Context: an optimization exercise on an open-source flow, tuned for a short achievable clock period. The choices shown serve that exercise and are no tape-out recipe. The RTL was checked by simulation tests, not by an equivalence proof against the original design. Some runs may be left out. An edit can pass the tests and still lose a function that they never use. Power figures rest on the tool's default switching activity, not on a simulated workload.

### Port wiring, run 1

Drawn at 2 px/um.
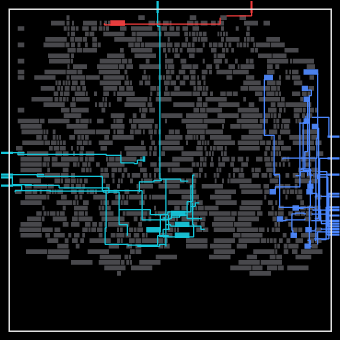
### Cell density map, run 1

Drawn at 2 px/um. The die is cut into 16 by 16 equal tiles; dark blue is low, red is high, 0 to 100% covered.
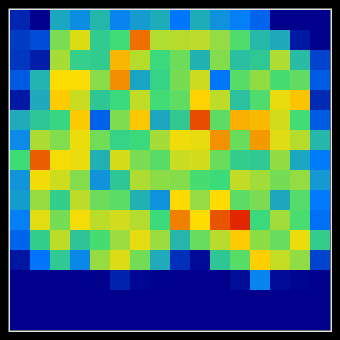
### Final layout, run 1

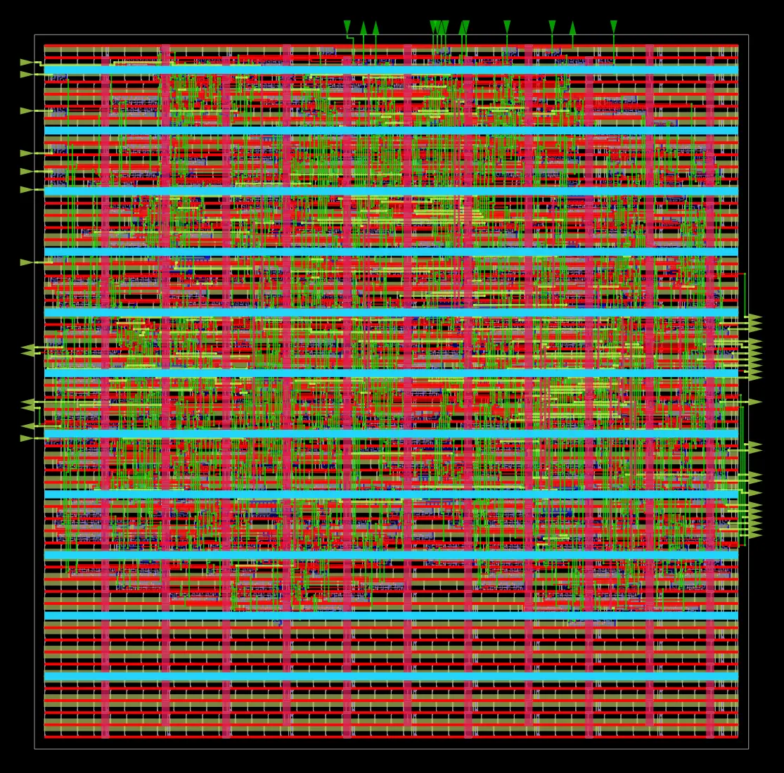
<file path="config.mk">
export PLATFORM = sky130hd
export DESIGN_NAME = UM6845R
export DESIGN_NICKNAME = UM6845R
export VERILOG_FILES = /design/flow/design.v
export SDC_FILE = /design/flow/constraint.sdc
export NUM_CORES = 4
export LEC_CHECK = 0
export CAP_MARGIN = 20
export CORE_MARGIN = 2
export CORE_UTILIZATION = 40
export PLACE_DENSITY = 0.6
export SLEW_MARGIN = 20
</file>
<file path="constraint.sdc">
create_clock -name core_clock -period 6.0 [get_ports {CLOCK}]
set_input_delay 1.2000 -clock core_clock [delete_from_list [all_inputs] [get_ports {CLOCK}]]
set_output_delay 1.2000 -clock core_clock [all_outputs]
set_load 0.01 [all_outputs]
</file>
<file path="design.v">
module UM6845R
(
	input            CLOCK,
	input            CLKEN,
	input            nRESET,
	input            CRTC_TYPE,
	input            ENABLE,
	input            nCS,
	input            R_nW,
	input            RS,
	input      [7:0] DI,
	output reg [7:0] DO,
	output reg       VSYNC,
	output reg       HSYNC,
	output           DE,
	output           FIELD,
	output           CURSOR,
	output    [13:0] MA,
	output     [4:0] RA
);
/*verilator lint_off WIDTH*/
assign FIELD = ~field & interlace[0];
assign MA = row_addr + hcc;
assign RA = line | (field & interlace[0]);
assign DE = de[R8_skew & ~{2{CRTC_TYPE}}];
reg [7:0] R0_h_total;
reg [7:0] R1_h_displayed;
reg [7:0] R2_h_sync_pos;
reg [3:0] R3_v_sync_width;
reg [3:0] R3_h_sync_width;
reg [6:0] R4_v_total;
reg [4:0] R5_v_total_adj;
reg [6:0] R6_v_displayed;
reg [6:0] R7_v_sync_pos;
reg [1:0] R8_skew;
reg [1:0] R8_interlace;
reg [4:0] R9_v_max_line;
reg [1:0] R10_cursor_mode;
reg [4:0] R10_cursor_start;
reg [4:0] R11_cursor_end;
reg [5:0] R12_start_addr_h;
reg [7:0] R13_start_addr_l;
reg [5:0] R14_cursor_h;
reg [7:0] R15_cursor_l;
reg [4:0] addr;
always @(*) begin
	DO = 8'hFF;
	if (ENABLE & ~nCS) begin
		if (RS) begin
			case (addr)
				10: DO = {R10_cursor_mode, R10_cursor_start};
				11: DO = R11_cursor_end;
				12: DO = CRTC_TYPE ? 8'h00 : R12_start_addr_h;
				13: DO = CRTC_TYPE ? 8'h00 : R13_start_addr_l;
				14: DO = R14_cursor_h;
				15: DO = R15_cursor_l;
				31: DO = CRTC_TYPE ? 8'hFF : 8'h00;
			 default: DO = 0;
			endcase
		end
		else if(CRTC_TYPE) begin
			DO = vde ? 8'h00 : 8'h20;  
		end
	end
end
always @(posedge CLOCK) begin
	if (ENABLE & ~nCS & ~R_nW) begin
		if (~RS) addr <= DI[4:0];
		else begin
			case (addr)
				00: R0_h_total <= DI;
				01: R1_h_displayed <= DI;
				02: R2_h_sync_pos <= DI;
				03: {R3_v_sync_width,R3_h_sync_width} <= DI;
				04: R4_v_total <= DI[6:0];
				05: R5_v_total_adj <= DI[4:0];
				06: R6_v_displayed <= DI[6:0];
				07: R7_v_sync_pos <= DI[6:0];
				08: {R8_skew, R8_interlace} <= {DI[5:4],DI[1:0]};
				09: R9_v_max_line <= DI[4:0];
				10: {R10_cursor_mode,R10_cursor_start} <= DI[6:0];
				11: R11_cursor_end <= DI[4:0];
				12: R12_start_addr_h <= DI[5:0];
				13: R13_start_addr_l <= DI[7:0];
				14: R14_cursor_h <= DI[5:0];
				15: R15_cursor_l <= DI[7:0];
			endcase
		end
	end
end
wire [4:0] interlace = &R8_interlace[1:0];
reg        in_adj;
reg  [7:0] hcc;
wire       hcc_last  = (hcc == R0_h_total) && (CRTC_TYPE || R0_h_total);  
wire [7:0] hcc_next  = hcc_last ? 8'h00 : hcc + 1'd1;
reg  [4:0] line;
wire [4:0] line_max  = (in_adj ? R5_v_total_adj-1'd1 : R9_v_max_line) & ~interlace;
wire       line_last = (line == line_max) || !line_max;
wire [4:0] line_next = (line_last ? 5'd0 : line + 1'd1 + interlace) & ~interlace;
wire       line_new  = hcc_last;
reg  [6:0] row;
wire       row_last  = (row == R4_v_total) || !R4_v_total;
wire [6:0] row_next  = (row_last & ~frame_adj) ? 7'd0 : row + 1'd1;
wire       row_new   = line_new & line_last;
wire       frame_adj = row_last && ~in_adj && R5_v_total_adj;
wire       frame_new = row_new & (row_last | in_adj) & ~frame_adj;
reg  field;
always @(posedge CLOCK) begin
	if(~nRESET) begin
		hcc    <= 0;
		line   <= 0;
		row    <= 0;
		in_adj <= 0;
		field  <= 0;
	end
	else if(CLKEN) begin
		hcc <= hcc_next;
		if(line_new) line <= line_next;
		if(row_new) begin
			if(frame_adj) in_adj <= 1;
			else if(frame_new) begin
				in_adj <= 0;
				row <= 0;
				field <= ~field & R8_interlace[0];
			end
			else row <= row_next;
		end
	end
end
wire CRTC1_reload =  CRTC_TYPE & ~line_last & !row & !hcc_next;  
wire CRTC0_reload = ~CRTC_TYPE & line_new & !R4_v_total & !R9_v_max_line;
reg  [13:0] row_addr;
always @(posedge CLOCK) begin
	if(~nRESET) row_addr <= {R12_start_addr_h, R13_start_addr_l};
	else if(CLKEN) begin
		if(hcc_next == R1_h_displayed && line_last) row_addr <= row_addr + R1_h_displayed;
		if(frame_new | CRTC0_reload | CRTC1_reload) row_addr <= {R12_start_addr_h, R13_start_addr_l};
	end
end
reg hde;
always @(posedge CLOCK) begin
	reg [3:0] hsc;
	if(~nRESET) begin
		hsc    <= 0;
		hde    <= 0;
		HSYNC  <= 0;
	end
	else if (CLKEN) begin
		if(line_new)                   hde <= 1;
		if(hcc_next == R1_h_displayed) hde <= 0;
		if(hsc) hsc <= hsc - 1'd1;
		else if (hcc_next == R2_h_sync_pos) begin
			if(R3_h_sync_width) begin
				HSYNC <= 1;
				hsc <= R3_h_sync_width - 1'd1;
			end
		end
		else HSYNC <= 0;
	end
end
reg vde;
always @(posedge CLOCK) begin
	reg  [3:0] vsc;
	reg        vsync_allow;
	if (ENABLE & ~nCS & ~R_nW & addr == 5'd07) vsync_allow <= 1;
	if(~nRESET) begin
		vsc    <= 0;
		vde    <= 0;
		VSYNC  <= 0;
		vsync_allow <= 1;
	end
	else if (CLKEN) begin
		if(row_new) begin
			if((frame_new & row !=0) | row_next != row) vsync_allow <= 1;
			if(frame_new)                  vde <= 1;
			if(row_next == R6_v_displayed) vde <= 0;
		end
		if(field ? (hcc_next == {1'b0, R0_h_total[7:1]}) : line_new) begin
			if(vsc) vsc <= vsc - 1'd1;
			else if (vsync_allow & (field ? (row == R7_v_sync_pos && !line) : (row_next == R7_v_sync_pos && line_last))) begin
				VSYNC <= 1;
				vsync_allow <= 0;
				vsc <= (CRTC_TYPE ? 4'd0 : R3_v_sync_width) - 1'd1;
			end
			else VSYNC <= 0;
		end
	end
end
wire [3:0] de = {1'b0, dde[1:0], hde & vde & |R6_v_displayed};
reg  [1:0] dde;
always @(posedge CLOCK) if (~nRESET) dde <= 2'b00; else if (CLKEN) dde <= {dde[0],de[0]};
reg cursor_line;
assign CURSOR = hde & vde & MA == {R14_cursor_h, R15_cursor_l} & cursor_line;
always @(posedge CLOCK) begin
	if(~nRESET) begin
		cursor_line <= 0;
	end
	else if (CLKEN) begin
		if (line == R10_cursor_start)
			cursor_line <= 1;
		else if (line == R11_cursor_end)
			cursor_line <= 0;
		end
	end
endmodule
</file>
<file path="run.sh">
#!/bin/bash
# synth_recipe.tcl (not shown) runs the flow's synth.tcl, then flattens the netlist and writes it again
# the make line also repeats each setting of config.mk as NAME=value (left out here)
make -C /OpenROAD-flow-scripts/flow DESIGN_CONFIG=/design/flow/config.mk WORK_HOME=/design/flow/orfs CLKGATE_MAP_FILE= SYNTH_SCRIPT=/design/flow/synth_recipe.tcl finish
</file>
==> results.txt, run 1 <==
Bufs w/o clock = 56
Clk sink count = 164
Synth Area in Simple Gates = 17.5%
Status = no timing/DRC/antenna violations
#FFs+latches synth = 164
Multi-input combinational area share = 44.4%
Clk_buf instances = 18
Final ANT Viol Nets = 0
Cells on worst reg2reg path = 9
Sequential share of the synthesized area = 46.6%
Slew HR = 22.8%
Setup TNS = 0 ns
Placed cell area = 10,500 sq um
Nature of the critical path endpoint = output pin
P_sw = 0.627 mW
Rows = 57
CTS Buffer Depth = 2
VDD IR max = 0.000216 V
Largest Register = row_addr
CTS tree = yes
Register area = 4540 sq um
GRT overflow = 0
Tap cells = 324
Syn-to-layout area delta = 13.1%
Hold slack = 0.497 ns
Compound-Gate Fraction of Synth Area = 14.6%
Fillers = 2,312
M2 GR Usage = 33.9%
Worst reg2reg path startpoint = hcc[6]
Cell accounting for the most synthesized area = edfxtp_1
Clock Power = 1.07 mW
Post-CTS resize count = 0
Async set-reset flop share out of synthesis = 0%
Routed WL = 27.6 mm
Number of synthesized flops with an enable pin = 126
Largest net degree at the start of global routing = 23
Reg power frac = 49.2%
Top cells by area, synth = edfxtp_1 39%, dfxtp_1 7.8%, xor2_1 4.6%
Beginning of the critical path = hcc[0]
Hold Buf Count CTS = 0
P_leak = 3.92 nW
Max layer used = met4
Cell count after placement = 1,258
GR met1 Demand/Resource = 30.6%
Gr busiest metal = met2
Power Internal = 1.92 mW
Vias in the first global route = 7,036
Signal buf overhead = 4.87%
Post-CTS setup buffers = 0
Worst Path Max Fanout = 8
Main combinational cell family by area after synthesis = simple AND/OR/NAND/NOR gates
Wl on met1 = 12.5 mm
Final Cell Area = 11,000 sq um
Netlist cell types = 86
Final HPWL DP = 20.2 mm
Gate Count Post-Synth = 921
Mapped Area = 9760 sq um
Layout cell share with drive strength beyond 1 = 9.32%
Global-route usage over all layers = 21.7%
Post-synthesis mux area share = 2.64%
Adder-cell area share of the yosys netlist = 3.49%
WL per Instance = 21.4 um
RR Endpoint = row_addr[7]
Final net count = 995
Starting density of the core = 40.5%
Critical path startpoint category = flip-flop
Worst Hold Depth = 2
Hold Crit Class = reg2reg
Commonest non-fill, non-tap cells in the layout = 126 x edfxtp_1, 81 x nand2_1, 77 x nor2_1
Clock power share = 42.0%
Synth top area share = 38.8%
Inverter count = 21
Initial DRC count = 769
H-tree depth = 4
Tmin final = 5.06 ns
Routability congestion estimate = 0.929
Comb. pwr = 0.226 mW
Initial antenna violation count = 0
Multi-input gates = 693
Seq. pwr = 1.25 mW
Max-Cap Viols = 0
Avg Inst Size Synth = 10.6 sq um
Most numerous cell in the Yosys netlist = edfxtp_1
Worst clock skew = 0.0117 ns
Routed wl met3 = 1.87 mm
Max FFs per register = 14
Seq area share = 41.2%
Crit Path Category = reg2out
CP Capture Point = CURSOR
R2R setup slack = 2.32 ns
Number of diodes = 0
Combinational power share = 8.9%
Synth cell count leaders = 126 x edfxtp_1, 81 x nand2_1, 77 x nor2_1
Hold EP = dde[1]
Clock root cell = clkbuf_16
DR pass1 iterations = 6
Worst-Margin Slew = 1.15 ns
Top class by area = multi-input gates
RSZ-0062 raised after global routing = no
Notes on 'Port wiring' above:
| port | color | direction | end cells | buffers | wire |
|---|---|---|---|---|---|
| RA | cyan | output | 5 | 5 | 750 um |
| HSYNC | red | output | 1 | 1 | 77.2 um |
| MA | blue | output | 14 | 14 | 752 um |
IO Pins: 48
input/output buffers: 47

Notes on 'Cell density map' above:
nearly empty tiles: 19%
emptiest ninth of the die: south-west
tiles over 75% full: 8.2%
fullest tile: 96%
mean over tiles: 41%

Notes on 'Final layout' above:
die width: 160 um
utilization after layout: 45.8%
Die Y: 160 um

### Logic cells by family, run 1

Drawn at 4 px/um.
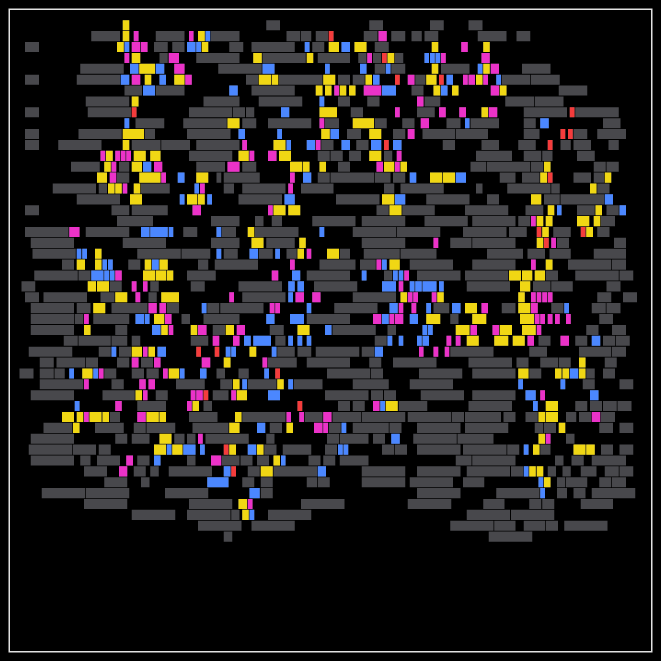

==> run 2: a larger rewrite; changed files in full <==
==> design.v <==
module UM6845R
(
	input            CLOCK,
	input            CLKEN,
	input            nRESET,
	input            CRTC_TYPE,
	input            ENABLE,
	input            nCS,
	input            R_nW,
	input            RS,
	input      [7:0] DI,
	output reg [7:0] DO,
	output reg       VSYNC,
	output reg       HSYNC,
	output           DE,
	output reg       FIELD,
	output reg       CURSOR,
	output reg [13:0] MA,
	output reg  [4:0] RA
);
/*verilator lint_off WIDTH*/
reg [7:0] R0_h_total;
reg [7:0] R1_h_displayed;
reg [7:0] R2_h_sync_pos;
reg [3:0] R3_v_sync_width;
reg [3:0] R3_h_sync_width;
reg [6:0] R4_v_total;
reg [4:0] R5_v_total_adj;
reg [6:0] R6_v_displayed;
reg [6:0] R7_v_sync_pos;
reg [1:0] R8_skew;
reg [1:0] R8_interlace;
reg [4:0] R9_v_max_line;
reg [1:0] R10_cursor_mode;
reg [4:0] R10_cursor_start;
reg [4:0] R11_cursor_end;
reg [5:0] R12_start_addr_h;
reg [7:0] R13_start_addr_l;
reg [5:0] R14_cursor_h;
reg [7:0] R15_cursor_l;
reg [4:0] addr;
reg ct;
always @(posedge CLOCK) ct <= CRTC_TYPE;
wire wr   = ENABLE & ~nCS & ~R_nW;
wire wr_a = wr & ~RS;
wire wr_d = wr & RS;
wire wr8  = wr_d & (addr == 5'd8);
wire wr6  = wr_d & (addr == 5'd6);
wire wr14 = wr_d & (addr == 5'd14);
wire wr15 = wr_d & (addr == 5'd15);
always @(posedge CLOCK) begin
	if (wr_a) addr <= DI[4:0];
	if (wr_d) begin
		case (addr)
			00: R0_h_total <= DI;
			01: R1_h_displayed <= DI;
			02: R2_h_sync_pos <= DI;
			03: {R3_v_sync_width,R3_h_sync_width} <= DI;
			04: R4_v_total <= DI[6:0];
			05: R5_v_total_adj <= DI[4:0];
			06: R6_v_displayed <= DI[6:0];
			07: R7_v_sync_pos <= DI[6:0];
			08: {R8_skew, R8_interlace} <= {DI[5:4],DI[1:0]};
			09: R9_v_max_line <= DI[4:0];
			10: {R10_cursor_mode,R10_cursor_start} <= DI[6:0];
			11: R11_cursor_end <= DI[4:0];
			12: R12_start_addr_h <= DI[5:0];
			13: R13_start_addr_l <= DI[7:0];
			14: R14_cursor_h <= DI[5:0];
			15: R15_cursor_l <= DI[7:0];
		endcase
	end
end
wire [6:0]  R6_n   = wr6  ? DI[6:0] : R6_v_displayed;
wire [1:0]  skew_n = wr8  ? DI[5:4] : R8_skew;
wire        il_n   = wr8  ? &DI[1:0] : &R8_interlace;
wire [13:0] C_n    = {wr14 ? DI[5:0] : R14_cursor_h, wr15 ? DI[7:0] : R15_cursor_l};
function [7:0] rsel0(input [4:0] a, input [6:0] r10, input [4:0] r11, input [5:0] r12,
                     input [7:0] r13, input [5:0] r14, input [7:0] r15);
	case (a)
		10: rsel0 = r10;
		11: rsel0 = r11;
		12: rsel0 = r12;
		13: rsel0 = r13;
		14: rsel0 = r14;
		15: rsel0 = r15;
		default: rsel0 = 8'h00;
	endcase
endfunction
function [7:0] rsel1(input [4:0] a, input [6:0] r10, input [4:0] r11,
                     input [5:0] r14, input [7:0] r15);
	case (a)
		10: rsel1 = r10;
		11: rsel1 = r11;
		14: rsel1 = r14;
		15: rsel1 = r15;
		31: rsel1 = 8'hFF;
		default: rsel1 = 8'h00;
	endcase
endfunction
reg [7:0] rd0, rd1;
always @(posedge CLOCK) begin
	if (wr_a) begin
		rd0 <= rsel0(DI[4:0], {R10_cursor_mode,R10_cursor_start}, R11_cursor_end, R12_start_addr_h,
		             R13_start_addr_l, R14_cursor_h, R15_cursor_l);
		rd1 <= rsel1(DI[4:0], {R10_cursor_mode,R10_cursor_start}, R11_cursor_end,
		             R14_cursor_h, R15_cursor_l);
	end
	else if (wr_d) begin
		case (addr)
			10: begin rd0 <= DI[6:0]; rd1 <= DI[6:0]; end
			11: begin rd0 <= DI[4:0]; rd1 <= DI[4:0]; end
			12: begin rd0 <= DI[5:0]; rd1 <= 8'h00;   end
			13: begin rd0 <= DI[7:0]; rd1 <= 8'h00;   end
			14: begin rd0 <= DI[5:0]; rd1 <= DI[5:0]; end
			15: begin rd0 <= DI[7:0]; rd1 <= DI[7:0]; end
		endcase
	end
end
reg vde;
always @(*) begin
	if (RS) DO = CRTC_TYPE ? rd1 : rd0;
	else    DO = CRTC_TYPE ? {2'b00, ~vde, 5'b00000} : 8'hFF;
end
wire il = &R8_interlace;
reg  [7:0] hcc, hcc1;            
reg  [4:0] line;
reg  [6:0] row;
reg        in_adj;
reg        field;
reg [13:0] row_addr;
wire R0_z = ~|R0_h_total;
wire hcc_last = (hcc == R0_h_total) & (ct | ~R0_z);
wire hn_R1  = hcc_last ? ~|R1_h_displayed : (hcc1 == R1_h_displayed);
wire hn_R2  = hcc_last ? ~|R2_h_sync_pos  : (hcc1 == R2_h_sync_pos);
wire hn_R0h = hcc_last ? ~|R0_h_total[7:1] : (hcc1 == {1'b0, R0_h_total[7:1]});
wire hn_0   = hcc_last | ~|hcc1;
wire [4:0] R5m1   = R5_v_total_adj - 1'd1;
wire [4:0] lmax_a = {R5m1[4:1], R5m1[0] & ~il};
wire [4:0] lmax_n = {R9_v_max_line[4:1], R9_v_max_line[0] & ~il};
wire ll_a = (line == lmax_a) | ~|lmax_a;
wire ll_n = (line == lmax_n) | ~|lmax_n;
wire line_last = in_adj ? ll_a : ll_n;
wire [4:0] line_inc  = line + 1'd1 + il;
wire [4:0] line_next = line_last ? 5'd0 : {line_inc[4:1], line_inc[0] & ~il};
wire R4_z  = ~|R4_v_total;
wire R5_nz = |R5_v_total_adj;
wire row_last  = (row == R4_v_total) | R4_z;
wire frame_adj = row_last & ~in_adj & R5_nz;
wire row_zero  = row_last & (in_adj | ~R5_nz);           
wire fn_c      = in_adj | (row_last & ~R5_nz);            
wire [6:0] row1 = row + 1'd1;
wire rn_R6 = row_zero ? ~|R6_v_displayed : (row1 == R6_v_displayed);
wire rn_R7 = row_zero ? ~|R7_v_sync_pos  : (row1 == R7_v_sync_pos);
wire row_nz = |row;
wire row_new   = hcc_last & line_last;
wire frame_new = row_new & fn_c;
wire CRTC1_reload =  ct & ~line_last & ~row_nz & hn_0;
wire CRTC0_reload = ~ct & hcc_last & R4_z & ~|R9_v_max_line;
wire reload = frame_new | CRTC0_reload | CRTC1_reload;
wire adv    = hn_R1 & line_last;
wire [7:0]  hcc_n   = hcc_last ? 8'd0 : hcc1;
wire [7:0]  hcc1_n  = hcc_last ? 8'd1 : hcc1 + 1'd1;
wire [4:0]  line_n  = hcc_last ? line_next : line;
wire        in_adj_n = row_new ? (frame_adj | (in_adj & ~fn_c)) : in_adj;
wire        field_n = frame_new ? (~field & R8_interlace[0]) : field;
wire [13:0] row_addr_n = reload ? {R12_start_addr_h, R13_start_addr_l} :
                         adv ? row_addr + R1_h_displayed : row_addr;
wire [13:0] MA_inc = MA + 1'd1;
wire [13:0] MA_adv = MA + R1_h_displayed + 1'd1;
wire [13:0] MA_n = reload ? {R12_start_addr_h, R13_start_addr_l} :
                   hn_0 ? row_addr : adv ? MA_adv : MA_inc;
wire        eq_n = reload ? ({R12_start_addr_h, R13_start_addr_l} == C_n) :
                   hn_0 ? (row_addr == C_n) : adv ? (MA_adv == C_n) : (MA_inc == C_n);
wire        eq_h = (MA == C_n);
always @(posedge CLOCK) begin
	if(~nRESET) begin
		hcc    <= 0;
		hcc1   <= 1;
		line   <= 0;
		row    <= 0;
		in_adj <= 0;
		field  <= 0;
	end
	else if(CLKEN) begin
		hcc  <= hcc_n;
		hcc1 <= hcc1_n;
		line <= line_n;
		in_adj <= in_adj_n;
		field <= field_n;
		if (row_new & ~frame_adj) row <= fn_c ? 7'd0 : row1;
	end
end
always @(posedge CLOCK) begin
	if(~nRESET) begin
		row_addr <= {R12_start_addr_h, R13_start_addr_l};
		MA       <= {R12_start_addr_h, R13_start_addr_l};
	end
	else if(CLKEN) begin
		row_addr <= row_addr_n;
		MA       <= MA_n;
	end
end
reg hde;
reg [3:0] hsc;
wire hde_n = hn_R1 ? 1'b0 : hcc_last ? 1'b1 : hde;
always @(posedge CLOCK) begin
	if(~nRESET) begin
		hsc    <= 0;
		hde    <= 0;
		HSYNC  <= 0;
	end
	else if (CLKEN) begin
		hde <= hde_n;
		if(|hsc) hsc <= hsc - 1'd1;
		else if (hn_R2) begin
			if(|R3_h_sync_width) begin
				HSYNC <= 1;
				hsc <= R3_h_sync_width - 1'd1;
			end
		end
		else HSYNC <= 0;
	end
end
reg [3:0] vsc;
reg       vsync_allow;
wire vs_tick  = field ? hn_R0h : hcc_last;
wire vmatch   = field ? ((row == R7_v_sync_pos) & ~|line) : (rn_R7 & line_last);
wire vs_fire  = vs_tick & ~|vsc & vsync_allow & vmatch;
wire vde_n    = row_new ? (rn_R6 ? 1'b0 : frame_new ? 1'b1 : vde) : vde;
always @(posedge CLOCK) begin
	if(~nRESET) begin
		vsc    <= 0;
		vde    <= 0;
		VSYNC  <= 0;
		vsync_allow <= 1;
	end
	else begin
		if (CLKEN & vs_fire) vsync_allow <= 0;
		else if ((wr & addr == 5'd07) | (CLKEN & row_new & (~row_zero | row_nz))) vsync_allow <= 1;
		if (CLKEN) begin
			vde <= vde_n;
			if(vs_tick) begin
				if(|vsc) vsc <= vsc - 1'd1;
				else if (vsync_allow & vmatch) begin
					VSYNC <= 1;
					vsc <= (ct ? 4'd0 : R3_v_sync_width) - 1'd1;
				end
				else VSYNC <= 0;
			end
		end
	end
end
reg cursor_line;
wire cursor_line_n = (line == R10_cursor_start) ? 1'b1 : (line == R11_cursor_end) ? 1'b0 : cursor_line;
reg       de0;                   
reg [1:0] dde;
reg       desk;                  
wire       de0_n = hde_n & vde_n & |R6_n;
wire [1:0] dde_n = {dde[0], de0};
function skewsel(input [1:0] s, input d0, input [1:0] dd);
	case (s)
		2'd0: skewsel = d0;
		2'd1: skewsel = dd[0];
		2'd2: skewsel = dd[1];
		default: skewsel = 1'b0;
	endcase
endfunction
assign DE = CRTC_TYPE ? de0 : desk;
always @(posedge CLOCK) begin
	if(~nRESET) begin
		cursor_line <= 0;
		de0    <= 0;
		dde    <= 2'b00;
		desk   <= 0;
		CURSOR <= 0;
		FIELD  <= il_n;
		RA     <= 5'd0;
	end
	else if (CLKEN) begin
		cursor_line <= cursor_line_n;
		de0    <= de0_n;
		dde    <= dde_n;
		desk   <= skewsel(skew_n, de0_n, dde_n);
		CURSOR <= hde_n & vde_n & cursor_line_n & eq_n;
		FIELD  <= ~field_n & il_n;
		RA     <= {line_n[4:1], line_n[0] | (field_n & il_n)};
	end
	else begin
		desk   <= skewsel(skew_n, hde & vde & |R6_n, dde);
		de0    <= hde & vde & |R6_n;
		CURSOR <= hde & vde & cursor_line & eq_h;
		FIELD  <= ~field & il_n;
		RA     <= {line[4:1], line[0] | (field & il_n)};
	end
end
endmodule
==> config.mk <==
export PLATFORM = sky130hd
export DESIGN_NAME = UM6845R
export DESIGN_NICKNAME = UM6845R
export VERILOG_FILES = /design/flow/design.v
export SDC_FILE = /design/flow/constraint.sdc
export NUM_CORES = 4
export LEC_CHECK = 0
export ABC_CLOCK_PERIOD_IN_PS = 2500
export CAP_MARGIN = 20
export CORE_MARGIN = 2
export CORE_UTILIZATION = 40
export PLACE_DENSITY = 0.6
export SETUP_SLACK_MARGIN = 3.5
export SLEW_MARGIN = 20
export TNS_END_PERCENT = 100
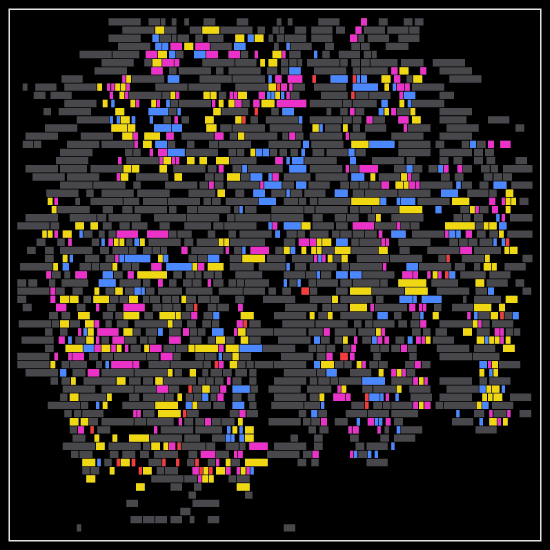
*Logic cells by family, run 2*
Drawn at 3 px/um.
| family | color | cells |
|---|---|---|
| inverters | red | 29 |
| NAND gates | magenta | 211 |
| inverting AOI/OAI gates | yellow | 229 |
| NOR gates | blue | 163 |
multi-input combinational area share: 42.4%
Post-Layout Cell Count: 1,810
commonest non-fill, non-tap cell in the layout: edfxtp_1

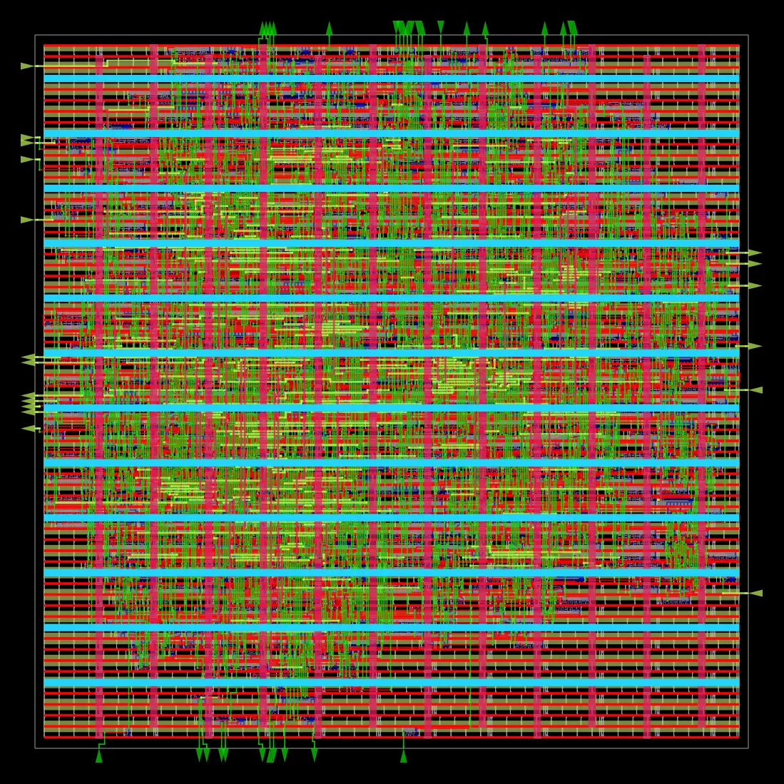
*Final layout, run 2*
Final Cell Area: 17,000 sq um
Routed WL: 41.3 mm

==> results.txt, run 2 <==
Sw Share = 24.9%
Post-CTS resize count = 290
Layout cell share with drive strength beyond 1 = 36.9%
Top cells by area, synth = edfxtp_1 39%, dfxtp_1 9.4%, xnor2_1 6.5%
P_sw = 0.962 mW
Post-CTS setup buffers = 137
Mapped Area = 11,900 sq um
Most numerous cell in the Yosys netlist = edfxtp_1
Hold slack = 0.475 ns
Crit path max-delay family = compound AO/OA/AOI/OAI gates
Vias in the first global route = 10,200
Number of synthesized flops with an enable pin = 156
CP most frequent cell = buf_4
Worst-Margin Slew = 0.863 ns
Critical Path AT = 3.89 ns
P_leak = 6.16 nW
Slowest cell on crit path = edfxtp_1
Die width = 177 um
Worst Hold Launch = hcc[5]
Compound-Gate Fraction of Synth Area = 14.5%
Crit path depth = 14
Synth Flop Type = edfxtp_1
Inverter count = 29
First-pass GRT wire length = 60.5 mm
DIE AREA = 31,200 sq um
Slew HR = 41.9%
Grt met3 use = 3.87%
Worst reg2reg path startpoint = R0_h_total[1]
Combinational power share = 14.1%
Hold EP = hcc[5]
Worst path bufs/invs = 3
Fmax = 290 MHz
Top Registers = MA x14, row_addr x14
Cell accounting for the most synthesized area = edfxtp_1
Hold Crit Class = reg2reg
Initial DRC count = 1,013
Routed wl met3 = 3.11 mm
Clock Power = 1.69 mW
Worst skew pair latency = 0.53 ns
Clk pin slew, worst setup/hold paths = 0.06 ns
Wl on met1 = 16.8 mm
Syn Nets = 1,217
Tmin final = 3.45 ns
M2 GR Usage = 42.1%
Via/cell ratio = 5.89
Global-route usage over all layers = 25.5%
Vias = 10,700
RSZ-0062 raised after global routing = yes
Utilization after layout = 57.7%
Final HPWL DP = 25.9 mm
Cts bufs inserted = 24
Final ANT Viol Nets = 0
Critical path startpoint category = flip-flop
Main combinational cell family by area after synthesis = simple AND/OR/NAND/NOR gates
Netlist cell types = 82
CP Capture Point = CURSOR
WL met2 = 20.2 mm
Reg power frac = 42.3%
GR met1 Demand/Resource = 34.2%
Signal buf overhead = 14.5%
Cell count after placement = 1,568
Largest net degree at the start of global routing = 34
WL per Instance = 22.8 um
IO Pins = 48
RR Endpoint = CURSOR
Fillers = 2,408
Req. time, crit path = 6.44 ns
Input/output buffers = 47
Avg Inst Size Synth = 10.2 sq um
Starting density of the core = 40.5%
Comb. pwr = 0.545 mW
Power Internal = 2.91 mW
Worst clock skew = 0.00898 ns
Final period utilization = 57.5%
Final hold viol count = 0
Synth top area share = 39.3%
Placed cell area = 13,200 sq um
Clock-cell share = 5.35%
DR pass1 iterations = 7
Register area = 5820 sq um
Tap cells = 390
Max-Cap Viols = 0
Core area = 29,500 sq um
Gate Count Post-Synth = 1,173
Yosys warns = 1
Commonest non-fill, non-tap cells in the layout = 156 x edfxtp_1, 134 x buf_4, 89 x nand2_1
Worst Hold Depth = 2
Worst-path cell chain = buf_4 -> nor3_2 -> nand3_1 -> nor3b_4 -> buf_6 -> mux2_4 -> buf_4 -> and4_1 -> o31ai_4 -> mux2i_1 -> xor2_1 -> a2111oi_4 -> o2111ai_1 -> o31ai_1
CTS tree = yes
Rows = 63
Slew Limit Fails = 0
Crit Path Category = reg2reg
#FFs+latches synth = 212
Routability congestion estimate = 0.935
Adder-cell area share of the yosys netlist = 3.06%
R2R setup slack = 2.55 ns
VDD IR max = 0.000173 V
Die Y = 177 um
DP Worst Slack = 1.13 ns
Clk sink count = 212
Nature of the critical path endpoint = flip-flop
Final Total Pwr = 3.87 mW
Post-synthesis mux area share = 3.06%
Number of diodes = 0
Async set-reset flop share out of synthesis = 0%
Sequential share of the synthesized area = 48.7%
H-tree depth = 1
Synth Area in Simple Gates = 17.3%
Initial antenna violation count = 0
Beginning of the critical path = R0_h_total[1]
Num sequential = 212
Gr busiest metal = met2
Top class by area = multi-input gates
Setup TNS = 0 ns
Multi-input gate area = 7210 sq um
Clock root cell = clkbuf_16
XOR/XNOR share of the synthesized area = 10.5%
Seq. pwr = 1.64 mW
Cells on worst reg2reg path = 14
Final setup viols = 0
Status = no timing/DRC/antenna violations
Hold Buf Count CTS = 0
Critical Path Max Stage Delay = 0.45 ns
PwrDens = 227 nW/um^2
Seq area share = 34.2%
Final net count = 1,446
Synth cell count leaders = 156 x edfxtp_1, 115 x nand2_1, 95 x nor2_1
Remaining DRCs = 0
GRT overflow = 0
Clk_buf instances = 28
Max layer used = met4
Bufs w/o clock = 255
Worst Path Max Fanout = 8
Clock power share = 43.6%
CTS Buffer Depth = 3
Multi-input gates = 880
Largest power group = the clock network
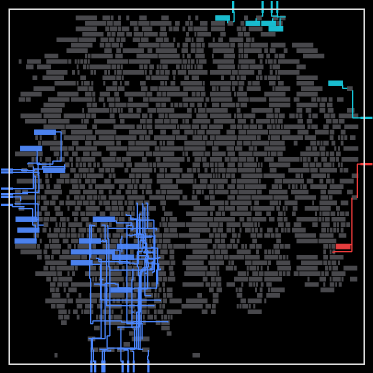
*Port wiring, run 2*
Drawn at 2 px/um.
| port | color | direction | end cells | buffers | wire |
|---|---|---|---|---|---|
| MA | blue | output | 14 | 29 | 1,550 um |
| HSYNC | red | output | 1 | 1 | 57.1 um |
| RA | cyan | output | 5 | 5 | 61.0 um |

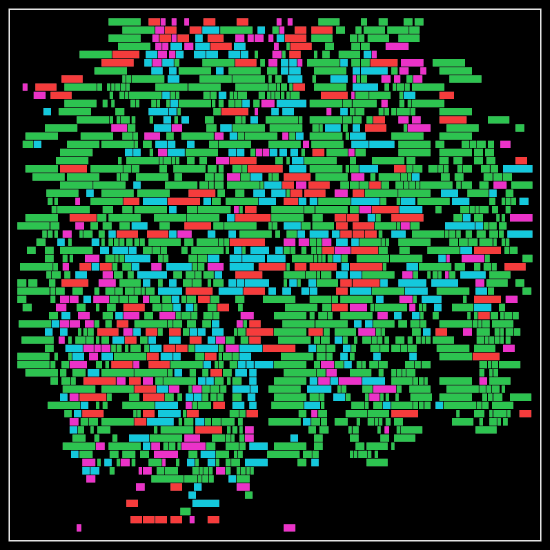
*Sizing map, run 2*
Drawn at 3 px/um.
| size | color | cells | share |
|---|---|---|---|
| _0 and _1 cells | green | 896 | 63% |
| _6 and larger | red | 125 | 8.8% |
| _3 and _4 cells | cyan | 251 | 18% |
| _2 cells | magenta | 148 | 10% |
fin worst setup slack: 2.55 ns
Syn-to-layout area delta: 42.7%

### Cell density map, run 2

Drawn at 2 px/um. The die is cut into 18 by 18 equal tiles; dark blue is low, red is high, 0 to 100% covered.
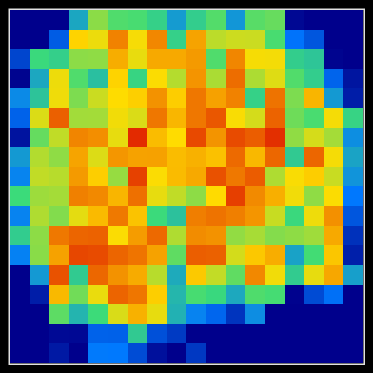

==> run 3, diff against run 2 <==
--- a/design.v
+++ b/design.v
@@ -129,23 +129,15 @@
 reg        in_adj;
 reg        field;
 reg [13:0] row_addr;
-wire R0_z = ~|R0_h_total;
-wire hcc_last = (hcc == R0_h_total) & (ct | ~R0_z);
+reg        hcc_last, line_last, row_last;
 wire hn_R1  = hcc_last ? ~|R1_h_displayed : (hcc1 == R1_h_displayed);
 wire hn_R2  = hcc_last ? ~|R2_h_sync_pos  : (hcc1 == R2_h_sync_pos);
 wire hn_R0h = hcc_last ? ~|R0_h_total[7:1] : (hcc1 == {1'b0, R0_h_total[7:1]});
 wire hn_0   = hcc_last | ~|hcc1;
-wire [4:0] R5m1   = R5_v_total_adj - 1'd1;
-wire [4:0] lmax_a = {R5m1[4:1], R5m1[0] & ~il};
-wire [4:0] lmax_n = {R9_v_max_line[4:1], R9_v_max_line[0] & ~il};
-wire ll_a = (line == lmax_a) | ~|lmax_a;
-wire ll_n = (line == lmax_n) | ~|lmax_n;
-wire line_last = in_adj ? ll_a : ll_n;
 wire [4:0] line_inc  = line + 1'd1 + il;
 wire [4:0] line_next = line_last ? 5'd0 : {line_inc[4:1], line_inc[0] & ~il};
 wire R4_z  = ~|R4_v_total;
 wire R5_nz = |R5_v_total_adj;
-wire row_last  = (row == R4_v_total) | R4_z;
 wire frame_adj = row_last & ~in_adj & R5_nz;
 wire row_zero  = row_last & (in_adj | ~R5_nz);           
 wire fn_c      = in_adj | (row_last & ~R5_nz);            
@@ -164,15 +156,43 @@
 wire [4:0]  line_n  = hcc_last ? line_next : line;
 wire        in_adj_n = row_new ? (frame_adj | (in_adj & ~fn_c)) : in_adj;
 wire        field_n = frame_new ? (~field & R8_interlace[0]) : field;
-wire [13:0] row_addr_n = reload ? {R12_start_addr_h, R13_start_addr_l} :
-                         adv ? row_addr + R1_h_displayed : row_addr;
+wire [6:0]  row_n   = (row_new & ~frame_adj) ? (fn_c ? 7'd0 : row1) : row;
+wire [13:0] R1213   = {R12_start_addr_h, R13_start_addr_l};
+wire [13:0] row_addr_n = reload ? R1213 : adv ? row_addr + R1_h_displayed : row_addr;
 wire [13:0] MA_inc = MA + 1'd1;
 wire [13:0] MA_adv = MA + R1_h_displayed + 1'd1;
-wire [13:0] MA_n = reload ? {R12_start_addr_h, R13_start_addr_l} :
-                   hn_0 ? row_addr : adv ? MA_adv : MA_inc;
-wire        eq_n = reload ? ({R12_start_addr_h, R13_start_addr_l} == C_n) :
-                   hn_0 ? (row_addr == C_n) : adv ? (MA_adv == C_n) : (MA_inc == C_n);
+wire s_rl  = reload;
+wire s_ra  = ~reload & hn_0;
+wire s_adv = ~reload & ~hn_0 & adv;
+wire s_inc = ~reload & ~hn_0 & ~adv;
+wire [13:0] MA_n = ({14{s_rl}} & R1213) | ({14{s_ra}} & row_addr) |
+                   ({14{s_adv}} & MA_adv) | ({14{s_inc}} & MA_inc);
+wire        eq_n = (s_rl & (R1213 == C_n)) | (s_ra & (row_addr == C_n)) |
+                   (s_adv & (MA_adv == C_n)) | (s_inc & (MA_inc == C_n));
 wire        eq_h = (MA == C_n);
+wire [7:0] R0_n = (wr_d & addr == 5'd0) ? DI : R0_h_total;
+wire [6:0] R4_n = (wr_d & addr == 5'd4) ? DI[6:0] : R4_v_total;
+wire [4:0] R5_n = (wr_d & addr == 5'd5) ? DI[4:0] : R5_v_total_adj;
+wire [4:0] R9_n = (wr_d & addr == 5'd9) ? DI[4:0] : R9_v_max_line;
+wire       R0_nz_n = |R0_n;
+wire [4:0] R5m1_n  = R5_n - 1'd1;
+wire [4:0] lmax_a  = {R5m1_n[4:1], R5m1_n[0] & ~il_n};
+wire [4:0] lmax_b  = {R9_n[4:1], R9_n[0] & ~il_n};
+wire       R4_z_n  = ~|R4_n;
+wire hl_r = ~R0_nz_n & CRTC_TYPE;
+wire hl_c = hcc_last ? (~R0_nz_n & CRTC_TYPE) : ((hcc1 == R0_n) & (CRTC_TYPE | R0_nz_n));
+wire hl_h = (hcc == R0_n) & (CRTC_TYPE | R0_nz_n);
+wire ll_r = ~|lmax_b;
+wire ll_c = in_adj_n ? ((line_n == lmax_a) | ~|lmax_a) : ((line_n == lmax_b) | ~|lmax_b);
+wire ll_h = in_adj ? ((line == lmax_a) | ~|lmax_a) : ((line == lmax_b) | ~|lmax_b);
+wire rl_r = R4_z_n;
+wire rl_c = (row_n == R4_n) | R4_z_n;
+wire rl_h = (row == R4_n) | R4_z_n;
+always @(posedge CLOCK) begin
+	hcc_last  <= ~nRESET ? hl_r : CLKEN ? hl_c : hl_h;
+	line_last <= ~nRESET ? ll_r : CLKEN ? ll_c : ll_h;
+	row_last  <= ~nRESET ? rl_r : CLKEN ? rl_c : rl_h;
+end
 always @(posedge CLOCK) begin
 	if(~nRESET) begin
 		hcc    <= 0;
@@ -188,13 +208,13 @@
 		line <= line_n;
 		in_adj <= in_adj_n;
 		field <= field_n;
-		if (row_new & ~frame_adj) row <= fn_c ? 7'd0 : row1;
+		row  <= row_n;
 	end
 end
 always @(posedge CLOCK) begin
 	if(~nRESET) begin
-		row_addr <= {R12_start_addr_h, R13_start_addr_l};
-		MA       <= {R12_start_addr_h, R13_start_addr_l};
+		row_addr <= R1213;
+		MA       <= R1213;
 	end
 	else if(CLKEN) begin
 		row_addr <= row_addr_n;
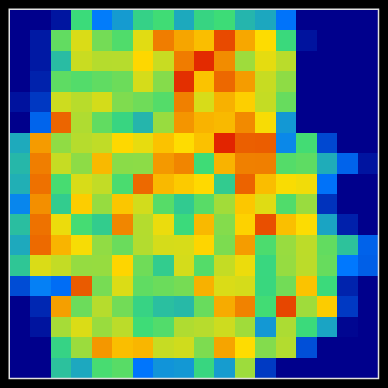
*Cell density map, run 3*
Drawn at 2 px/um. The die is cut into 18 by 18 equal tiles; dark blue is low, red is high, 0 to 100% covered.
mean over tiles: 49%
fullest tile: 96%
nearly empty tiles: 17%
tiles over 75% full: 21%
emptiest ninth of the die: north-east
core area: 31,700 sq um
utilization after layout: 53.9%
starting density of the core: 40.8%

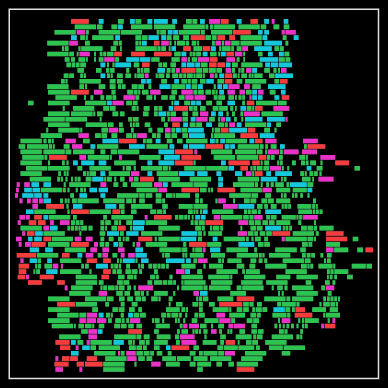
*Sizing map, run 3*
Drawn at 2 px/um.
| size | color | cells | share |
|---|---|---|---|
| _3 and _4 cells | cyan | 184 | 13% |
| _0 and _1 cells | green | 1,028 | 71% |
| _6 and larger | red | 97 | 6.7% |
| _2 cells | magenta | 148 | 10% |
Syn-to-layout area delta: 32.1%
bufs w/o clock: 198
fin worst setup slack: 2.85 ns

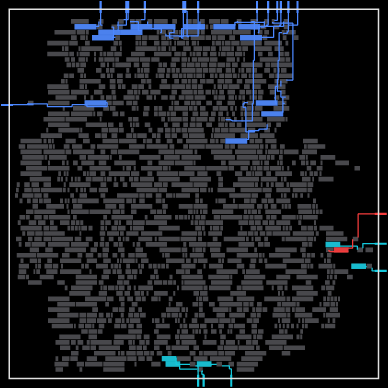
*Port wiring, run 3*
Drawn at 2 px/um.
| port | color | direction | end cells | buffers | wire |
|---|---|---|---|---|---|
| MA | blue | output | 14 | 18 | 533 um |
| HSYNC | red | output | 1 | 1 | 38.2 um |
| RA | cyan | output | 5 | 5 | 70.0 um |

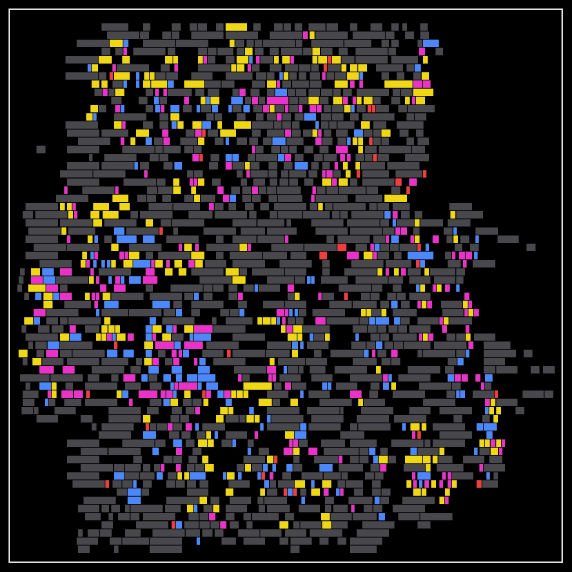
*Logic cells by family, run 3*
Drawn at 3 px/um.
| family | color | cells |
|---|---|---|
| inverters | red | 33 |
| NAND gates | magenta | 205 |
| inverting AOI/OAI gates | yellow | 229 |
| NOR gates | blue | 183 |
multi-input combinational area share: 45.8%
Post-Layout Cell Count: 1,859

==> results.txt, run 3 <==
RSZ-0062 raised after global routing = yes
Crit path depth = 7
Synth Flop Type = edfxtp_1
Max layer used = met4
Power Internal = 2.82 mW
Final net count = 1,482
Global-route usage over all layers = 24.2%
Final HPWL DP = 27.6 mm
Commonest non-fill, non-tap cell in the layout = edfxtp_1
Critical Path AT = 1.95 ns
Top Registers = MA x14, row_addr x14
Final Total Pwr = 3.86 mW
Critical Path Max Stage Delay = 0.16 ns
Synth Area in Simple Gates = 17.4%
Worst-path cell chain = buf_8 -> buf_12 -> buf_4 -> clkbuf_16 -> nand2_4 -> a21oi_2 -> buf_2
Clock-cell share = 4.82%
Post-CTS setup buffers = 86
Final Cell Area = 17,100 sq um
Post-synthesis mux area share = 5.01%
Seq. pwr = 1.68 mW
Clock root cell = clkbuf_16
Combinational power share = 16.7%
Reg power frac = 43.7%
Vias = 11,000
Wl on met1 = 18.1 mm
Die width = 184 um
IO Pins = 48
Initial antenna violation count = 0
Commonest non-fill, non-tap cells in the layout = 156 x edfxtp_1, 96 x nand2_1, 96 x buf_4
Fmax = 318 MHz
Hold slack = 0.486 ns
M2 GR Usage = 38.9%
Worst-Margin Slew = 0.821 ns
Worst reg2reg path startpoint = addr[4]
Top cells by area, synth = edfxtp_1 36%, dfxtp_1 9.1%, xnor2_1 6.2%
Status = no timing/DRC/antenna violations
Number of diodes = 0
Placed cell area = 14,200 sq um
Max-Cap Viols = 0
CTS Buffer Depth = 3
Routed WL = 41.6 mm
P_sw = 1.04 mW
Gr busiest metal = met2
Tap cells = 402
Rows = 65
Clk pin slew, worst setup/hold paths = 0.06 ns
Remaining DRCs = 0
Final hold viol count = 0
Hold EP = hcc[5]
H-tree depth = 1
First-pass GRT wire length = 62.9 mm
DIE AREA = 33,800 sq um
Multi-input gates = 967
VDD IR max = 0.000185 V
Crit path max-delay family = buffers and inverters
Worst Path Max Fanout = 6
RR Endpoint = CURSOR
Async set-reset flop share out of synthesis = 0%
Largest power group = sequential cells
PwrDens = 226 nW/um^2
P_leak = 6.37 nW
Avg Inst Size Synth = 10.1 sq um
Worst clock skew = 0.00966 ns
Final period utilization = 52.5%
GRT overflow = 0
Synth top area share = 36.2%
XOR/XNOR share of the synthesized area = 13.6%
Main combinational cell family by area after synthesis = simple AND/OR/NAND/NOR gates
Initial DRC count = 1,128
Final ANT Viol Nets = 0
Final setup viols = 0
WL met2 = 18.8 mm
Worst Hold Depth = 2
Netlist cell types = 79
DP Worst Slack = 1.46 ns
Most numerous cell in the Yosys netlist = edfxtp_1
Comb. pwr = 0.642 mW
Compound-Gate Fraction of Synth Area = 12.8%
Crit Path Category = in2out
Nature of the critical path endpoint = output pin
Signal buf overhead = 11.2%
Cell accounting for the most synthesized area = edfxtp_1
Yosys warns = 1
Num sequential = 215
Clk sink count = 215
Hold Crit Class = reg2reg
Multi-input gate area = 7830 sq um
CP Capture Point = DO[7]
#FFs+latches synth = 215
R2R setup slack = 2.96 ns
Seq area share = 34.4%
Inverter count = 33
Cts bufs inserted = 24
Syn Nets = 1,323
GR met1 Demand/Resource = 34.3%
Post-CTS resize count = 252
Top class by area = multi-input gates
Req. time, crit path = 4.80 ns
Clock Power = 1.53 mW
Grt met3 use = 2.79%
Clk_buf instances = 31
Slowest cell on crit path = clkbuf_16
Sequential share of the synthesized area = 45.3%
DR pass1 iterations = 6
Vias in the first global route = 10,600
Cell count after placement = 1,676
Hold Buf Count CTS = 0
CTS tree = yes
Register area = 5890 sq um
Fillers = 2,689
Number of synthesized flops with an enable pin = 156
Slew Limit Fails = 0
Routability congestion estimate = 0.874
Beginning of the critical path = RS
Mapped Area = 12,900 sq um
Tmin final = 3.15 ns
Worst Hold Launch = hcc[5]
Largest net degree at the start of global routing = 43
Setup TNS = 0 ns
### Final layout, run 3

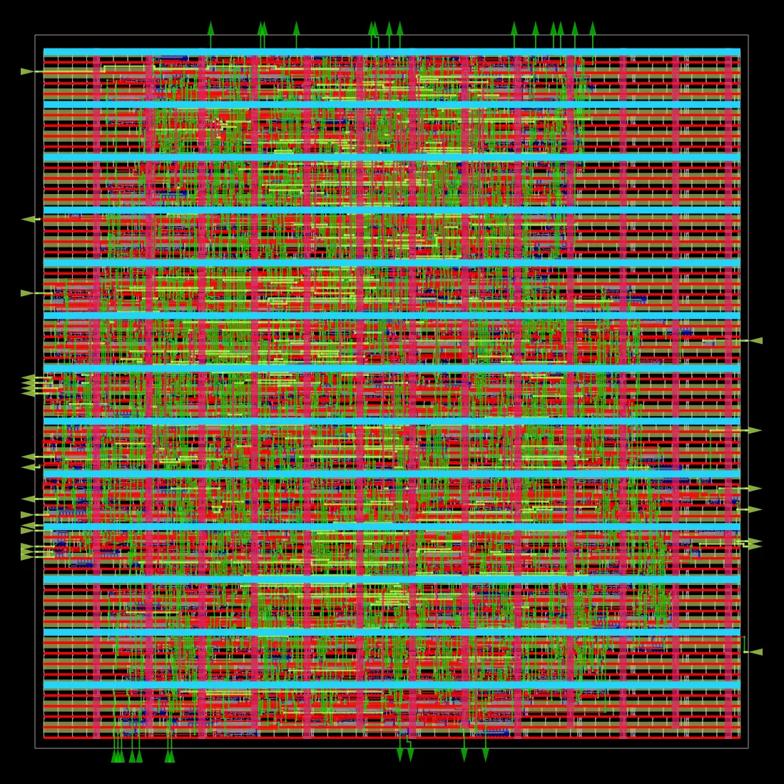

==> run 4: a larger rewrite; changed files in full <==
==> design.v <==
module UM6845R
(
	input            CLOCK,
	input            CLKEN,
	input            nRESET,
	input            CRTC_TYPE,
	input            ENABLE,
	input            nCS,
	input            R_nW,
	input            RS,
	input      [7:0] DI,
	output reg [7:0] DO,
	output reg       VSYNC,
	output reg       HSYNC,
	output           DE,
	output reg       FIELD,
	output           CURSOR,
	output reg [13:0] MA,
	output reg  [4:0] RA
);
/*verilator lint_off WIDTH*/
reg [7:0] R0_h_total;
reg [7:0] R1_h_displayed;
reg [7:0] R2_h_sync_pos;
reg [3:0] R3_v_sync_width;
reg [3:0] R3_h_sync_width;
reg [6:0] R4_v_total;
reg [4:0] R5_v_total_adj;
reg [6:0] R6_v_displayed;
reg [6:0] R7_v_sync_pos;
reg [1:0] R8_skew;
reg [1:0] R8_interlace;
reg [4:0] R9_v_max_line;
reg [1:0] R10_cursor_mode;
reg [4:0] R10_cursor_start;
reg [4:0] R11_cursor_end;
reg [5:0] R12_start_addr_h;
reg [7:0] R13_start_addr_l;
reg [5:0] R14_cursor_h;
reg [7:0] R15_cursor_l;
reg [15:0] asel;
reg ct;
always @(posedge CLOCK) ct <= CRTC_TYPE;
wire wr   = ENABLE & ~nCS & ~R_nW;
wire wr_a = wr & ~RS;
wire wr_d = wr & RS;
wire [15:0] w = {16{wr_d}} & asel;         
wire [15:0] dsel = DI[4] ? 16'd0 : (16'd1 << DI[3:0]);
always @(posedge CLOCK) begin
	if (wr_a) asel <= dsel;
	if (w[0])  R0_h_total <= DI;
	if (w[1])  R1_h_displayed <= DI;
	if (w[2])  R2_h_sync_pos <= DI;
	if (w[3])  {R3_v_sync_width,R3_h_sync_width} <= DI;
	if (w[4])  R4_v_total <= DI[6:0];
	if (w[5])  R5_v_total_adj <= DI[4:0];
	if (w[6])  R6_v_displayed <= DI[6:0];
	if (w[7])  R7_v_sync_pos <= DI[6:0];
	if (w[8])  {R8_skew, R8_interlace} <= {DI[5:4],DI[1:0]};
	if (w[9])  R9_v_max_line <= DI[4:0];
	if (w[10]) {R10_cursor_mode,R10_cursor_start} <= DI[6:0];
	if (w[11]) R11_cursor_end <= DI[4:0];
	if (w[12]) R12_start_addr_h <= DI[5:0];
	if (w[13]) R13_start_addr_l <= DI[7:0];
	if (w[14]) R14_cursor_h <= DI[5:0];
	if (w[15]) R15_cursor_l <= DI[7:0];
end
wire [6:0]  R6_n   = w[6] ? DI[6:0] : R6_v_displayed;
wire [1:0]  skew_n = w[8] ? DI[5:4] : R8_skew;
wire        il_n   = w[8] ? &DI[1:0] : &R8_interlace;
function [7:0] rsel0(input [15:0] a, input [6:0] r10, input [4:0] r11, input [5:0] r12,
                     input [7:0] r13, input [5:0] r14, input [7:0] r15);
	rsel0 = ({8{a[10]}} & r10) | ({8{a[11]}} & r11) | ({8{a[12]}} & r12) |
	        ({8{a[13]}} & r13) | ({8{a[14]}} & r14) | ({8{a[15]}} & r15);
endfunction
reg [7:0] rd0n, rd1;
always @(posedge CLOCK) begin
	if (wr_a) begin
		rd0n <= ~rsel0(dsel, {R10_cursor_mode,R10_cursor_start}, R11_cursor_end, R12_start_addr_h,
		               R13_start_addr_l, R14_cursor_h, R15_cursor_l);
		rd1  <= rsel0(dsel & 16'b1100_1111_1111_1111, {R10_cursor_mode,R10_cursor_start}, R11_cursor_end,
		              R12_start_addr_h, R13_start_addr_l, R14_cursor_h, R15_cursor_l) |
		        {8{DI[4:0] == 5'd31}};
	end
	else if (wr_d & |asel[15:10]) begin
		rd0n <= ~(DI & {~(asel[10] | asel[11] | asel[12] | asel[14]), ~(asel[11] | asel[12] | asel[14]), ~asel[11], 5'h1F});
		rd1  <= (asel[12] | asel[13]) ? 8'h00 : DI & {~(asel[10] | asel[11] | asel[14]), ~(asel[11] | asel[14]), ~asel[11], 5'h1F};
	end
end
reg nvde;    
always @(*) begin
	if (CRTC_TYPE) DO = RS ? rd1 : {2'b00, nvde, 5'b00000};
	else           DO = ~({8{RS}} & rd0n);
end
wire il = &R8_interlace;
reg  [7:0] hcc, hcc1;            
reg  [4:0] line;
reg  [6:0] row;
reg        in_adj;
reg        field;
reg [13:0] row_addr;
reg        hcc_last, line_last, row_last;
wire hn_R1  = hcc_last ? ~|R1_h_displayed : (hcc1 == R1_h_displayed);
wire hn_R2  = hcc_last ? ~|R2_h_sync_pos  : (hcc1 == R2_h_sync_pos);
wire hn_R0h = hcc_last ? ~|R0_h_total[7:1] : (hcc1 == {1'b0, R0_h_total[7:1]});
wire hn_0   = hcc_last | ~|hcc1;
wire [4:0] line_inc  = line + 1'd1 + il;
wire [4:0] line_next = line_last ? 5'd0 : {line_inc[4:1], line_inc[0] & ~il};
wire R4_z  = ~|R4_v_total;
wire R5_nz = |R5_v_total_adj;
wire frame_adj = row_last & ~in_adj & R5_nz;
wire row_zero  = row_last & (in_adj | ~R5_nz);           
wire fn_c      = in_adj | (row_last & ~R5_nz);            
wire [6:0] row1 = row + 1'd1;
wire rn_R6 = row_zero ? ~|R6_v_displayed : (row1 == R6_v_displayed);
wire rn_R7 = row_zero ? ~|R7_v_sync_pos  : (row1 == R7_v_sync_pos);
wire row_nz = |row;
wire row_new   = hcc_last & line_last;
wire frame_new = row_new & fn_c;
wire CRTC1_reload =  ct & ~line_last & ~row_nz & hn_0;
wire CRTC0_reload = ~ct & hcc_last & R4_z & ~|R9_v_max_line;
wire reload = frame_new | CRTC0_reload | CRTC1_reload;
wire adv    = hn_R1 & line_last;
wire [7:0]  hcc_n   = hcc_last ? 8'd0 : hcc1;
wire [7:0]  hcc1_n  = hcc_last ? 8'd1 : hcc1 + 1'd1;
wire [4:0]  line_n  = hcc_last ? line_next : line;
wire        in_adj_n = row_new ? (frame_adj | (in_adj & ~fn_c)) : in_adj;
wire        field_n = frame_new ? (~field & R8_interlace[0]) : field;
wire [6:0]  row_n   = (row_new & ~frame_adj) ? (fn_c ? 7'd0 : row1) : row;
wire [13:0] R1213   = {R12_start_addr_h, R13_start_addr_l};
wire [13:0] row_addr_n = reload ? R1213 : adv ? row_addr + R1_h_displayed : row_addr;
wire [13:0] MA_inc = MA + 1'd1;
wire [13:0] MA_adv = MA + R1_h_displayed + 1'd1;
wire s_rl  = reload;
wire s_ra  = ~reload & hn_0;
wire s_adv = ~reload & ~hn_0 & adv;
wire s_inc = ~reload & ~hn_0 & ~adv;
wire [13:0] MA_n = ({14{s_rl}} & R1213) | ({14{s_ra}} & row_addr) |
                   ({14{s_adv}} & MA_adv) | ({14{s_inc}} & MA_inc);
always @(posedge CLOCK) begin
	if(~nRESET) begin
		hcc    <= 0;
		hcc1   <= 1;
		line   <= 0;
		row    <= 0;
		in_adj <= 0;
		field  <= 0;
	end
	else if(CLKEN) begin
		hcc  <= hcc_n;
		hcc1 <= hcc1_n;
		line <= line_n;
		in_adj <= in_adj_n;
		field <= field_n;
		row  <= row_n;
	end
end
always @(posedge CLOCK) begin
	if(~nRESET) begin
		row_addr <= R1213;
		MA       <= R1213;
	end
	else if(CLKEN) begin
		row_addr <= row_addr_n;
		MA       <= MA_n;
	end
end
function hlf(input [7:0] r0, input cty, input rst, input cke, input last,
             input [7:0] h, input [7:0] h1);
	reg r0nz;
	begin
		r0nz = |r0;
		hlf = ~rst ? (~r0nz & cty) :
		      cke ? (last ? (~r0nz & cty) : ((h1 == r0) & (cty | r0nz))) :
		            ((h == r0) & (cty | r0nz));
	end
endfunction
function llf(input [4:0] ln, input adj, input [4:0] r5, input [4:0] r9, input i);
	reg [4:0] r5m1, la, lb;
	begin
		r5m1 = r5 - 1'd1;
		la = {r5m1[4:1], r5m1[0] & ~i};
		lb = {r9[4:1], r9[0] & ~i};
		llf = adj ? ((ln == la) | ~|la) : ((ln == lb) | ~|lb);
	end
endfunction
function rlf(input [6:0] r, input [6:0] r4);
	rlf = (r == r4) | ~|r4;
endfunction
wire [4:0] line_f   = ~nRESET ? 5'd0 : CLKEN ? line_n : line;
wire       in_adj_f = nRESET & (CLKEN ? in_adj_n : in_adj);
wire [6:0] row_f    = ~nRESET ? 7'd0 : CLKEN ? row_n : row;
wire       w_il     = w[5] | w[8] | w[9];
wire hl_R = hlf(R0_h_total, CRTC_TYPE, nRESET, CLKEN, hcc_last, hcc, hcc1);
wire hl_D = hlf(DI,         CRTC_TYPE, nRESET, CLKEN, hcc_last, hcc, hcc1);
wire ll_R  = llf(line_f, in_adj_f, R5_v_total_adj, R9_v_max_line, il);
wire ll_5  = llf(line_f, in_adj_f, DI[4:0],        R9_v_max_line, il);
wire ll_9  = llf(line_f, in_adj_f, R5_v_total_adj, DI[4:0],       il);
wire ll_8  = llf(line_f, in_adj_f, R5_v_total_adj, R9_v_max_line, &DI[1:0]);
wire rl_R = rlf(row_f, R4_v_total);
wire rl_D = rlf(row_f, DI[6:0]);
always @(posedge CLOCK) begin
	hcc_last  <= (w[0] & hl_D) | (~w[0] & hl_R);
	line_last <= (w[5] & ll_5) | (w[9] & ll_9) | (w[8] & ll_8) | (~w_il & ll_R);
	row_last  <= (w[4] & rl_D) | (~w[4] & rl_R);
end
reg hde;
reg [3:0] hsc;
wire hde_n = hn_R1 ? 1'b0 : hcc_last ? 1'b1 : hde;
always @(posedge CLOCK) begin
	if(~nRESET) begin
		hsc    <= 0;
		hde    <= 0;
		HSYNC  <= 0;
	end
	else if (CLKEN) begin
		hde <= hde_n;
		if(|hsc) hsc <= hsc - 1'd1;
		else if (hn_R2) begin
			if(|R3_h_sync_width) begin
				HSYNC <= 1;
				hsc <= R3_h_sync_width - 1'd1;
			end
		end
		else HSYNC <= 0;
	end
end
reg vde;
reg [3:0] vsc;
reg       vsync_allow;
wire vs_tick  = field ? hn_R0h : hcc_last;
wire vmatch   = field ? ((row == R7_v_sync_pos) & ~|line) : (rn_R7 & line_last);
wire vs_fire  = vs_tick & ~|vsc & vsync_allow & vmatch;
wire vde_n    = row_new ? (rn_R6 ? 1'b0 : frame_new ? 1'b1 : vde) : vde;
always @(posedge CLOCK) begin
	if(~nRESET) begin
		vsc    <= 0;
		vde    <= 0;
		nvde   <= 1;
		VSYNC  <= 0;
		vsync_allow <= 1;
	end
	else begin
		if (CLKEN & vs_fire) vsync_allow <= 0;
		else if ((wr & asel[7]) | (CLKEN & row_new & (~row_zero | row_nz))) vsync_allow <= 1;
		if (CLKEN) begin
			vde  <= vde_n;
			nvde <= ~vde_n;
			if(vs_tick) begin
				if(|vsc) vsc <= vsc - 1'd1;
				else if (vsync_allow & vmatch) begin
					VSYNC <= 1;
					vsc <= (ct ? 4'd0 : R3_v_sync_width) - 1'd1;
				end
				else VSYNC <= 0;
			end
		end
	end
end
reg cursor_line;
wire cursor_line_n = (line == R10_cursor_start) ? 1'b1 : (line == R11_cursor_end) ? 1'b0 : cursor_line;
reg cpre, ceqh, ceql;
assign CURSOR = cpre & ceqh & ceql;
function [0:0] eqw6(input [5:0] x, input wr, input [5:0] d, input [5:0] r);
	eqw6 = (wr & (x == d)) | (~wr & (x == r));
endfunction
function [0:0] eqw8(input [7:0] x, input wr, input [7:0] d, input [7:0] r);
	eqw8 = (wr & (x == d)) | (~wr & (x == r));
endfunction
wire rst_or_rl = ~nRESET | (CLKEN & s_rl);
wire c_ra  = nRESET & CLKEN & s_ra;
wire c_adv = nRESET & CLKEN & s_adv;
wire c_inc = nRESET & CLKEN & s_inc;
wire c_h   = nRESET & ~CLKEN;
wire ceqh_n = (rst_or_rl & eqw6(R1213[13:8],    w[14], DI[5:0], R14_cursor_h)) |
              (c_ra      & eqw6(row_addr[13:8], w[14], DI[5:0], R14_cursor_h)) |
              (c_adv     & eqw6(MA_adv[13:8],   w[14], DI[5:0], R14_cursor_h)) |
              (c_inc     & eqw6(MA_inc[13:8],   w[14], DI[5:0], R14_cursor_h)) |
              (c_h       & eqw6(MA[13:8],       w[14], DI[5:0], R14_cursor_h));
wire ceql_n = (rst_or_rl & eqw8(R1213[7:0],    w[15], DI, R15_cursor_l)) |
              (c_ra      & eqw8(row_addr[7:0], w[15], DI, R15_cursor_l)) |
              (c_adv     & eqw8(MA_adv[7:0],   w[15], DI, R15_cursor_l)) |
              (c_inc     & eqw8(MA_inc[7:0],   w[15], DI, R15_cursor_l)) |
              (c_h       & eqw8(MA[7:0],       w[15], DI, R15_cursor_l));
always @(posedge CLOCK) begin
	ceqh <= ceqh_n;
	ceql <= ceql_n;
	if(~nRESET) begin
		cursor_line <= 0;
		cpre <= 0;
	end
	else if (CLKEN) begin
		cursor_line <= cursor_line_n;
		cpre <= hde_n & vde_n & cursor_line_n;
	end
end
reg       nde0;                  
reg [1:0] dde;
reg       ndesk;                 
wire       de0_n = hde_n & vde_n & |R6_n;
wire       de0_h = hde & vde & |R6_n;
wire [1:0] dde_n = {dde[0], ~nde0};
function skewsel(input [1:0] s, input d0, input [1:0] dd);
	case (s)
		2'd0: skewsel = d0;
		2'd1: skewsel = dd[0];
		2'd2: skewsel = dd[1];
		default: skewsel = 1'b0;
	endcase
endfunction
assign DE = ~(CRTC_TYPE ? nde0 : ndesk);
always @(posedge CLOCK) begin
	if(~nRESET) begin
		nde0   <= 1;
		dde    <= 2'b00;
		ndesk  <= 1;
		FIELD  <= il_n;
		RA     <= 5'd0;
	end
	else if (CLKEN) begin
		nde0   <= ~de0_n;
		dde    <= dde_n;
		ndesk  <= ~skewsel(skew_n, de0_n, dde_n);
		FIELD  <= ~field_n & il_n;
		RA     <= {line_n[4:1], line_n[0] | (field_n & il_n)};
	end
	else begin
		nde0   <= ~de0_h;
		ndesk  <= ~skewsel(skew_n, de0_h, dde);
		FIELD  <= ~field & il_n;
		RA     <= {line[4:1], line[0] | (field & il_n)};
	end
end
endmodule
==> config.mk <==
export PLATFORM = sky130hd
export DESIGN_NAME = UM6845R
export DESIGN_NICKNAME = UM6845R
export VERILOG_FILES = /design/flow/design.v
export SDC_FILE = /design/flow/constraint.sdc
export NUM_CORES = 4
export LEC_CHECK = 0
export ABC_CLOCK_PERIOD_IN_PS = 1500
export CAP_MARGIN = 20
export CORE_MARGIN = 2
export CORE_UTILIZATION = 30
export PLACE_DENSITY = 0.5
export SETUP_SLACK_MARGIN = 4.0
export SLEW_MARGIN = 20
export TNS_END_PERCENT = 100
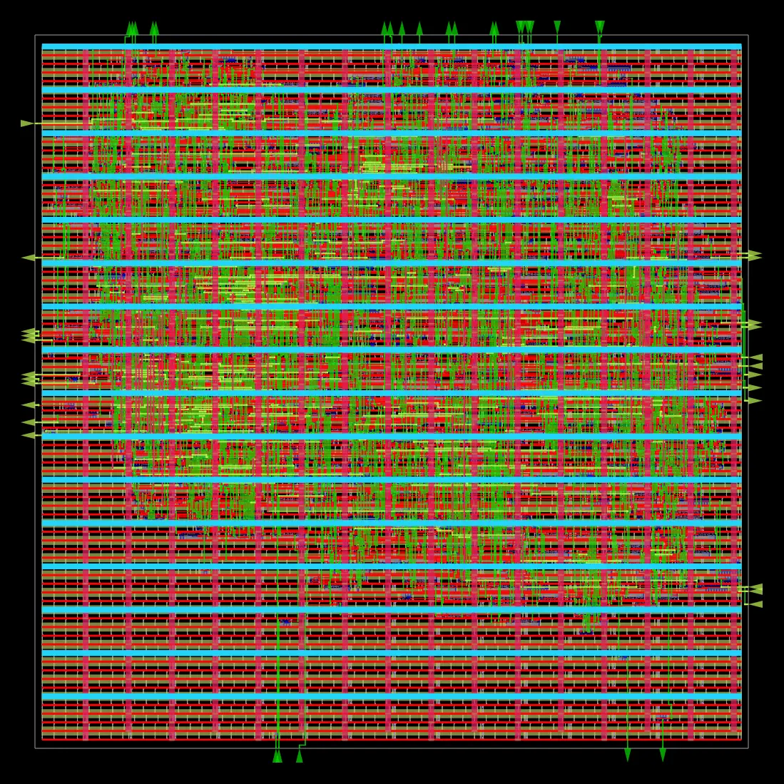
*Final layout, run 4*
die width: 224 um
Die Y: 224 um
DIE AREA: 50,200 sq um
Rows: 80

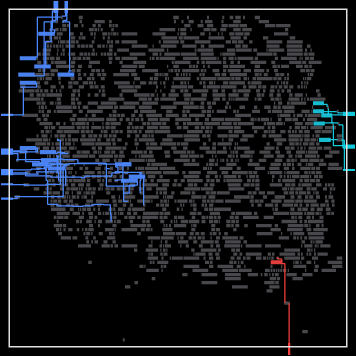
*Port wiring, run 4*
Drawn at 1.5 px/um.
| port | color | direction | end cells | buffers | wire |
|---|---|---|---|---|---|
| MA | blue | output | 14 | 23 | 1,050 um |
| HSYNC | red | output | 1 | 1 | 61.8 um |
| RA | cyan | output | 5 | 5 | 117 um |

==> results.txt, run 4 <==
Clock Power = 1.68 mW
Commonest non-fill, non-tap cell in the layout = edfxtp_1
Seq area share = 30.8%
Initial antenna violation count = 0
Cts bufs inserted = 26
Top class by area = multi-input gates
Beginning of the critical path = CRTC_TYPE
Syn-to-layout area delta = 39.2%
Final HPWL DP = 33.9 mm
Max FFs per register = 16
GR met1 Demand/Resource = 28.4%
#FFs+latches synth = 229
Max layer used = met4
Inverter count = 51
Power Internal = 3.20 mW
Cells on worst reg2reg path = 13
Initial DRC count = 1,235
CP most frequent cell = buf_6
Core area = 47,700 sq um
Via/cell ratio = 5.49
Crit path depth = 6
Placed cell area = 16,100 sq um
Final ANT Viol Nets = 0
Clk pin slew, worst setup/hold paths = 0.06 ns
Gate Count Post-Synth = 1,473
Gr busiest metal = met2
CTS Buffer Depth = 3
Wl on met1 = 23.7 mm
Crit path max-delay family = buffers and inverters
Cell count after placement = 2,057
Worst path bufs/invs = 4
Worst-path cell chain = buf_6 -> buf_12 -> nor2b_4 -> buf_6 -> a22oi_2 -> buf_2
Mapped Area = 14,500 sq um
Worst-Margin Slew = 1.10 ns
Seq. pwr = 1.84 mW
Worst clock skew = 0.0161 ns
Cell accounting for the most synthesized area = edfxtp_1
Post-CTS setup buffers = 140
Critical path startpoint category = input pin
Hold Buf Count CTS = 0
M2 GR Usage = 33.8%
PwrDens = 224 nW/um^2
Netlist cell types = 103
DR pass1 iterations = 5
Global-route usage over all layers = 20.6%
Signal buf overhead = 14.1%
Utilization after layout = 42.3%
P_sw = 1.33 mW
Comb. pwr = 1.01 mW
Sw Share = 29.3%
Synth Area in Simple Gates = 17.6%
Clock root cell = clkbuf_16
Worst reg2reg path startpoint = MA[0]
Number of synthesized flops with an enable pin = 158
DP Worst Slack = 1.40 ns
First-pass GRT wire length = 78.6 mm
RSZ-0062 raised after global routing = yes
Routed wl met3 = 3.36 mm
Layout cell share with drive strength beyond 1 = 36.2%
Critical Path Max Stage Delay = 0.19 ns
Clk_buf instances = 36
Clk sink count = 229
Slowest cell on crit path = nor2b_4
CP Capture Point = DO[0]
Reg power frac = 40.6%
Setup TNS = 0 ns
P_leak = 7.50 nW
Routed WL = 53.8 mm
Compound-Gate Fraction of Synth Area = 14.1%
Final period utilization = 52.4%
Tap cells = 615
Fillers = 4,489
IO Pins = 48
Yosys warns = 1
Worst Hold Depth = 1
XOR/XNOR share of the synthesized area = 16.2%
Vias in the first global route = 12,300
Worst skew pair latency = 0.57 ns
Fmax = 318 MHz
Multi-input gates = 1,106
WL met2 = 25.0 mm
Fin worst setup slack = 2.86 ns
Status = no timing/DRC/antenna violations
Final net count = 1,737
Combinational power share = 22.3%
WL per Instance = 23.2 um
Slew Limit Fails = 0
GRT overflow = 0
Largest power group = sequential cells
Post-CTS resize count = 401
Grt met3 use = 2.94%
Synth top area share = 32.7%
Critical Path AT = 1.94 ns
Clock-cell share = 4.34%
Syn Nets = 1,523
R2R setup slack = 3.19 ns
VDD IR max = 0.000210 V
Num sequential = 229
Final setup viols = 0
Synth Flop Type = edfxtp_1
Routability congestion estimate = 0.896
Largest Register = asel
Hold Crit Class = reg2reg
Final Total Pwr = 4.53 mW
Post-synthesis mux area share = 2.27%
Largest net degree at the start of global routing = 42
RR Endpoint = ceqh
Final hold viol count = 0
Top Registers = asel x16, MA x14, row_addr x14
Tmin final = 3.14 ns
Hold EP = cursor_line
Register area = 6220 sq um
Synth cell count leaders = 158 x edfxtp_1, 142 x xor2_1, 123 x xnor2_1
Avg Inst Size Synth = 9.85 sq um
Multi-input gate area = 9200 sq um
Max-Cap Viols = 0
Starting density of the core = 30.4%
Sequential share of the synthesized area = 42.5%
Slew HR = 26.6%
Number of diodes = 0
H-tree depth = 1
Most numerous cell in the Yosys netlist = edfxtp_1
Crit Path Category = in2out
Clock power share = 37.1%
CTS tree = yes
Req. time, crit path = 4.80 ns
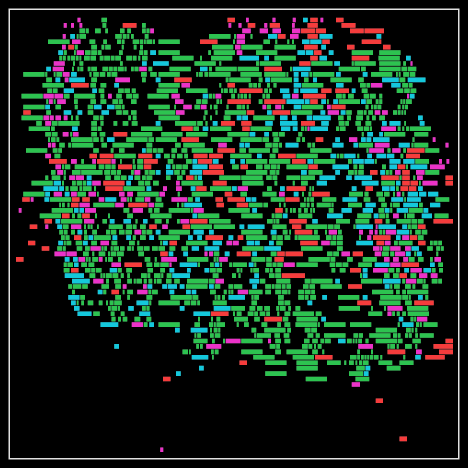
*Sizing map, run 4*
Drawn at 2 px/um.
| size | color | cells | share |
|---|---|---|---|
| _6 and larger | red | 152 | 8.9% |
| _3 and _4 cells | cyan | 287 | 17% |
| _0 and _1 cells | green | 1,089 | 64% |
| _2 cells | magenta | 179 | 10% |
Final Cell Area: 20,200 sq um
bufs w/o clock: 273

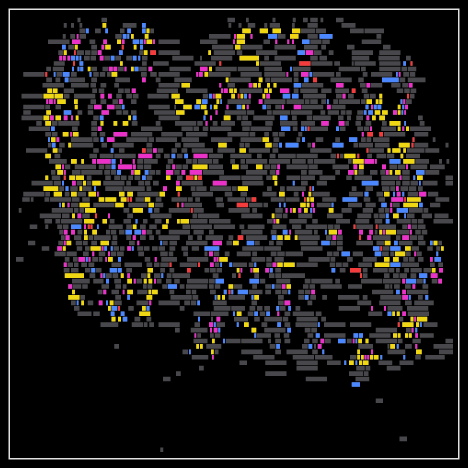
*Logic cells by family, run 4*
Drawn at 2 px/um.
| family | color | cells |
|---|---|---|
| NOR gates | blue | 206 |
| inverters | red | 51 |
| NAND gates | magenta | 207 |
| inverting AOI/OAI gates | yellow | 249 |
multi-input combinational area share: 45.6%
Post-Layout Cell Count: 2,322

### Cell density map, run 4

Drawn at 1.5 px/um. The die is cut into 22 by 22 equal tiles; dark blue is low, red is high, 0 to 100% covered.
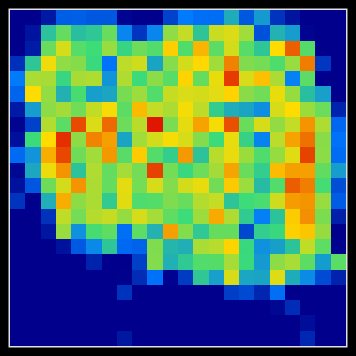

==> run 5, diff against run 4 <==
==> config.mk (replaced) <==
export PLATFORM = sky130hd
export DESIGN_NAME = UM6845R
export DESIGN_NICKNAME = UM6845R
export VERILOG_FILES = /design/flow/design.v
export SDC_FILE = /design/flow/constraint.sdc
export NUM_CORES = 4
export LEC_CHECK = 0
export ABC_CLOCK_PERIOD_IN_PS = 2500
export CAP_MARGIN = 20
export CORE_MARGIN = 2
export CORE_UTILIZATION = 60
export PLACE_DENSITY = 0.75
export SETUP_SLACK_MARGIN = 3.5
export SLEW_MARGIN = 20
export TNS_END_PERCENT = 100
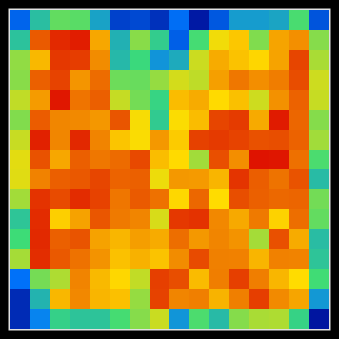
*Cell density map, run 5*
Drawn at 2 px/um. The die is cut into 16 by 16 equal tiles; dark blue is low, red is high, 0 to 100% covered.
mean over tiles: 73%
emptiest ninth of the die: north
tiles over 75% full: 63%

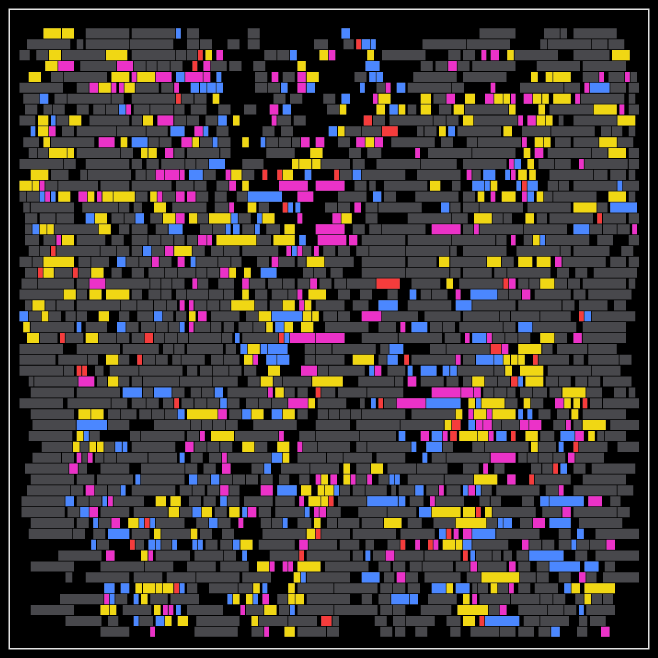
*Logic cells by family, run 5*
Drawn at 4 px/um.
| family | color | cells | where |
|---|---|---|---|
| inverters | red | 51 | spread over the die |
| NAND gates | magenta | 203 | spread over the die |
| NOR gates | blue | 205 | spread over the die |
| inverting AOI/OAI gates | yellow | 249 | spread over the die |
multi-input combinational area share: 47.9%
Post-Layout Cell Count: 1,973

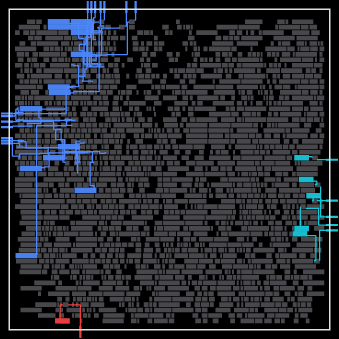
*Port wiring, run 5*
Drawn at 2 px/um.
| port | color | direction | end cells | buffers | wire |
|---|---|---|---|---|---|
| HSYNC | red | output | 1 | 1 | 32.5 um |
| MA | blue | output | 14 | 21 | 921 um |
| RA | cyan | output | 5 | 5 | 114 um |

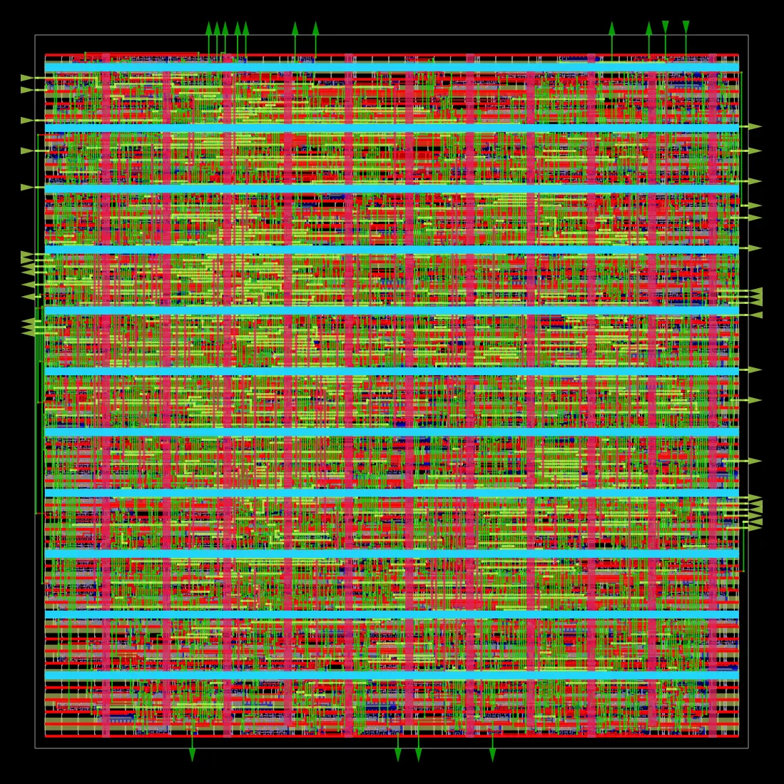
*Final layout, run 5*
Die Y: 160 um
Routed WL: 50.5 mm
utilization after layout: 80.0%

==> results.txt, run 5 <==
Status = no timing/DRC/antenna violations
Vias in the first global route = 12,400
GR met1 Demand/Resource = 50.8%
XOR/XNOR share of the synthesized area = 16.2%
Cells on worst reg2reg path = 13
Register area = 6190 sq um
Largest power group = sequential cells
Input/output buffers = 47
Crit path max-delay family = buffers and inverters
Avg Inst Size Synth = 9.85 sq um
CP most frequent cell = buf_6
R2R setup slack = 3.13 ns
Clock root cell = clkbuf_16
Commonest non-fill, non-tap cells in the layout = 158 x edfxtp_1, 142 x xor2_1, 124 x buf_4
Worst Path Max Fanout = 4
Tmin final = 3.26 ns
Clk pin slew, worst setup/hold paths = 0.06 ns
Crit path depth = 7
Signal buf overhead = 11.7%
PwrDens = 232 nW/um^2
Synth cell count leaders = 158 x edfxtp_1, 142 x xor2_1, 123 x xnor2_1
RSZ-0062 raised after global routing = yes
Multi-input gates = 1,099
CTS Buffer Depth = 3
Worst clock skew = 0.0175 ns
Fmax = 307 MHz
First-pass GRT wire length = 72.1 mm
Largest net degree at the start of global routing = 36
Wl on met1 = 19.5 mm
Slew Limit Fails = 0
M2 GR Usage = 56.7%
Combinational power share = 22.4%
Hold slack = 0.475 ns
Via/cell ratio = 6.70
Setup TNS = 0 ns
Mapped Area = 14,500 sq um
Number of diodes = 0
Clock Power = 1.55 mW
Multi-input gate area = 9050 sq um
Max-Cap Viols = 0
Hold EP = cursor_line
GRT overflow = 0
Sw Share = 29.4%
Post-CTS resize count = 326
Tap cells = 319
Vias = 13,200
Req. time, crit path = 4.80 ns
Worst skew pair latency = 0.55 ns
Seq. pwr = 1.84 mW
Routed wl met3 = 6.02 mm
Grt met3 use = 6.93%
Sequential share of the synthesized area = 42.5%
Syn-to-layout area delta = 30.1%
Max layer used = met4
DIE AREA = 25,400 sq um
Final ANT Viol Nets = 0
Cell accounting for the most synthesized area = edfxtp_1
Comb. pwr = 0.982 mW
DP Worst Slack = 1.60 ns
Max FFs per register = 16
Commonest non-fill, non-tap cell in the layout = edfxtp_1
Bufs w/o clock = 229
Seq area share = 32.8%
Adder-cell area share of the yosys netlist = 3.03%
IO Pins = 48
Top cells by area, synth = edfxtp_1 33%, dfxtp_1 9.8%, xor2_1 8.6%
Synth Flop Type = edfxtp_1
Crit Path Category = in2out
Reg power frac = 42.0%
Core area = 23,600 sq um
Initial antenna violation count = 0
Final period utilization = 54.3%
Die width = 160 um
Number of synthesized flops with an enable pin = 158
Rows = 56
Worst Hold Launch = cursor_line
DR pass1 iterations = 6
Post-CTS setup buffers = 129
Worst Hold Depth = 1
Clock-cell share = 4.31%
Most numerous cell in the Yosys netlist = edfxtp_1
H-tree depth = 1
Hold Crit Class = reg2reg
Clock power share = 35.5%
VDD IR max = 0.000275 V
Nature of the critical path endpoint = output pin
CP Capture Point = DO[7]
Main combinational cell family by area after synthesis = simple AND/OR/NAND/NOR gates
#FFs+latches synth = 229
Top class by area = multi-input gates
Top Registers = asel x16, MA x14, row_addr x14
Routability congestion estimate = 0.990
P_sw = 1.29 mW
Cts bufs inserted = 25
Gr busiest metal = met2
Starting density of the core = 61.5%
Global-route usage over all layers = 36.5%
Final hold viol count = 0
Syn Nets = 1,523
Initial DRC count = 1,809
Beginning of the critical path = RS
Compound-Gate Fraction of Synth Area = 14.1%
Slew HR = 34.9%
RR Endpoint = MA[10]
Worst path bufs/invs = 5
Worst-path cell chain = buf_6 -> buf_6 -> nor2b_4 -> buf_6 -> buf_6 -> a22oi_2 -> buf_2
CTS tree = yes
Synth Area in Simple Gates = 17.6%
Inverter count = 51
Num sequential = 229
WL met2 = 22.6 mm
Critical Path Max Stage Delay = 0.15 ns
Power Internal = 3.09 mW
Hold Buf Count CTS = 0
Post-synthesis mux area share = 2.27%
Synth top area share = 32.7%
Async set-reset flop share out of synthesis = 0%
Remaining DRCs = 0
Final Cell Area = 18,900 sq um
Clk sink count = 229
Critical Path AT = 2.06 ns
Critical path startpoint category = input pin
P_leak = 7.08 nW
Final setup viols = 0
Worst-Margin Slew = 0.967 ns
Fin worst setup slack = 2.74 ns
Placed cell area = 15,400 sq um
### Sizing map, run 5

Drawn at 3 px/um.
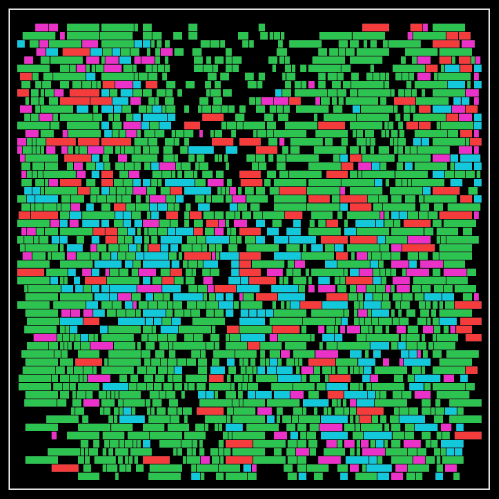

==> run 6, diff against run 5 <==
--- a/config.mk
+++ b/config.mk
@@ -8,8 +8,8 @@
 export ABC_CLOCK_PERIOD_IN_PS = 2500
 export CAP_MARGIN = 20
 export CORE_MARGIN = 2
-export CORE_UTILIZATION = 60
-export PLACE_DENSITY = 0.75
+export CORE_UTILIZATION = 40
+export PLACE_DENSITY = 0.6
 export SETUP_SLACK_MARGIN = 3.5
 export SLEW_MARGIN = 20
 export TNS_END_PERCENT = 100
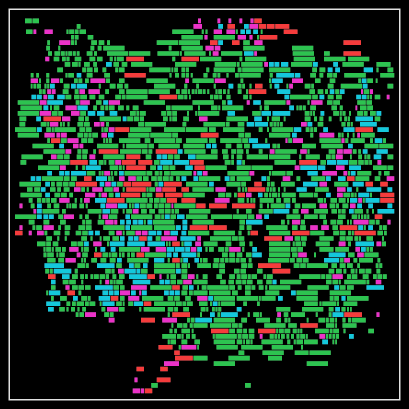
*Sizing map, run 6*
Drawn at 2 px/um.
| size | color | cells | share |
|---|---|---|---|
| _6 and larger | red | 92 | 5.5% |
| _2 cells | magenta | 175 | 11% |
| _0 and _1 cells | green | 1,152 | 69% |
| _3 and _4 cells | cyan | 245 | 15% |
Final Cell Area: 19,100 sq um
bufs w/o clock: 234
Syn-to-layout area delta: 31.4%

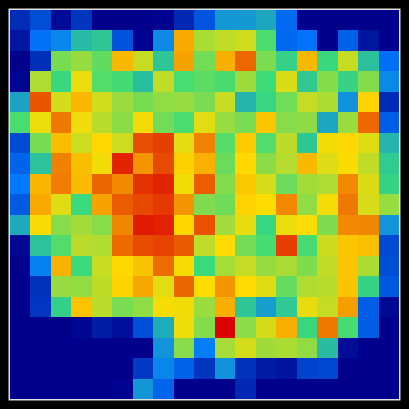
*Cell density map, run 6*
Drawn at 2 px/um. The die is cut into 19 by 19 equal tiles; dark blue is low, red is high, 0 to 100% covered.
mean over tiles: 49%
fullest tile: 100%
emptiest ninth of the die: south-west
tiles over 75% full: 22%

==> results.txt, run 6 <==
Seq area share = 32.5%
Hold slack = 0.473 ns
Clk pin slew, worst setup/hold paths = 0.06 ns
Remaining DRCs = 0
CTS tree = yes
Cells on worst reg2reg path = 12
Grt met3 use = 3.31%
Slew HR = 36.7%
DP Worst Slack = 1.42 ns
Tap cells = 461
Sequential share of the synthesized area = 42.5%
Mapped Area = 14,500 sq um
Main combinational cell family by area after synthesis = simple AND/OR/NAND/NOR gates
Clock power share = 38.6%
Compound-Gate Fraction of Synth Area = 14.1%
M2 GR Usage = 40.7%
VDD IR max = 0.000212 V
Hold Buf Count CTS = 0
Worst clock skew = 0.0215 ns
Beginning of the critical path = CRTC_TYPE
RR Endpoint = ceql
R2R setup slack = 3.20 ns
Top cells by area, synth = edfxtp_1 33%, dfxtp_1 9.8%, xor2_1 8.6%
Multi-input gates = 1,100
Cell accounting for the most synthesized area = edfxtp_1
Starting density of the core = 40.7%
Gr busiest metal = met2
Cell count after placement = 1,905
Clk_buf instances = 38
Post-CTS setup buffers = 135
Synth Area in Simple Gates = 17.6%
Gate Count Post-Synth = 1,473
Worst-path cell chain = buf_6 -> buf_12 -> nor2b_4 -> buf_6 -> a22oi_2 -> buf_2
Adder-cell area share of the yosys netlist = 3.03%
Fillers = 3,042
Clock root cell = clkbuf_16
Largest power group = sequential cells
Final setup viols = 0
Reg power frac = 40.4%
Max-Cap Viols = 0
PwrDens = 238 nW/um^2
Routed WL = 49.3 mm
Final hold viol count = 0
Multi-input gate area = 8950 sq um
WL met2 = 22.6 mm
DR pass1 iterations = 6
Num sequential = 229
Worst Hold Depth = 1
Commonest non-fill, non-tap cells in the layout = 158 x edfxtp_1, 142 x buf_4, 141 x xor2_1
Initial antenna violation count = 0
RSZ-0062 raised after global routing = yes
Critical path startpoint category = input pin
Number of diodes = 0
Final net count = 1,693
P_leak = 7.15 nW
Wl on met1 = 21.0 mm
Critical Path Max Stage Delay = 0.18 ns
Multi-input combinational area share = 46.9%
Fin worst setup slack = 2.85 ns
Worst-Margin Slew = 0.941 ns
Worst Hold Launch = cursor_line
#FFs+latches synth = 229
Power Internal = 3.25 mW
Critical Path AT = 1.95 ns
H-tree depth = 1
Final period utilization = 52.5%
Routed wl met3 = 3.43 mm
CTS Buffer Depth = 3
Cts bufs inserted = 27
Inverter count = 51
Fmax = 318 MHz
Placed cell area = 15,600 sq um
Vias = 12,600
Commonest non-fill, non-tap cell in the layout = edfxtp_1
Post-CTS resize count = 309
Crit Path Category = in2out
Hold Crit Class = reg2reg
Largest net degree at the start of global routing = 42
Nature of the critical path endpoint = output pin
Synth top area share = 32.7%
Max FFs per register = 16
Worst skew pair latency = 0.56 ns
Req. time, crit path = 4.80 ns
Final ANT Viol Nets = 0
IO Pins = 48
XOR/XNOR share of the synthesized area = 16.2%
WL per Instance = 23.2 um
Top class by area = multi-input gates
Sw Share = 28.3%
First-pass GRT wire length = 74.0 mm
Routability congestion estimate = 0.919
Register area = 6190 sq um
Signal buf overhead = 11.5%
Final Total Pwr = 4.54 mW
P_sw = 1.29 mW
GRT overflow = 0
Crit path max-delay family = buffers and inverters
Netlist cell types = 103
Most numerous cell in the Yosys netlist = edfxtp_1
Combinational power share = 21.0%
Slowest cell on crit path = nor2b_4
Syn Nets = 1,523
Clk sink count = 229
Status = no timing/DRC/antenna violations
Layout cell share with drive strength beyond 1 = 30.8%
Hold EP = cursor_line
Slew Limit Fails = 0
Number of synthesized flops with an enable pin = 158
Worst reg2reg path startpoint = R5_v_total_adj[1]
Max layer used = met4
Input/output buffers = 47
Crit path depth = 6
Top Registers = asel x16, MA x14, row_addr x14
Tmin final = 3.15 ns
GR met1 Demand/Resource = 34.4%
Worst path bufs/invs = 4
Post-synthesis mux area share = 2.27%
Avg Inst Size Synth = 9.85 sq um
Yosys warns = 1
Global-route usage over all layers = 25.3%
Synth Flop Type = edfxtp_1
Core area = 35,700 sq um
CP most frequent cell = buf_6
Setup TNS = 0 ns
Synth cell count leaders = 158 x edfxtp_1, 142 x xor2_1, 123 x xnor2_1
Worst Path Max Fanout = 6
Clock-cell share = 4.93%
CP Capture Point = DO[1]
Clock Power = 1.75 mW
Largest Register = asel
Vias in the first global route = 12,400
Seq. pwr = 1.83 mW
Via/cell ratio = 5.94
Final HPWL DP = 31.2 mm
Comb. pwr = 0.955 mW
Initial DRC count = 1,160
Die width = 194 um
Async set-reset flop share out of synthesis = 0%
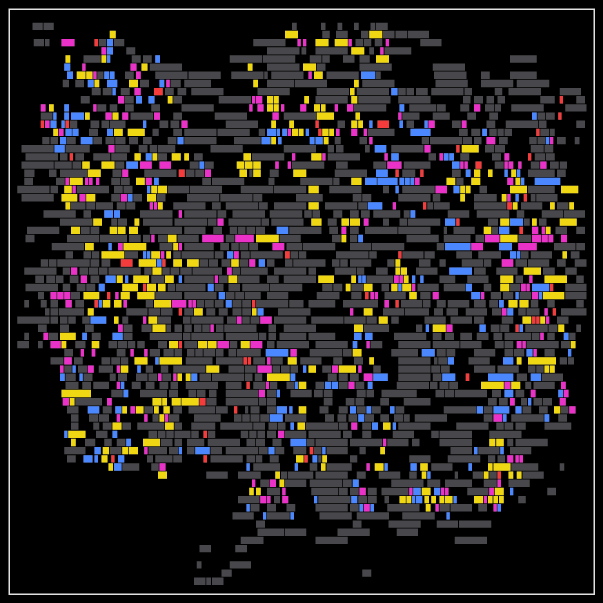
*Logic cells by family, run 6*
Drawn at 3 px/um.
| family | color | cells |
|---|---|---|
| inverters | red | 51 |
| inverting AOI/OAI gates | yellow | 249 |
| NAND gates | magenta | 204 |
| NOR gates | blue | 205 |

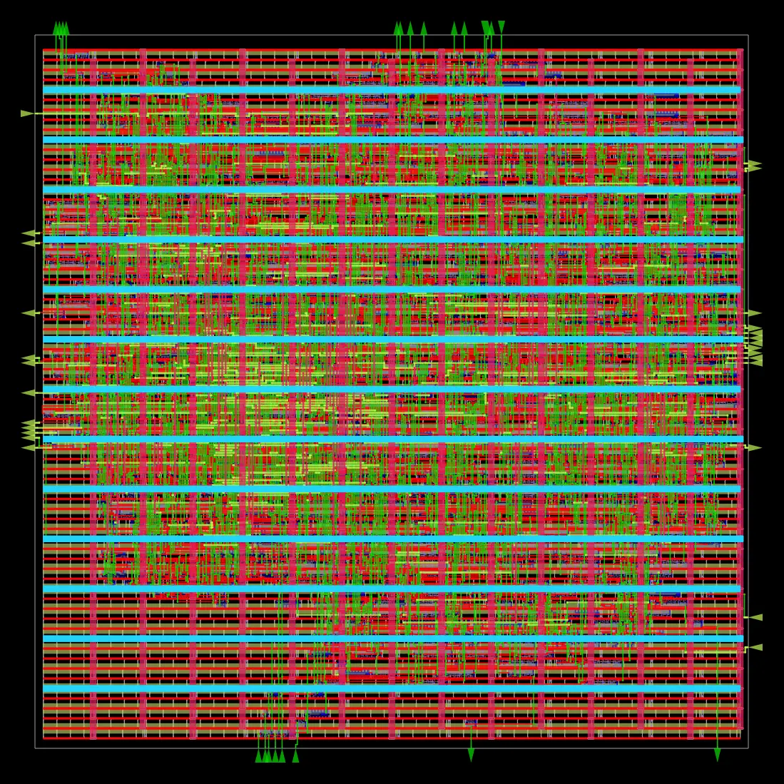
*Final layout, run 6*
Rows: 69
DIE AREA: 37,800 sq um
utilization after layout: 53.5%
Post-Layout Cell Count: 2,125
Die Y: 194 um

### Port wiring, run 6

Drawn at 2 px/um.
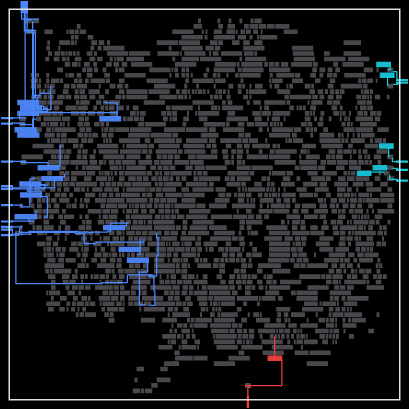

==> run 7, diff against run 6 <==
==> flow/run.sh (new file) <==
#!/bin/bash
# The standard layout, with the ports of the RS / CRTC_TYPE -> DO / DE paths placed together.
set -euo pipefail
bash standard.sh IO_CONSTRAINTS="$PWD/flow/io.tcl" finish > flow_make.log 2>&1
==> flow/io.tcl (new file) <==
# Keep the ports of the combinational read and display-enable paths together on one edge.
set_io_pin_constraint -group -order -region left:* -pin_names {DO[7] DO[6] DO[5] DO[4] RS CRTC_TYPE DE DO[3] DO[2] DO[1] DO[0]}
==> standard.sh (new file) <==
#!/bin/bash
# synth_recipe.tcl (not shown) runs the flow's synth.tcl, then flattens the netlist and writes it again
# the make line also repeats each setting of config.mk as NAME=value (left out here)
make -C /OpenROAD-flow-scripts/flow DESIGN_CONFIG=/design/flow/config.mk WORK_HOME=/design/flow/orfs CLKGATE_MAP_FILE= SYNTH_SCRIPT=/design/flow/synth_recipe.tcl "${@:-finish}"
removed: run.sh
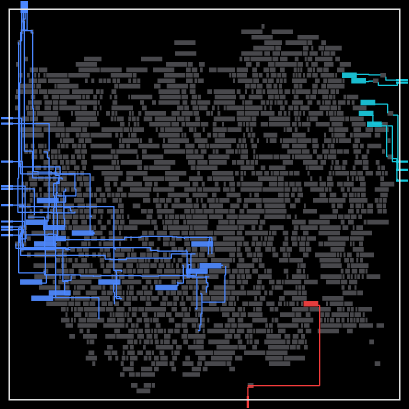
*Port wiring, run 7*
Drawn at 2 px/um.
| port | color | direction | end cells | buffers | wire |
|---|---|---|---|---|---|
| MA | blue | output | 14 | 28 | 1,790 um |
| RA | cyan | output | 5 | 5 | 142 um |
| HSYNC | red | output | 1 | 1 | 85.3 um |

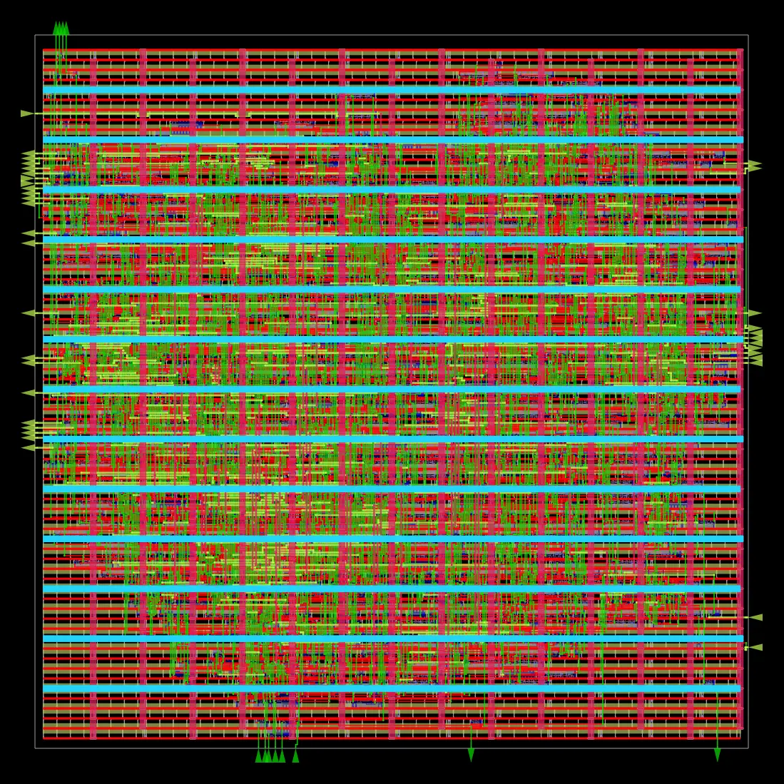
*Final layout, run 7*
utilization after layout: 52.7%
die width: 194 um
Routed WL: 50.8 mm
Final Cell Area: 18,800 sq um
Post-Layout Cell Count: 2,109

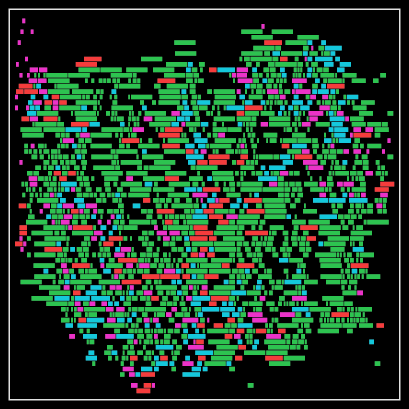
*Sizing map, run 7*
Drawn at 2 px/um.
| size | color | cells | share |
|---|---|---|---|
| _3 and _4 cells | cyan | 216 | 13% |
| _2 cells | magenta | 158 | 9.6% |
| _0 and _1 cells | green | 1,170 | 71% |
| _6 and larger | red | 104 | 6.3% |
Syn-to-layout area delta: 29.4%
bufs w/o clock: 221
fin worst setup slack: 2.87 ns

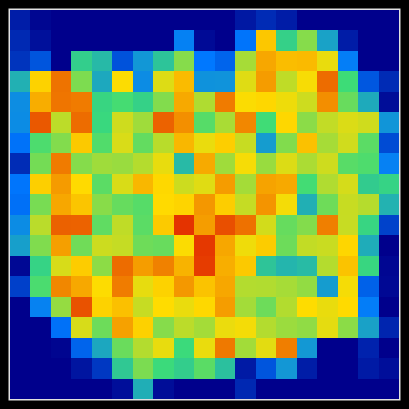
*Cell density map, run 7*
Drawn at 2 px/um. The die is cut into 19 by 19 equal tiles; dark blue is low, red is high, 0 to 100% covered.
mean over tiles: 48%
nearly empty tiles: 17%
tiles over 75% full: 23%
emptiest ninth of the die: south-east
starting density of the core: 40.7%
core area: 35,700 sq um

==> results.txt, run 7 <==
Max FFs per register = 16
IO Pins = 48
RSZ-0062 raised after global routing = yes
Nature of the critical path endpoint = output pin
Vias in the first global route = 12,500
Combinational power share = 21.8%
Power Internal = 3.14 mW
CTS Buffer Depth = 3
WL per Instance = 24.1 um
Most numerous cell in the Yosys netlist = edfxtp_1
Synth cell count leaders = 158 x edfxtp_1, 142 x xor2_1, 123 x xnor2_1
WL met2 = 23.3 mm
Max-Cap Viols = 0
Placed cell area = 15,600 sq um
XOR/XNOR share of the synthesized area = 16.2%
Compound-Gate Fraction of Synth Area = 14.1%
GRT overflow = 0
Fillers = 3,094
Clk sink count = 229
Routed wl met3 = 4.59 mm
Cell count after placement = 1,907
Final HPWL DP = 32.7 mm
M2 GR Usage = 42.1%
Synth top area share = 32.7%
RR Endpoint = ceql
Num sequential = 229
Top class by area = multi-input gates
Multi-input gates = 1,101
Inverter count = 51
Initial antenna violation count = 0
CP Capture Point = DO[1]
Critical Path AT = 1.93 ns
Slowest cell on crit path = nor2b_4
Clock Power = 1.60 mW
Final setup viols = 0
Slew Limit Fails = 0
Global-route usage over all layers = 26.0%
Req. time, crit path = 4.80 ns
VDD IR max = 0.000202 V
Avg Inst Size Synth = 9.85 sq um
Synth Flop Type = edfxtp_1
Remaining DRCs = 0
Worst Path Max Fanout = 5
Sw Share = 28.6%
Worst-path cell chain = buf_6 -> buf_12 -> nor2b_4 -> buf_12 -> a22oi_2 -> buf_2
Clk pin slew, worst setup/hold paths = 0.06 ns
Final Total Pwr = 4.40 mW
Critical Path Max Stage Delay = 0.18 ns
R2R setup slack = 3.13 ns
P_sw = 1.26 mW
H-tree depth = 1
Layout cell share with drive strength beyond 1 = 29.0%
Clock-cell share = 4.50%
Main combinational cell family by area after synthesis = simple AND/OR/NAND/NOR gates
Setup TNS = 0 ns
Top Registers = asel x16, MA x14, row_addr x14
Largest net degree at the start of global routing = 36
First-pass GRT wire length = 76.3 mm
Async set-reset flop share out of synthesis = 0%
Hold Crit Class = reg2reg
Clk_buf instances = 33
Commonest non-fill, non-tap cell in the layout = edfxtp_1
Status = no timing/DRC/antenna violations
Commonest non-fill, non-tap cells in the layout = 158 x edfxtp_1, 141 x xor2_1, 119 x buf_4
Beginning of the critical path = CRTC_TYPE
Largest power group = sequential cells
Critical path startpoint category = input pin
Max layer used = met4
GR met1 Demand/Resource = 35.5%
Worst reg2reg path startpoint = R5_v_total_adj[0]
Initial DRC count = 1,348
Netlist cell types = 103
Slew HR = 33.7%
Routability congestion estimate = 0.898
PwrDens = 234 nW/um^2
Via/cell ratio = 6.07
Number of synthesized flops with an enable pin = 158
Adder-cell area share of the yosys netlist = 3.03%
CTS tree = yes
Cells on worst reg2reg path = 12
Signal buf overhead = 11.3%
Post-CTS resize count = 350
Vias = 12,800
Crit Path Category = in2out
Final ANT Viol Nets = 0
Post-CTS setup buffers = 119
Gate Count Post-Synth = 1,473
Worst skew pair latency = 0.55 ns
Crit path max-delay family = buffers and inverters
Register area = 6190 sq um
Grt met3 use = 4.30%
Final hold viol count = 0
Number of diodes = 0
Post-synthesis mux area share = 2.27%
Multi-input combinational area share = 47.0%
Final net count = 1,679
DP Worst Slack = 1.40 ns
Sequential share of the synthesized area = 42.5%
Tap cells = 461
Seq area share = 33.0%
Comb. pwr = 0.959 mW
CP most frequent cell = buf_12
Hold Buf Count CTS = 0
Hold slack = 0.489 ns
Final period utilization = 52.2%
Largest Register = asel
Clock root cell = clkbuf_16
Worst Hold Depth = 2
Reg power frac = 41.8%
### Logic cells by family, run 7

Drawn at 3 px/um.
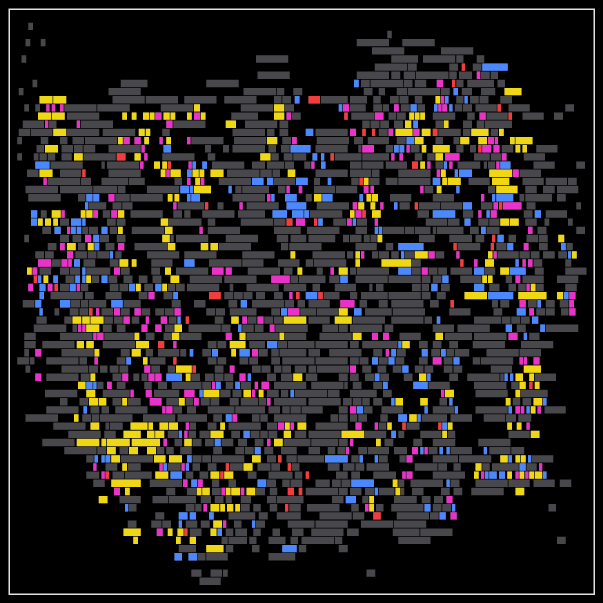

==> run 8, diff against run 7 <==
--- a/design.v
+++ b/design.v
@@ -65,8 +65,22 @@
 	if (w[14]) R14_cursor_h <= DI[5:0];
 	if (w[15]) R15_cursor_l <= DI[7:0];
 end
-wire [6:0]  R6_n   = w[6] ? DI[6:0] : R6_v_displayed;
-wire [1:0]  skew_n = w[8] ? DI[5:4] : R8_skew;
+reg R0h_z, R1_z, R2_z, R3h_nz, R4_z, R5_nz, R6_z, R7_z, R9_z;
+reg [6:0] R6m1, R7m1;
+always @(posedge CLOCK) begin
+	if (w[0]) R0h_z  <= ~|DI[7:1];
+	if (w[1]) R1_z   <= ~|DI;
+	if (w[2]) R2_z   <= ~|DI;
+	if (w[3]) R3h_nz <= |DI[3:0];
+	if (w[4]) R4_z   <= ~|DI[6:0];
+	if (w[5]) R5_nz  <= |DI[4:0];
+	if (w[6]) R6_z   <= ~|DI[6:0];
+	if (w[6]) R6m1   <= DI[6:0] - 1'd1;
+	if (w[7]) R7_z   <= ~|DI[6:0];
+	if (w[7]) R7m1   <= DI[6:0] - 1'd1;
+	if (w[9]) R9_z   <= ~|DI[4:0];
+end
+wire        R6nz_n = w[6] ? |DI[6:0] : ~R6_z;
 wire        il_n   = w[8] ? &DI[1:0] : &R8_interlace;
 function [7:0] rsel0(input [15:0] a, input [6:0] r10, input [4:0] r11, input [5:0] r12,
                      input [7:0] r13, input [5:0] r14, input [7:0] r15);
@@ -100,25 +114,23 @@
 reg        field;
 reg [13:0] row_addr;
 reg        hcc_last, line_last, row_last;
-wire hn_R1  = hcc_last ? ~|R1_h_displayed : (hcc1 == R1_h_displayed);
-wire hn_R2  = hcc_last ? ~|R2_h_sync_pos  : (hcc1 == R2_h_sync_pos);
-wire hn_R0h = hcc_last ? ~|R0_h_total[7:1] : (hcc1 == {1'b0, R0_h_total[7:1]});
+wire hn_R1  = hcc_last ? R1_z  : (hcc1 == R1_h_displayed);
+wire hn_R2  = hcc_last ? R2_z  : (hcc1 == R2_h_sync_pos);
+wire hn_R0h = hcc_last ? R0h_z : (hcc1 == {1'b0, R0_h_total[7:1]});
 wire hn_0   = hcc_last | ~|hcc1;
 wire [4:0] line_inc  = line + 1'd1 + il;
 wire [4:0] line_next = line_last ? 5'd0 : {line_inc[4:1], line_inc[0] & ~il};
-wire R4_z  = ~|R4_v_total;
-wire R5_nz = |R5_v_total_adj;
 wire frame_adj = row_last & ~in_adj & R5_nz;
 wire row_zero  = row_last & (in_adj | ~R5_nz);           
 wire fn_c      = in_adj | (row_last & ~R5_nz);            
 wire [6:0] row1 = row + 1'd1;
-wire rn_R6 = row_zero ? ~|R6_v_displayed : (row1 == R6_v_displayed);
-wire rn_R7 = row_zero ? ~|R7_v_sync_pos  : (row1 == R7_v_sync_pos);
+wire rn_R6 = row_zero ? R6_z : (row == R6m1);
+wire rn_R7 = row_zero ? R7_z : (row == R7m1);
 wire row_nz = |row;
 wire row_new   = hcc_last & line_last;
 wire frame_new = row_new & fn_c;
 wire CRTC1_reload =  ct & ~line_last & ~row_nz & hn_0;
-wire CRTC0_reload = ~ct & hcc_last & R4_z & ~|R9_v_max_line;
+wire CRTC0_reload = ~ct & hcc_last & R4_z & R9_z;
 wire reload = frame_new | CRTC0_reload | CRTC1_reload;
 wire adv    = hn_R1 & line_last;
 wire [7:0]  hcc_n   = hcc_last ? 8'd0 : hcc1;
@@ -128,9 +140,15 @@
 wire        field_n = frame_new ? (~field & R8_interlace[0]) : field;
 wire [6:0]  row_n   = (row_new & ~frame_adj) ? (fn_c ? 7'd0 : row1) : row;
 wire [13:0] R1213   = {R12_start_addr_h, R13_start_addr_l};
-wire [13:0] row_addr_n = reload ? R1213 : adv ? row_addr + R1_h_displayed : row_addr;
-wire [13:0] MA_inc = MA + 1'd1;
-wire [13:0] MA_adv = MA + R1_h_displayed + 1'd1;
+wire [8:0]  ra_lo  = row_addr[7:0] + R1_h_displayed;
+wire [5:0]  ra_hi1 = row_addr[13:8] + 1'd1;
+wire [13:0] ra_adv = {ra_lo[8] ? ra_hi1 : row_addr[13:8], ra_lo[7:0]};
+wire [5:0]  MA_hi1 = MA[13:8] + 1'd1;
+wire [8:0]  MA_lo1 = MA[7:0] + 1'd1;
+wire [8:0]  MA_loa = MA[7:0] + R1_h_displayed + 1'd1;
+wire [13:0] MA_inc = {MA_lo1[8] ? MA_hi1 : MA[13:8], MA_lo1[7:0]};
+wire [13:0] MA_adv = {MA_loa[8] ? MA_hi1 : MA[13:8], MA_loa[7:0]};
+wire [13:0] row_addr_n = reload ? R1213 : adv ? ra_adv : row_addr;
 wire s_rl  = reload;
 wire s_ra  = ~reload & hn_0;
 wire s_adv = ~reload & ~hn_0 & adv;
@@ -217,7 +235,7 @@
 		hde <= hde_n;
 		if(|hsc) hsc <= hsc - 1'd1;
 		else if (hn_R2) begin
-			if(|R3_h_sync_width) begin
+			if(R3h_nz) begin
 				HSYNC <= 1;
 				hsc <= R3_h_sync_width - 1'd1;
 			end
@@ -297,8 +315,8 @@
 reg       nde0;                  
 reg [1:0] dde;
 reg       ndesk;                 
-wire       de0_n = hde_n & vde_n & |R6_n;
-wire       de0_h = hde & vde & |R6_n;
+wire       de0_n = hde_n & vde_n & R6nz_n;
+wire       de0_h = hde & vde & R6nz_n;
 wire [1:0] dde_n = {dde[0], ~nde0};
 function skewsel(input [1:0] s, input d0, input [1:0] dd);
 	case (s)
@@ -320,13 +338,13 @@
 	else if (CLKEN) begin
 		nde0   <= ~de0_n;
 		dde    <= dde_n;
-		ndesk  <= ~skewsel(skew_n, de0_n, dde_n);
+		ndesk  <= ~((w[8] & skewsel(DI[5:4], de0_n, dde_n)) | (~w[8] & skewsel(R8_skew, de0_n, dde_n)));
 		FIELD  <= ~field_n & il_n;
 		RA     <= {line_n[4:1], line_n[0] | (field_n & il_n)};
 	end
 	else begin
 		nde0   <= ~de0_h;
-		ndesk  <= ~skewsel(skew_n, de0_h, dde);
+		ndesk  <= ~((w[8] & skewsel(DI[5:4], de0_h, dde)) | (~w[8] & skewsel(R8_skew, de0_h, dde)));
 		FIELD  <= ~field & il_n;
 		RA     <= {line[4:1], line[0] | (field & il_n)};
 	end
==> run.sh (new file) <==
#!/bin/bash
# synth_recipe.tcl (not shown) runs the flow's synth.tcl, then flattens the netlist and writes it again
# the make line also repeats each setting of config.mk as NAME=value (left out here)
make -C /OpenROAD-flow-scripts/flow DESIGN_CONFIG=/design/flow/config.mk WORK_HOME=/design/flow/orfs CLKGATE_MAP_FILE= SYNTH_SCRIPT=/design/flow/synth_recipe.tcl finish
removed: flow/run.sh
removed: flow/io.tcl
removed: standard.sh
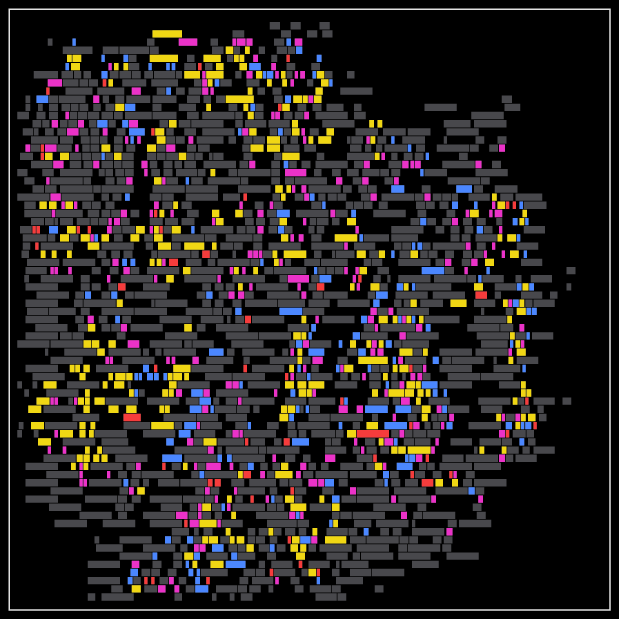
*Logic cells by family, run 8*
Drawn at 3 px/um.
| family | color | cells |
|---|---|---|
| inverting AOI/OAI gates | yellow | 271 |
| NOR gates | blue | 177 |
| inverters | red | 57 |
| NAND gates | magenta | 246 |
Post-Layout Cell Count: 2,215
multi-input combinational area share: 45.7%

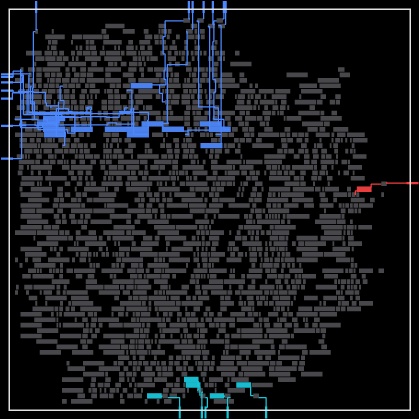
*Port wiring, run 8*
Drawn at 2 px/um.
| port | color | direction | end cells | buffers | wire |
|---|---|---|---|---|---|
| RA | cyan | output | 5 | 5 | 60.8 um |
| MA | blue | output | 14 | 19 | 1,140 um |
| HSYNC | red | output | 1 | 1 | 27.6 um |

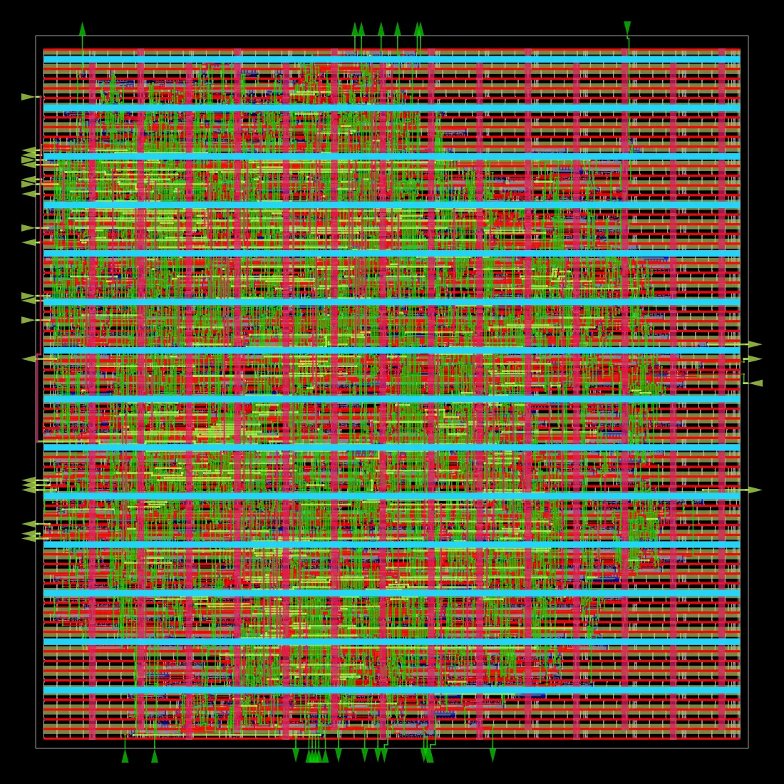
*Final layout, run 8*
Rows: 71
Die Y: 200 um
Final Cell Area: 19,500 sq um
die width: 200 um

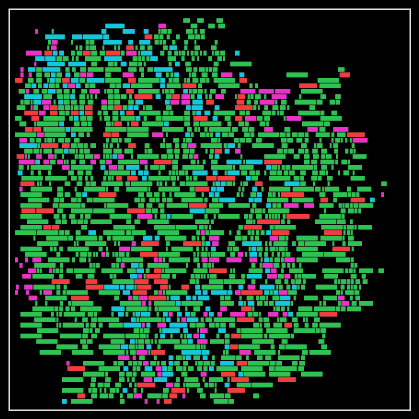
*Sizing map, run 8*
Drawn at 2 px/um.
| size | color | cells | share |
|---|---|---|---|
| _3 and _4 cells | cyan | 191 | 11% |
| _0 and _1 cells | green | 1,277 | 75% |
| _2 cells | magenta | 133 | 7.8% |
| _6 and larger | red | 103 | 6.0% |

==> results.txt, run 8 <==
Status = no timing/DRC/antenna violations
Final period utilization = 53.8%
DP Worst Slack = 1.46 ns
Clock root cell = clkbuf_16
Routed WL = 53.3 mm
Bufs w/o clock = 210
Worst reg2reg path startpoint = R1_h_displayed[0]
Worst clock skew = 0.0122 ns
Gr busiest metal = met2
Post-CTS resize count = 288
Input/output buffers = 47
Syn-to-layout area delta = 27.2%
R2R setup slack = 3.12 ns
Signal buf overhead = 10.6%
Crit path depth = 6
WL per Instance = 24.1 um
Cell count after placement = 2,013
Final ANT Viol Nets = 0
Cells on worst reg2reg path = 12
P_leak = 6.85 nW
Largest power group = sequential cells
Clock-cell share = 4.24%
Commonest non-fill, non-tap cell in the layout = edfxtp_1
Initial antenna violation count = 0
Synth Area in Simple Gates = 17.4%
Commonest non-fill, non-tap cells in the layout = 183 x edfxtp_1, 177 x xnor2_1, 115 x nand2_1
Main combinational cell family by area after synthesis = simple AND/OR/NAND/NOR gates
Synth Flop Type = edfxtp_1
Final HPWL DP = 34.1 mm
CTS tree = yes
Slew Limit Fails = 0
Yosys warns = 1
Final setup viols = 0
Cell accounting for the most synthesized area = edfxtp_1
P_sw = 1.25 mW
VDD IR max = 0.000207 V
Max layer used = met4
Slew HR = 42.6%
Worst Hold Depth = 2
Hold Crit Class = reg2reg
Top cells by area, synth = edfxtp_1 36%, xnor2_1 10%, dfxtp_1 8.1%
Most numerous cell in the Yosys netlist = edfxtp_1
Syn Nets = 1,589
Req. time, crit path = 4.80 ns
#FFs+latches synth = 245
Utilization after layout = 51.8%
RR Endpoint = ceql
Register area = 6760 sq um
Synth cell count leaders = 183 x edfxtp_1, 182 x xnor2_1, 129 x nand2_1
Hold Buf Count CTS = 0
Post-CTS setup buffers = 111
Compound-Gate Fraction of Synth Area = 14.4%
Critical Path AT = 2.03 ns
Sw Share = 28.1%
RSZ-0062 raised after global routing = yes
GRT overflow = 0
Critical path startpoint category = input pin
Number of diodes = 0
Remaining DRCs = 0
IO Pins = 48
CP most frequent cell = buf_6
Seq. pwr = 1.95 mW
Hold slack = 0.498 ns
Starting density of the core = 40.7%
Placed cell area = 16,300 sq um
Clk_buf instances = 46
Final net count = 1,732
M2 GR Usage = 42.5%
Num sequential = 245
Async set-reset flop share out of synthesis = 0%
Inverter count = 57
Tmin final = 3.23 ns
Vias = 13,300
Tap cells = 511
Top Registers = asel x16, MA x14, row_addr x14
Critical Path Max Stage Delay = 0.17 ns
Worst skew pair latency = 0.55 ns
Clk sink count = 245
Max-Cap Viols = 0
Multi-input gate area = 8920 sq um
Global-route usage over all layers = 26.4%
Routability congestion estimate = 0.888
GR met1 Demand/Resource = 34.6%
Worst Path Max Fanout = 7
Sequential share of the synthesized area = 44.0%
XOR/XNOR share of the synthesized area = 15.5%
Synth top area share = 35.9%
Fin worst setup slack = 2.77 ns
Top class by area = multi-input gates
Reg power frac = 43.8%
WL met2 = 24.9 mm
Adder-cell area share of the yosys netlist = 2.94%
Core area = 37,700 sq um
Avg Inst Size Synth = 9.96 sq um
Final hold viol count = 0
Seq area share = 34.6%
Final Total Pwr = 4.45 mW
Mapped Area = 15,300 sq um
H-tree depth = 1
Setup TNS = 0 ns
Worst path bufs/invs = 4
Largest net degree at the start of global routing = 35
Layout cell share with drive strength beyond 1 = 25.1%
Comb. pwr = 0.905 mW
Worst-path cell chain = buf_6 -> buf_6 -> nor2b_4 -> buf_12 -> a22oi_2 -> buf_2
PwrDens = 228 nW/um^2
Cts bufs inserted = 28
DIE AREA = 39,900 sq um
Gate Count Post-Synth = 1,539
Max FFs per register = 16
Hold EP = vsc[1]
Clock power share = 35.9%
==> run 9, diff against run 8 <==
==> flow/run.sh (new file) <==
#!/bin/bash
# The standard layout, with the ports of the RS / CRTC_TYPE -> DO / DE paths
# placed together and the DO logic rebuilt after floorplan (flow/io.tcl).
set -euo pipefail
bash standard.sh IO_CONSTRAINTS="$PWD/flow/io.tcl" finish > flow_make.log 2>&1
==> flow/io.tcl (new file) <==
# Sourced at the end of floorplan (IO_CONSTRAINTS): keep the ports of the
# RS / CRTC_TYPE -> DO / DE paths together on one edge, and rebuild the DO logic.
set_io_pin_constraint -group -order -region left:* -pin_names {DO[7] DO[6] DO[5] DO[4] RS CRTC_TYPE DE DO[3] DO[2] DO[1] DO[0]}
source [file join [file dirname [info script]] surg.tcl]
==> flow/surg.tcl (new file) <==
# Rebuild the read-data output logic as two gate levels per bit:
#   DO[i] = mux2i(S=CRTC_TYPE, A0=and2(RS, rd0n[i]), A1=nand2(RS, rd1[i]))
#   DO[5] = mux2i(S=CRTC_TYPE, A0=and2(RS, rd0n[5]), A1=mux2i(S=RS, A0=nvde, A1=rd1[5]))
# which is the function the RTL gives DO, then remove the logic left without loads.
set surg_block [ord::get_db_block]
proc surg_master {n} { return [[ord::get_db] findMaster $n] }
proc surg_inst {cell name conns} {
  set inst [odb::dbInst_create $::surg_block [surg_master $cell] $name]
  foreach {pin net} $conns { [$inst findITerm $pin] connect $net }
  return $inst
}
array set surg_q {}
foreach inst [$surg_block getInsts] {
  set n [$inst getName]
  if {[regexp {^(rd0n|rd1)\\\[(\d)\\\]\$} $n -> b i]} { set surg_q($b,$i) [[$inst findITerm Q] getNet] }
  if {[regexp {^nvde\$} $n]} { set surg_q(nvde) [[$inst findITerm Q] getNet] }
}
if {[array size surg_q] != 17} { error "surgery: found [array size surg_q] of 17 register outputs" }
set surg_rs [$surg_block findNet RS]
set surg_ct [$surg_block findNet CRTC_TYPE]
for {set i 0} {$i < 8} {incr i} {
  set out [$surg_block findNet "DO\[$i\]"]
  if {$out eq "NULL"} { error "surgery: no net DO\[$i\]" }
  foreach it [$out getITerms] { if {[$it isOutputSignal]} { $it disconnect } }
  set na [odb::dbNet_create $surg_block "do_a_$i"]
  set nb [odb::dbNet_create $surg_block "do_b_$i"]
  surg_inst sky130_fd_sc_hd__and2_2 "do_and_$i" [list A $surg_rs B $surg_q(rd0n,$i) X $na]
  if {$i == 5} {
    surg_inst sky130_fd_sc_hd__mux2i_2 "do_st_$i" [list S $surg_rs A0 $surg_q(nvde) A1 $surg_q(rd1,$i) Y $nb]
  } else {
    surg_inst sky130_fd_sc_hd__nand2_2 "do_nand_$i" [list A $surg_rs B $surg_q(rd1,$i) Y $nb]
  }
  surg_inst sky130_fd_sc_hd__mux2i_2 "do_mux_$i" [list S $surg_ct A0 $na A1 $nb Y $out]
}
# remove combinational cells whose outputs drive nothing
set surg_removed 0
set surg_changed 1
while {$surg_changed} {
  set surg_changed 0
  foreach inst [$surg_block getInsts] {
    set m [[$inst getMaster] getName]
    if {![string match sky130_fd_sc_hd__* $m] || [string match *df* $m] || [string match *dl* $m]} { continue }
    set hasout 0
    set dead 1
    foreach it [$inst getITerms] {
      if {[$it isOutputSignal]} {
        set hasout 1
        set net [$it getNet]
        if {$net ne "NULL" && ([llength [$net getITerms]] > 1 || [llength [$net getBTerms]] > 0)} { set dead 0 }
      }
    }
    if {$hasout && $dead} {
      set nets {}
      foreach it [$inst getITerms] { set net [$it getNet]; if {$net ne "NULL"} { lappend nets $net } }
      odb::dbInst_destroy $inst
      foreach net $nets { if {[llength [$net getITerms]] == 0 && [llength [$net getBTerms]] == 0} { odb::dbNet_destroy $net } }
      incr surg_removed
      set surg_changed 1
    }
  }
}
puts "surgery: rebuilt DO\[7:0\], removed $surg_removed cells"
==> standard.sh (new file) <==
#!/bin/bash
# synth_recipe.tcl (not shown) runs the flow's synth.tcl, then flattens the netlist and writes it again
# the make line also repeats each setting of config.mk as NAME=value (left out here)
make -C /OpenROAD-flow-scripts/flow DESIGN_CONFIG=/design/flow/config.mk WORK_HOME=/design/flow/orfs CLKGATE_MAP_FILE= SYNTH_SCRIPT=/design/flow/synth_recipe.tcl "${@:-finish}"
removed: run.sh
==> results.txt, run 9 <==
Die width = 200 um
Async set-reset flop share out of synthesis = 0%
Yosys warns = 1
Top cells by area, synth = edfxtp_1 36%, xnor2_1 10%, dfxtp_1 8.1%
Number of synthesized flops with an enable pin = 183
Cell accounting for the most synthesized area = edfxtp_1
Post-synthesis mux area share = 0.947%
Die Y = 200 um
Avg Inst Size Synth = 9.96 sq um
Adder-cell area share of the yosys netlist = 2.94%
Starting density of the core = 40.7%
Synth Flop Type = edfxtp_1
Halt Stage = floorplan (2_1_floorplan)
Rows = 71
Compound-Gate Fraction of Synth Area = 14.4%
#FFs+latches synth = 245
Main combinational cell family by area after synthesis = simple AND/OR/NAND/NOR gates
Most numerous cell in the Yosys netlist = edfxtp_1
Synth top area share = 35.9%
Mapped Area = 15,300 sq um
XOR/XNOR share of the synthesized area = 15.5%
Syn Nets = 1,589
Sequential share of the synthesized area = 44.0%
Synth Area in Simple Gates = 17.4%
Synth cell count leaders = 183 x edfxtp_1, 182 x xnor2_1, 129 x nand2_1
Netlist cell types = 101
Tool error = Error: floorplan.tcl, 162 can't read "::surg_block": no such variable
Gate Count Post-Synth = 1,539
Status = stopped before the end

afterwards: timing with drivers on the ports:
How much do the figures lean on ideal ports? The routed layouts below were timed once more, with nothing changed but the port constraints. Step 1 (the two cells are an assumption about what drives the block):
set clk [get_ports {CLOCK}]
set_driving_cell -lib_cell sky130_fd_sc_hd__clkbuf_16 $clk
set_driving_cell -lib_cell sky130_fd_sc_hd__buf_2 [delete_from_list [all_inputs] $clk]
Step 2 times the ports against the registers' clock, not the clock port: input delays grow and output delays shrink by t, the midpoint of the rising clock arrivals with the driver on. a / b / c = ideal / step 1 / step 2; a / b = the first two.
run | t (ns) | setup slack, ns | latest minus earliest clock arrival (ns)
run 1 | 0.473 | 0.937 / 0.889 / 1.021 | 0.012 / 0.012
run 2 | 0.577 | 2.550 / 2.550 / 2.059 | 0.008 / 0.008
run 3 | 0.578 | 2.851 / 2.813 / 2.281 | 0.010 / 0.010
run 4 | 0.613 | 2.858 / 2.815 / 2.617 | 0.018 / 0.019
run 5 | 0.593 | 2.743 / 2.710 / 2.613 | 0.019 / 0.019
run 6 | 0.601 | 2.850 / 2.818 / 2.663 | 0.022 / 0.021
run 7 | 0.589 | 2.867 / 2.835 / 2.678 | 0.023 / 0.023
run 8 | 0.595 | 2.774 / 2.744 / 2.659 | 0.015 / 0.015
After both steps every run listed still meets setup and hold. The setup slack of run 3, which loses most, moves by -0.038 ns with the drivers and by -0.570 ns with both steps.
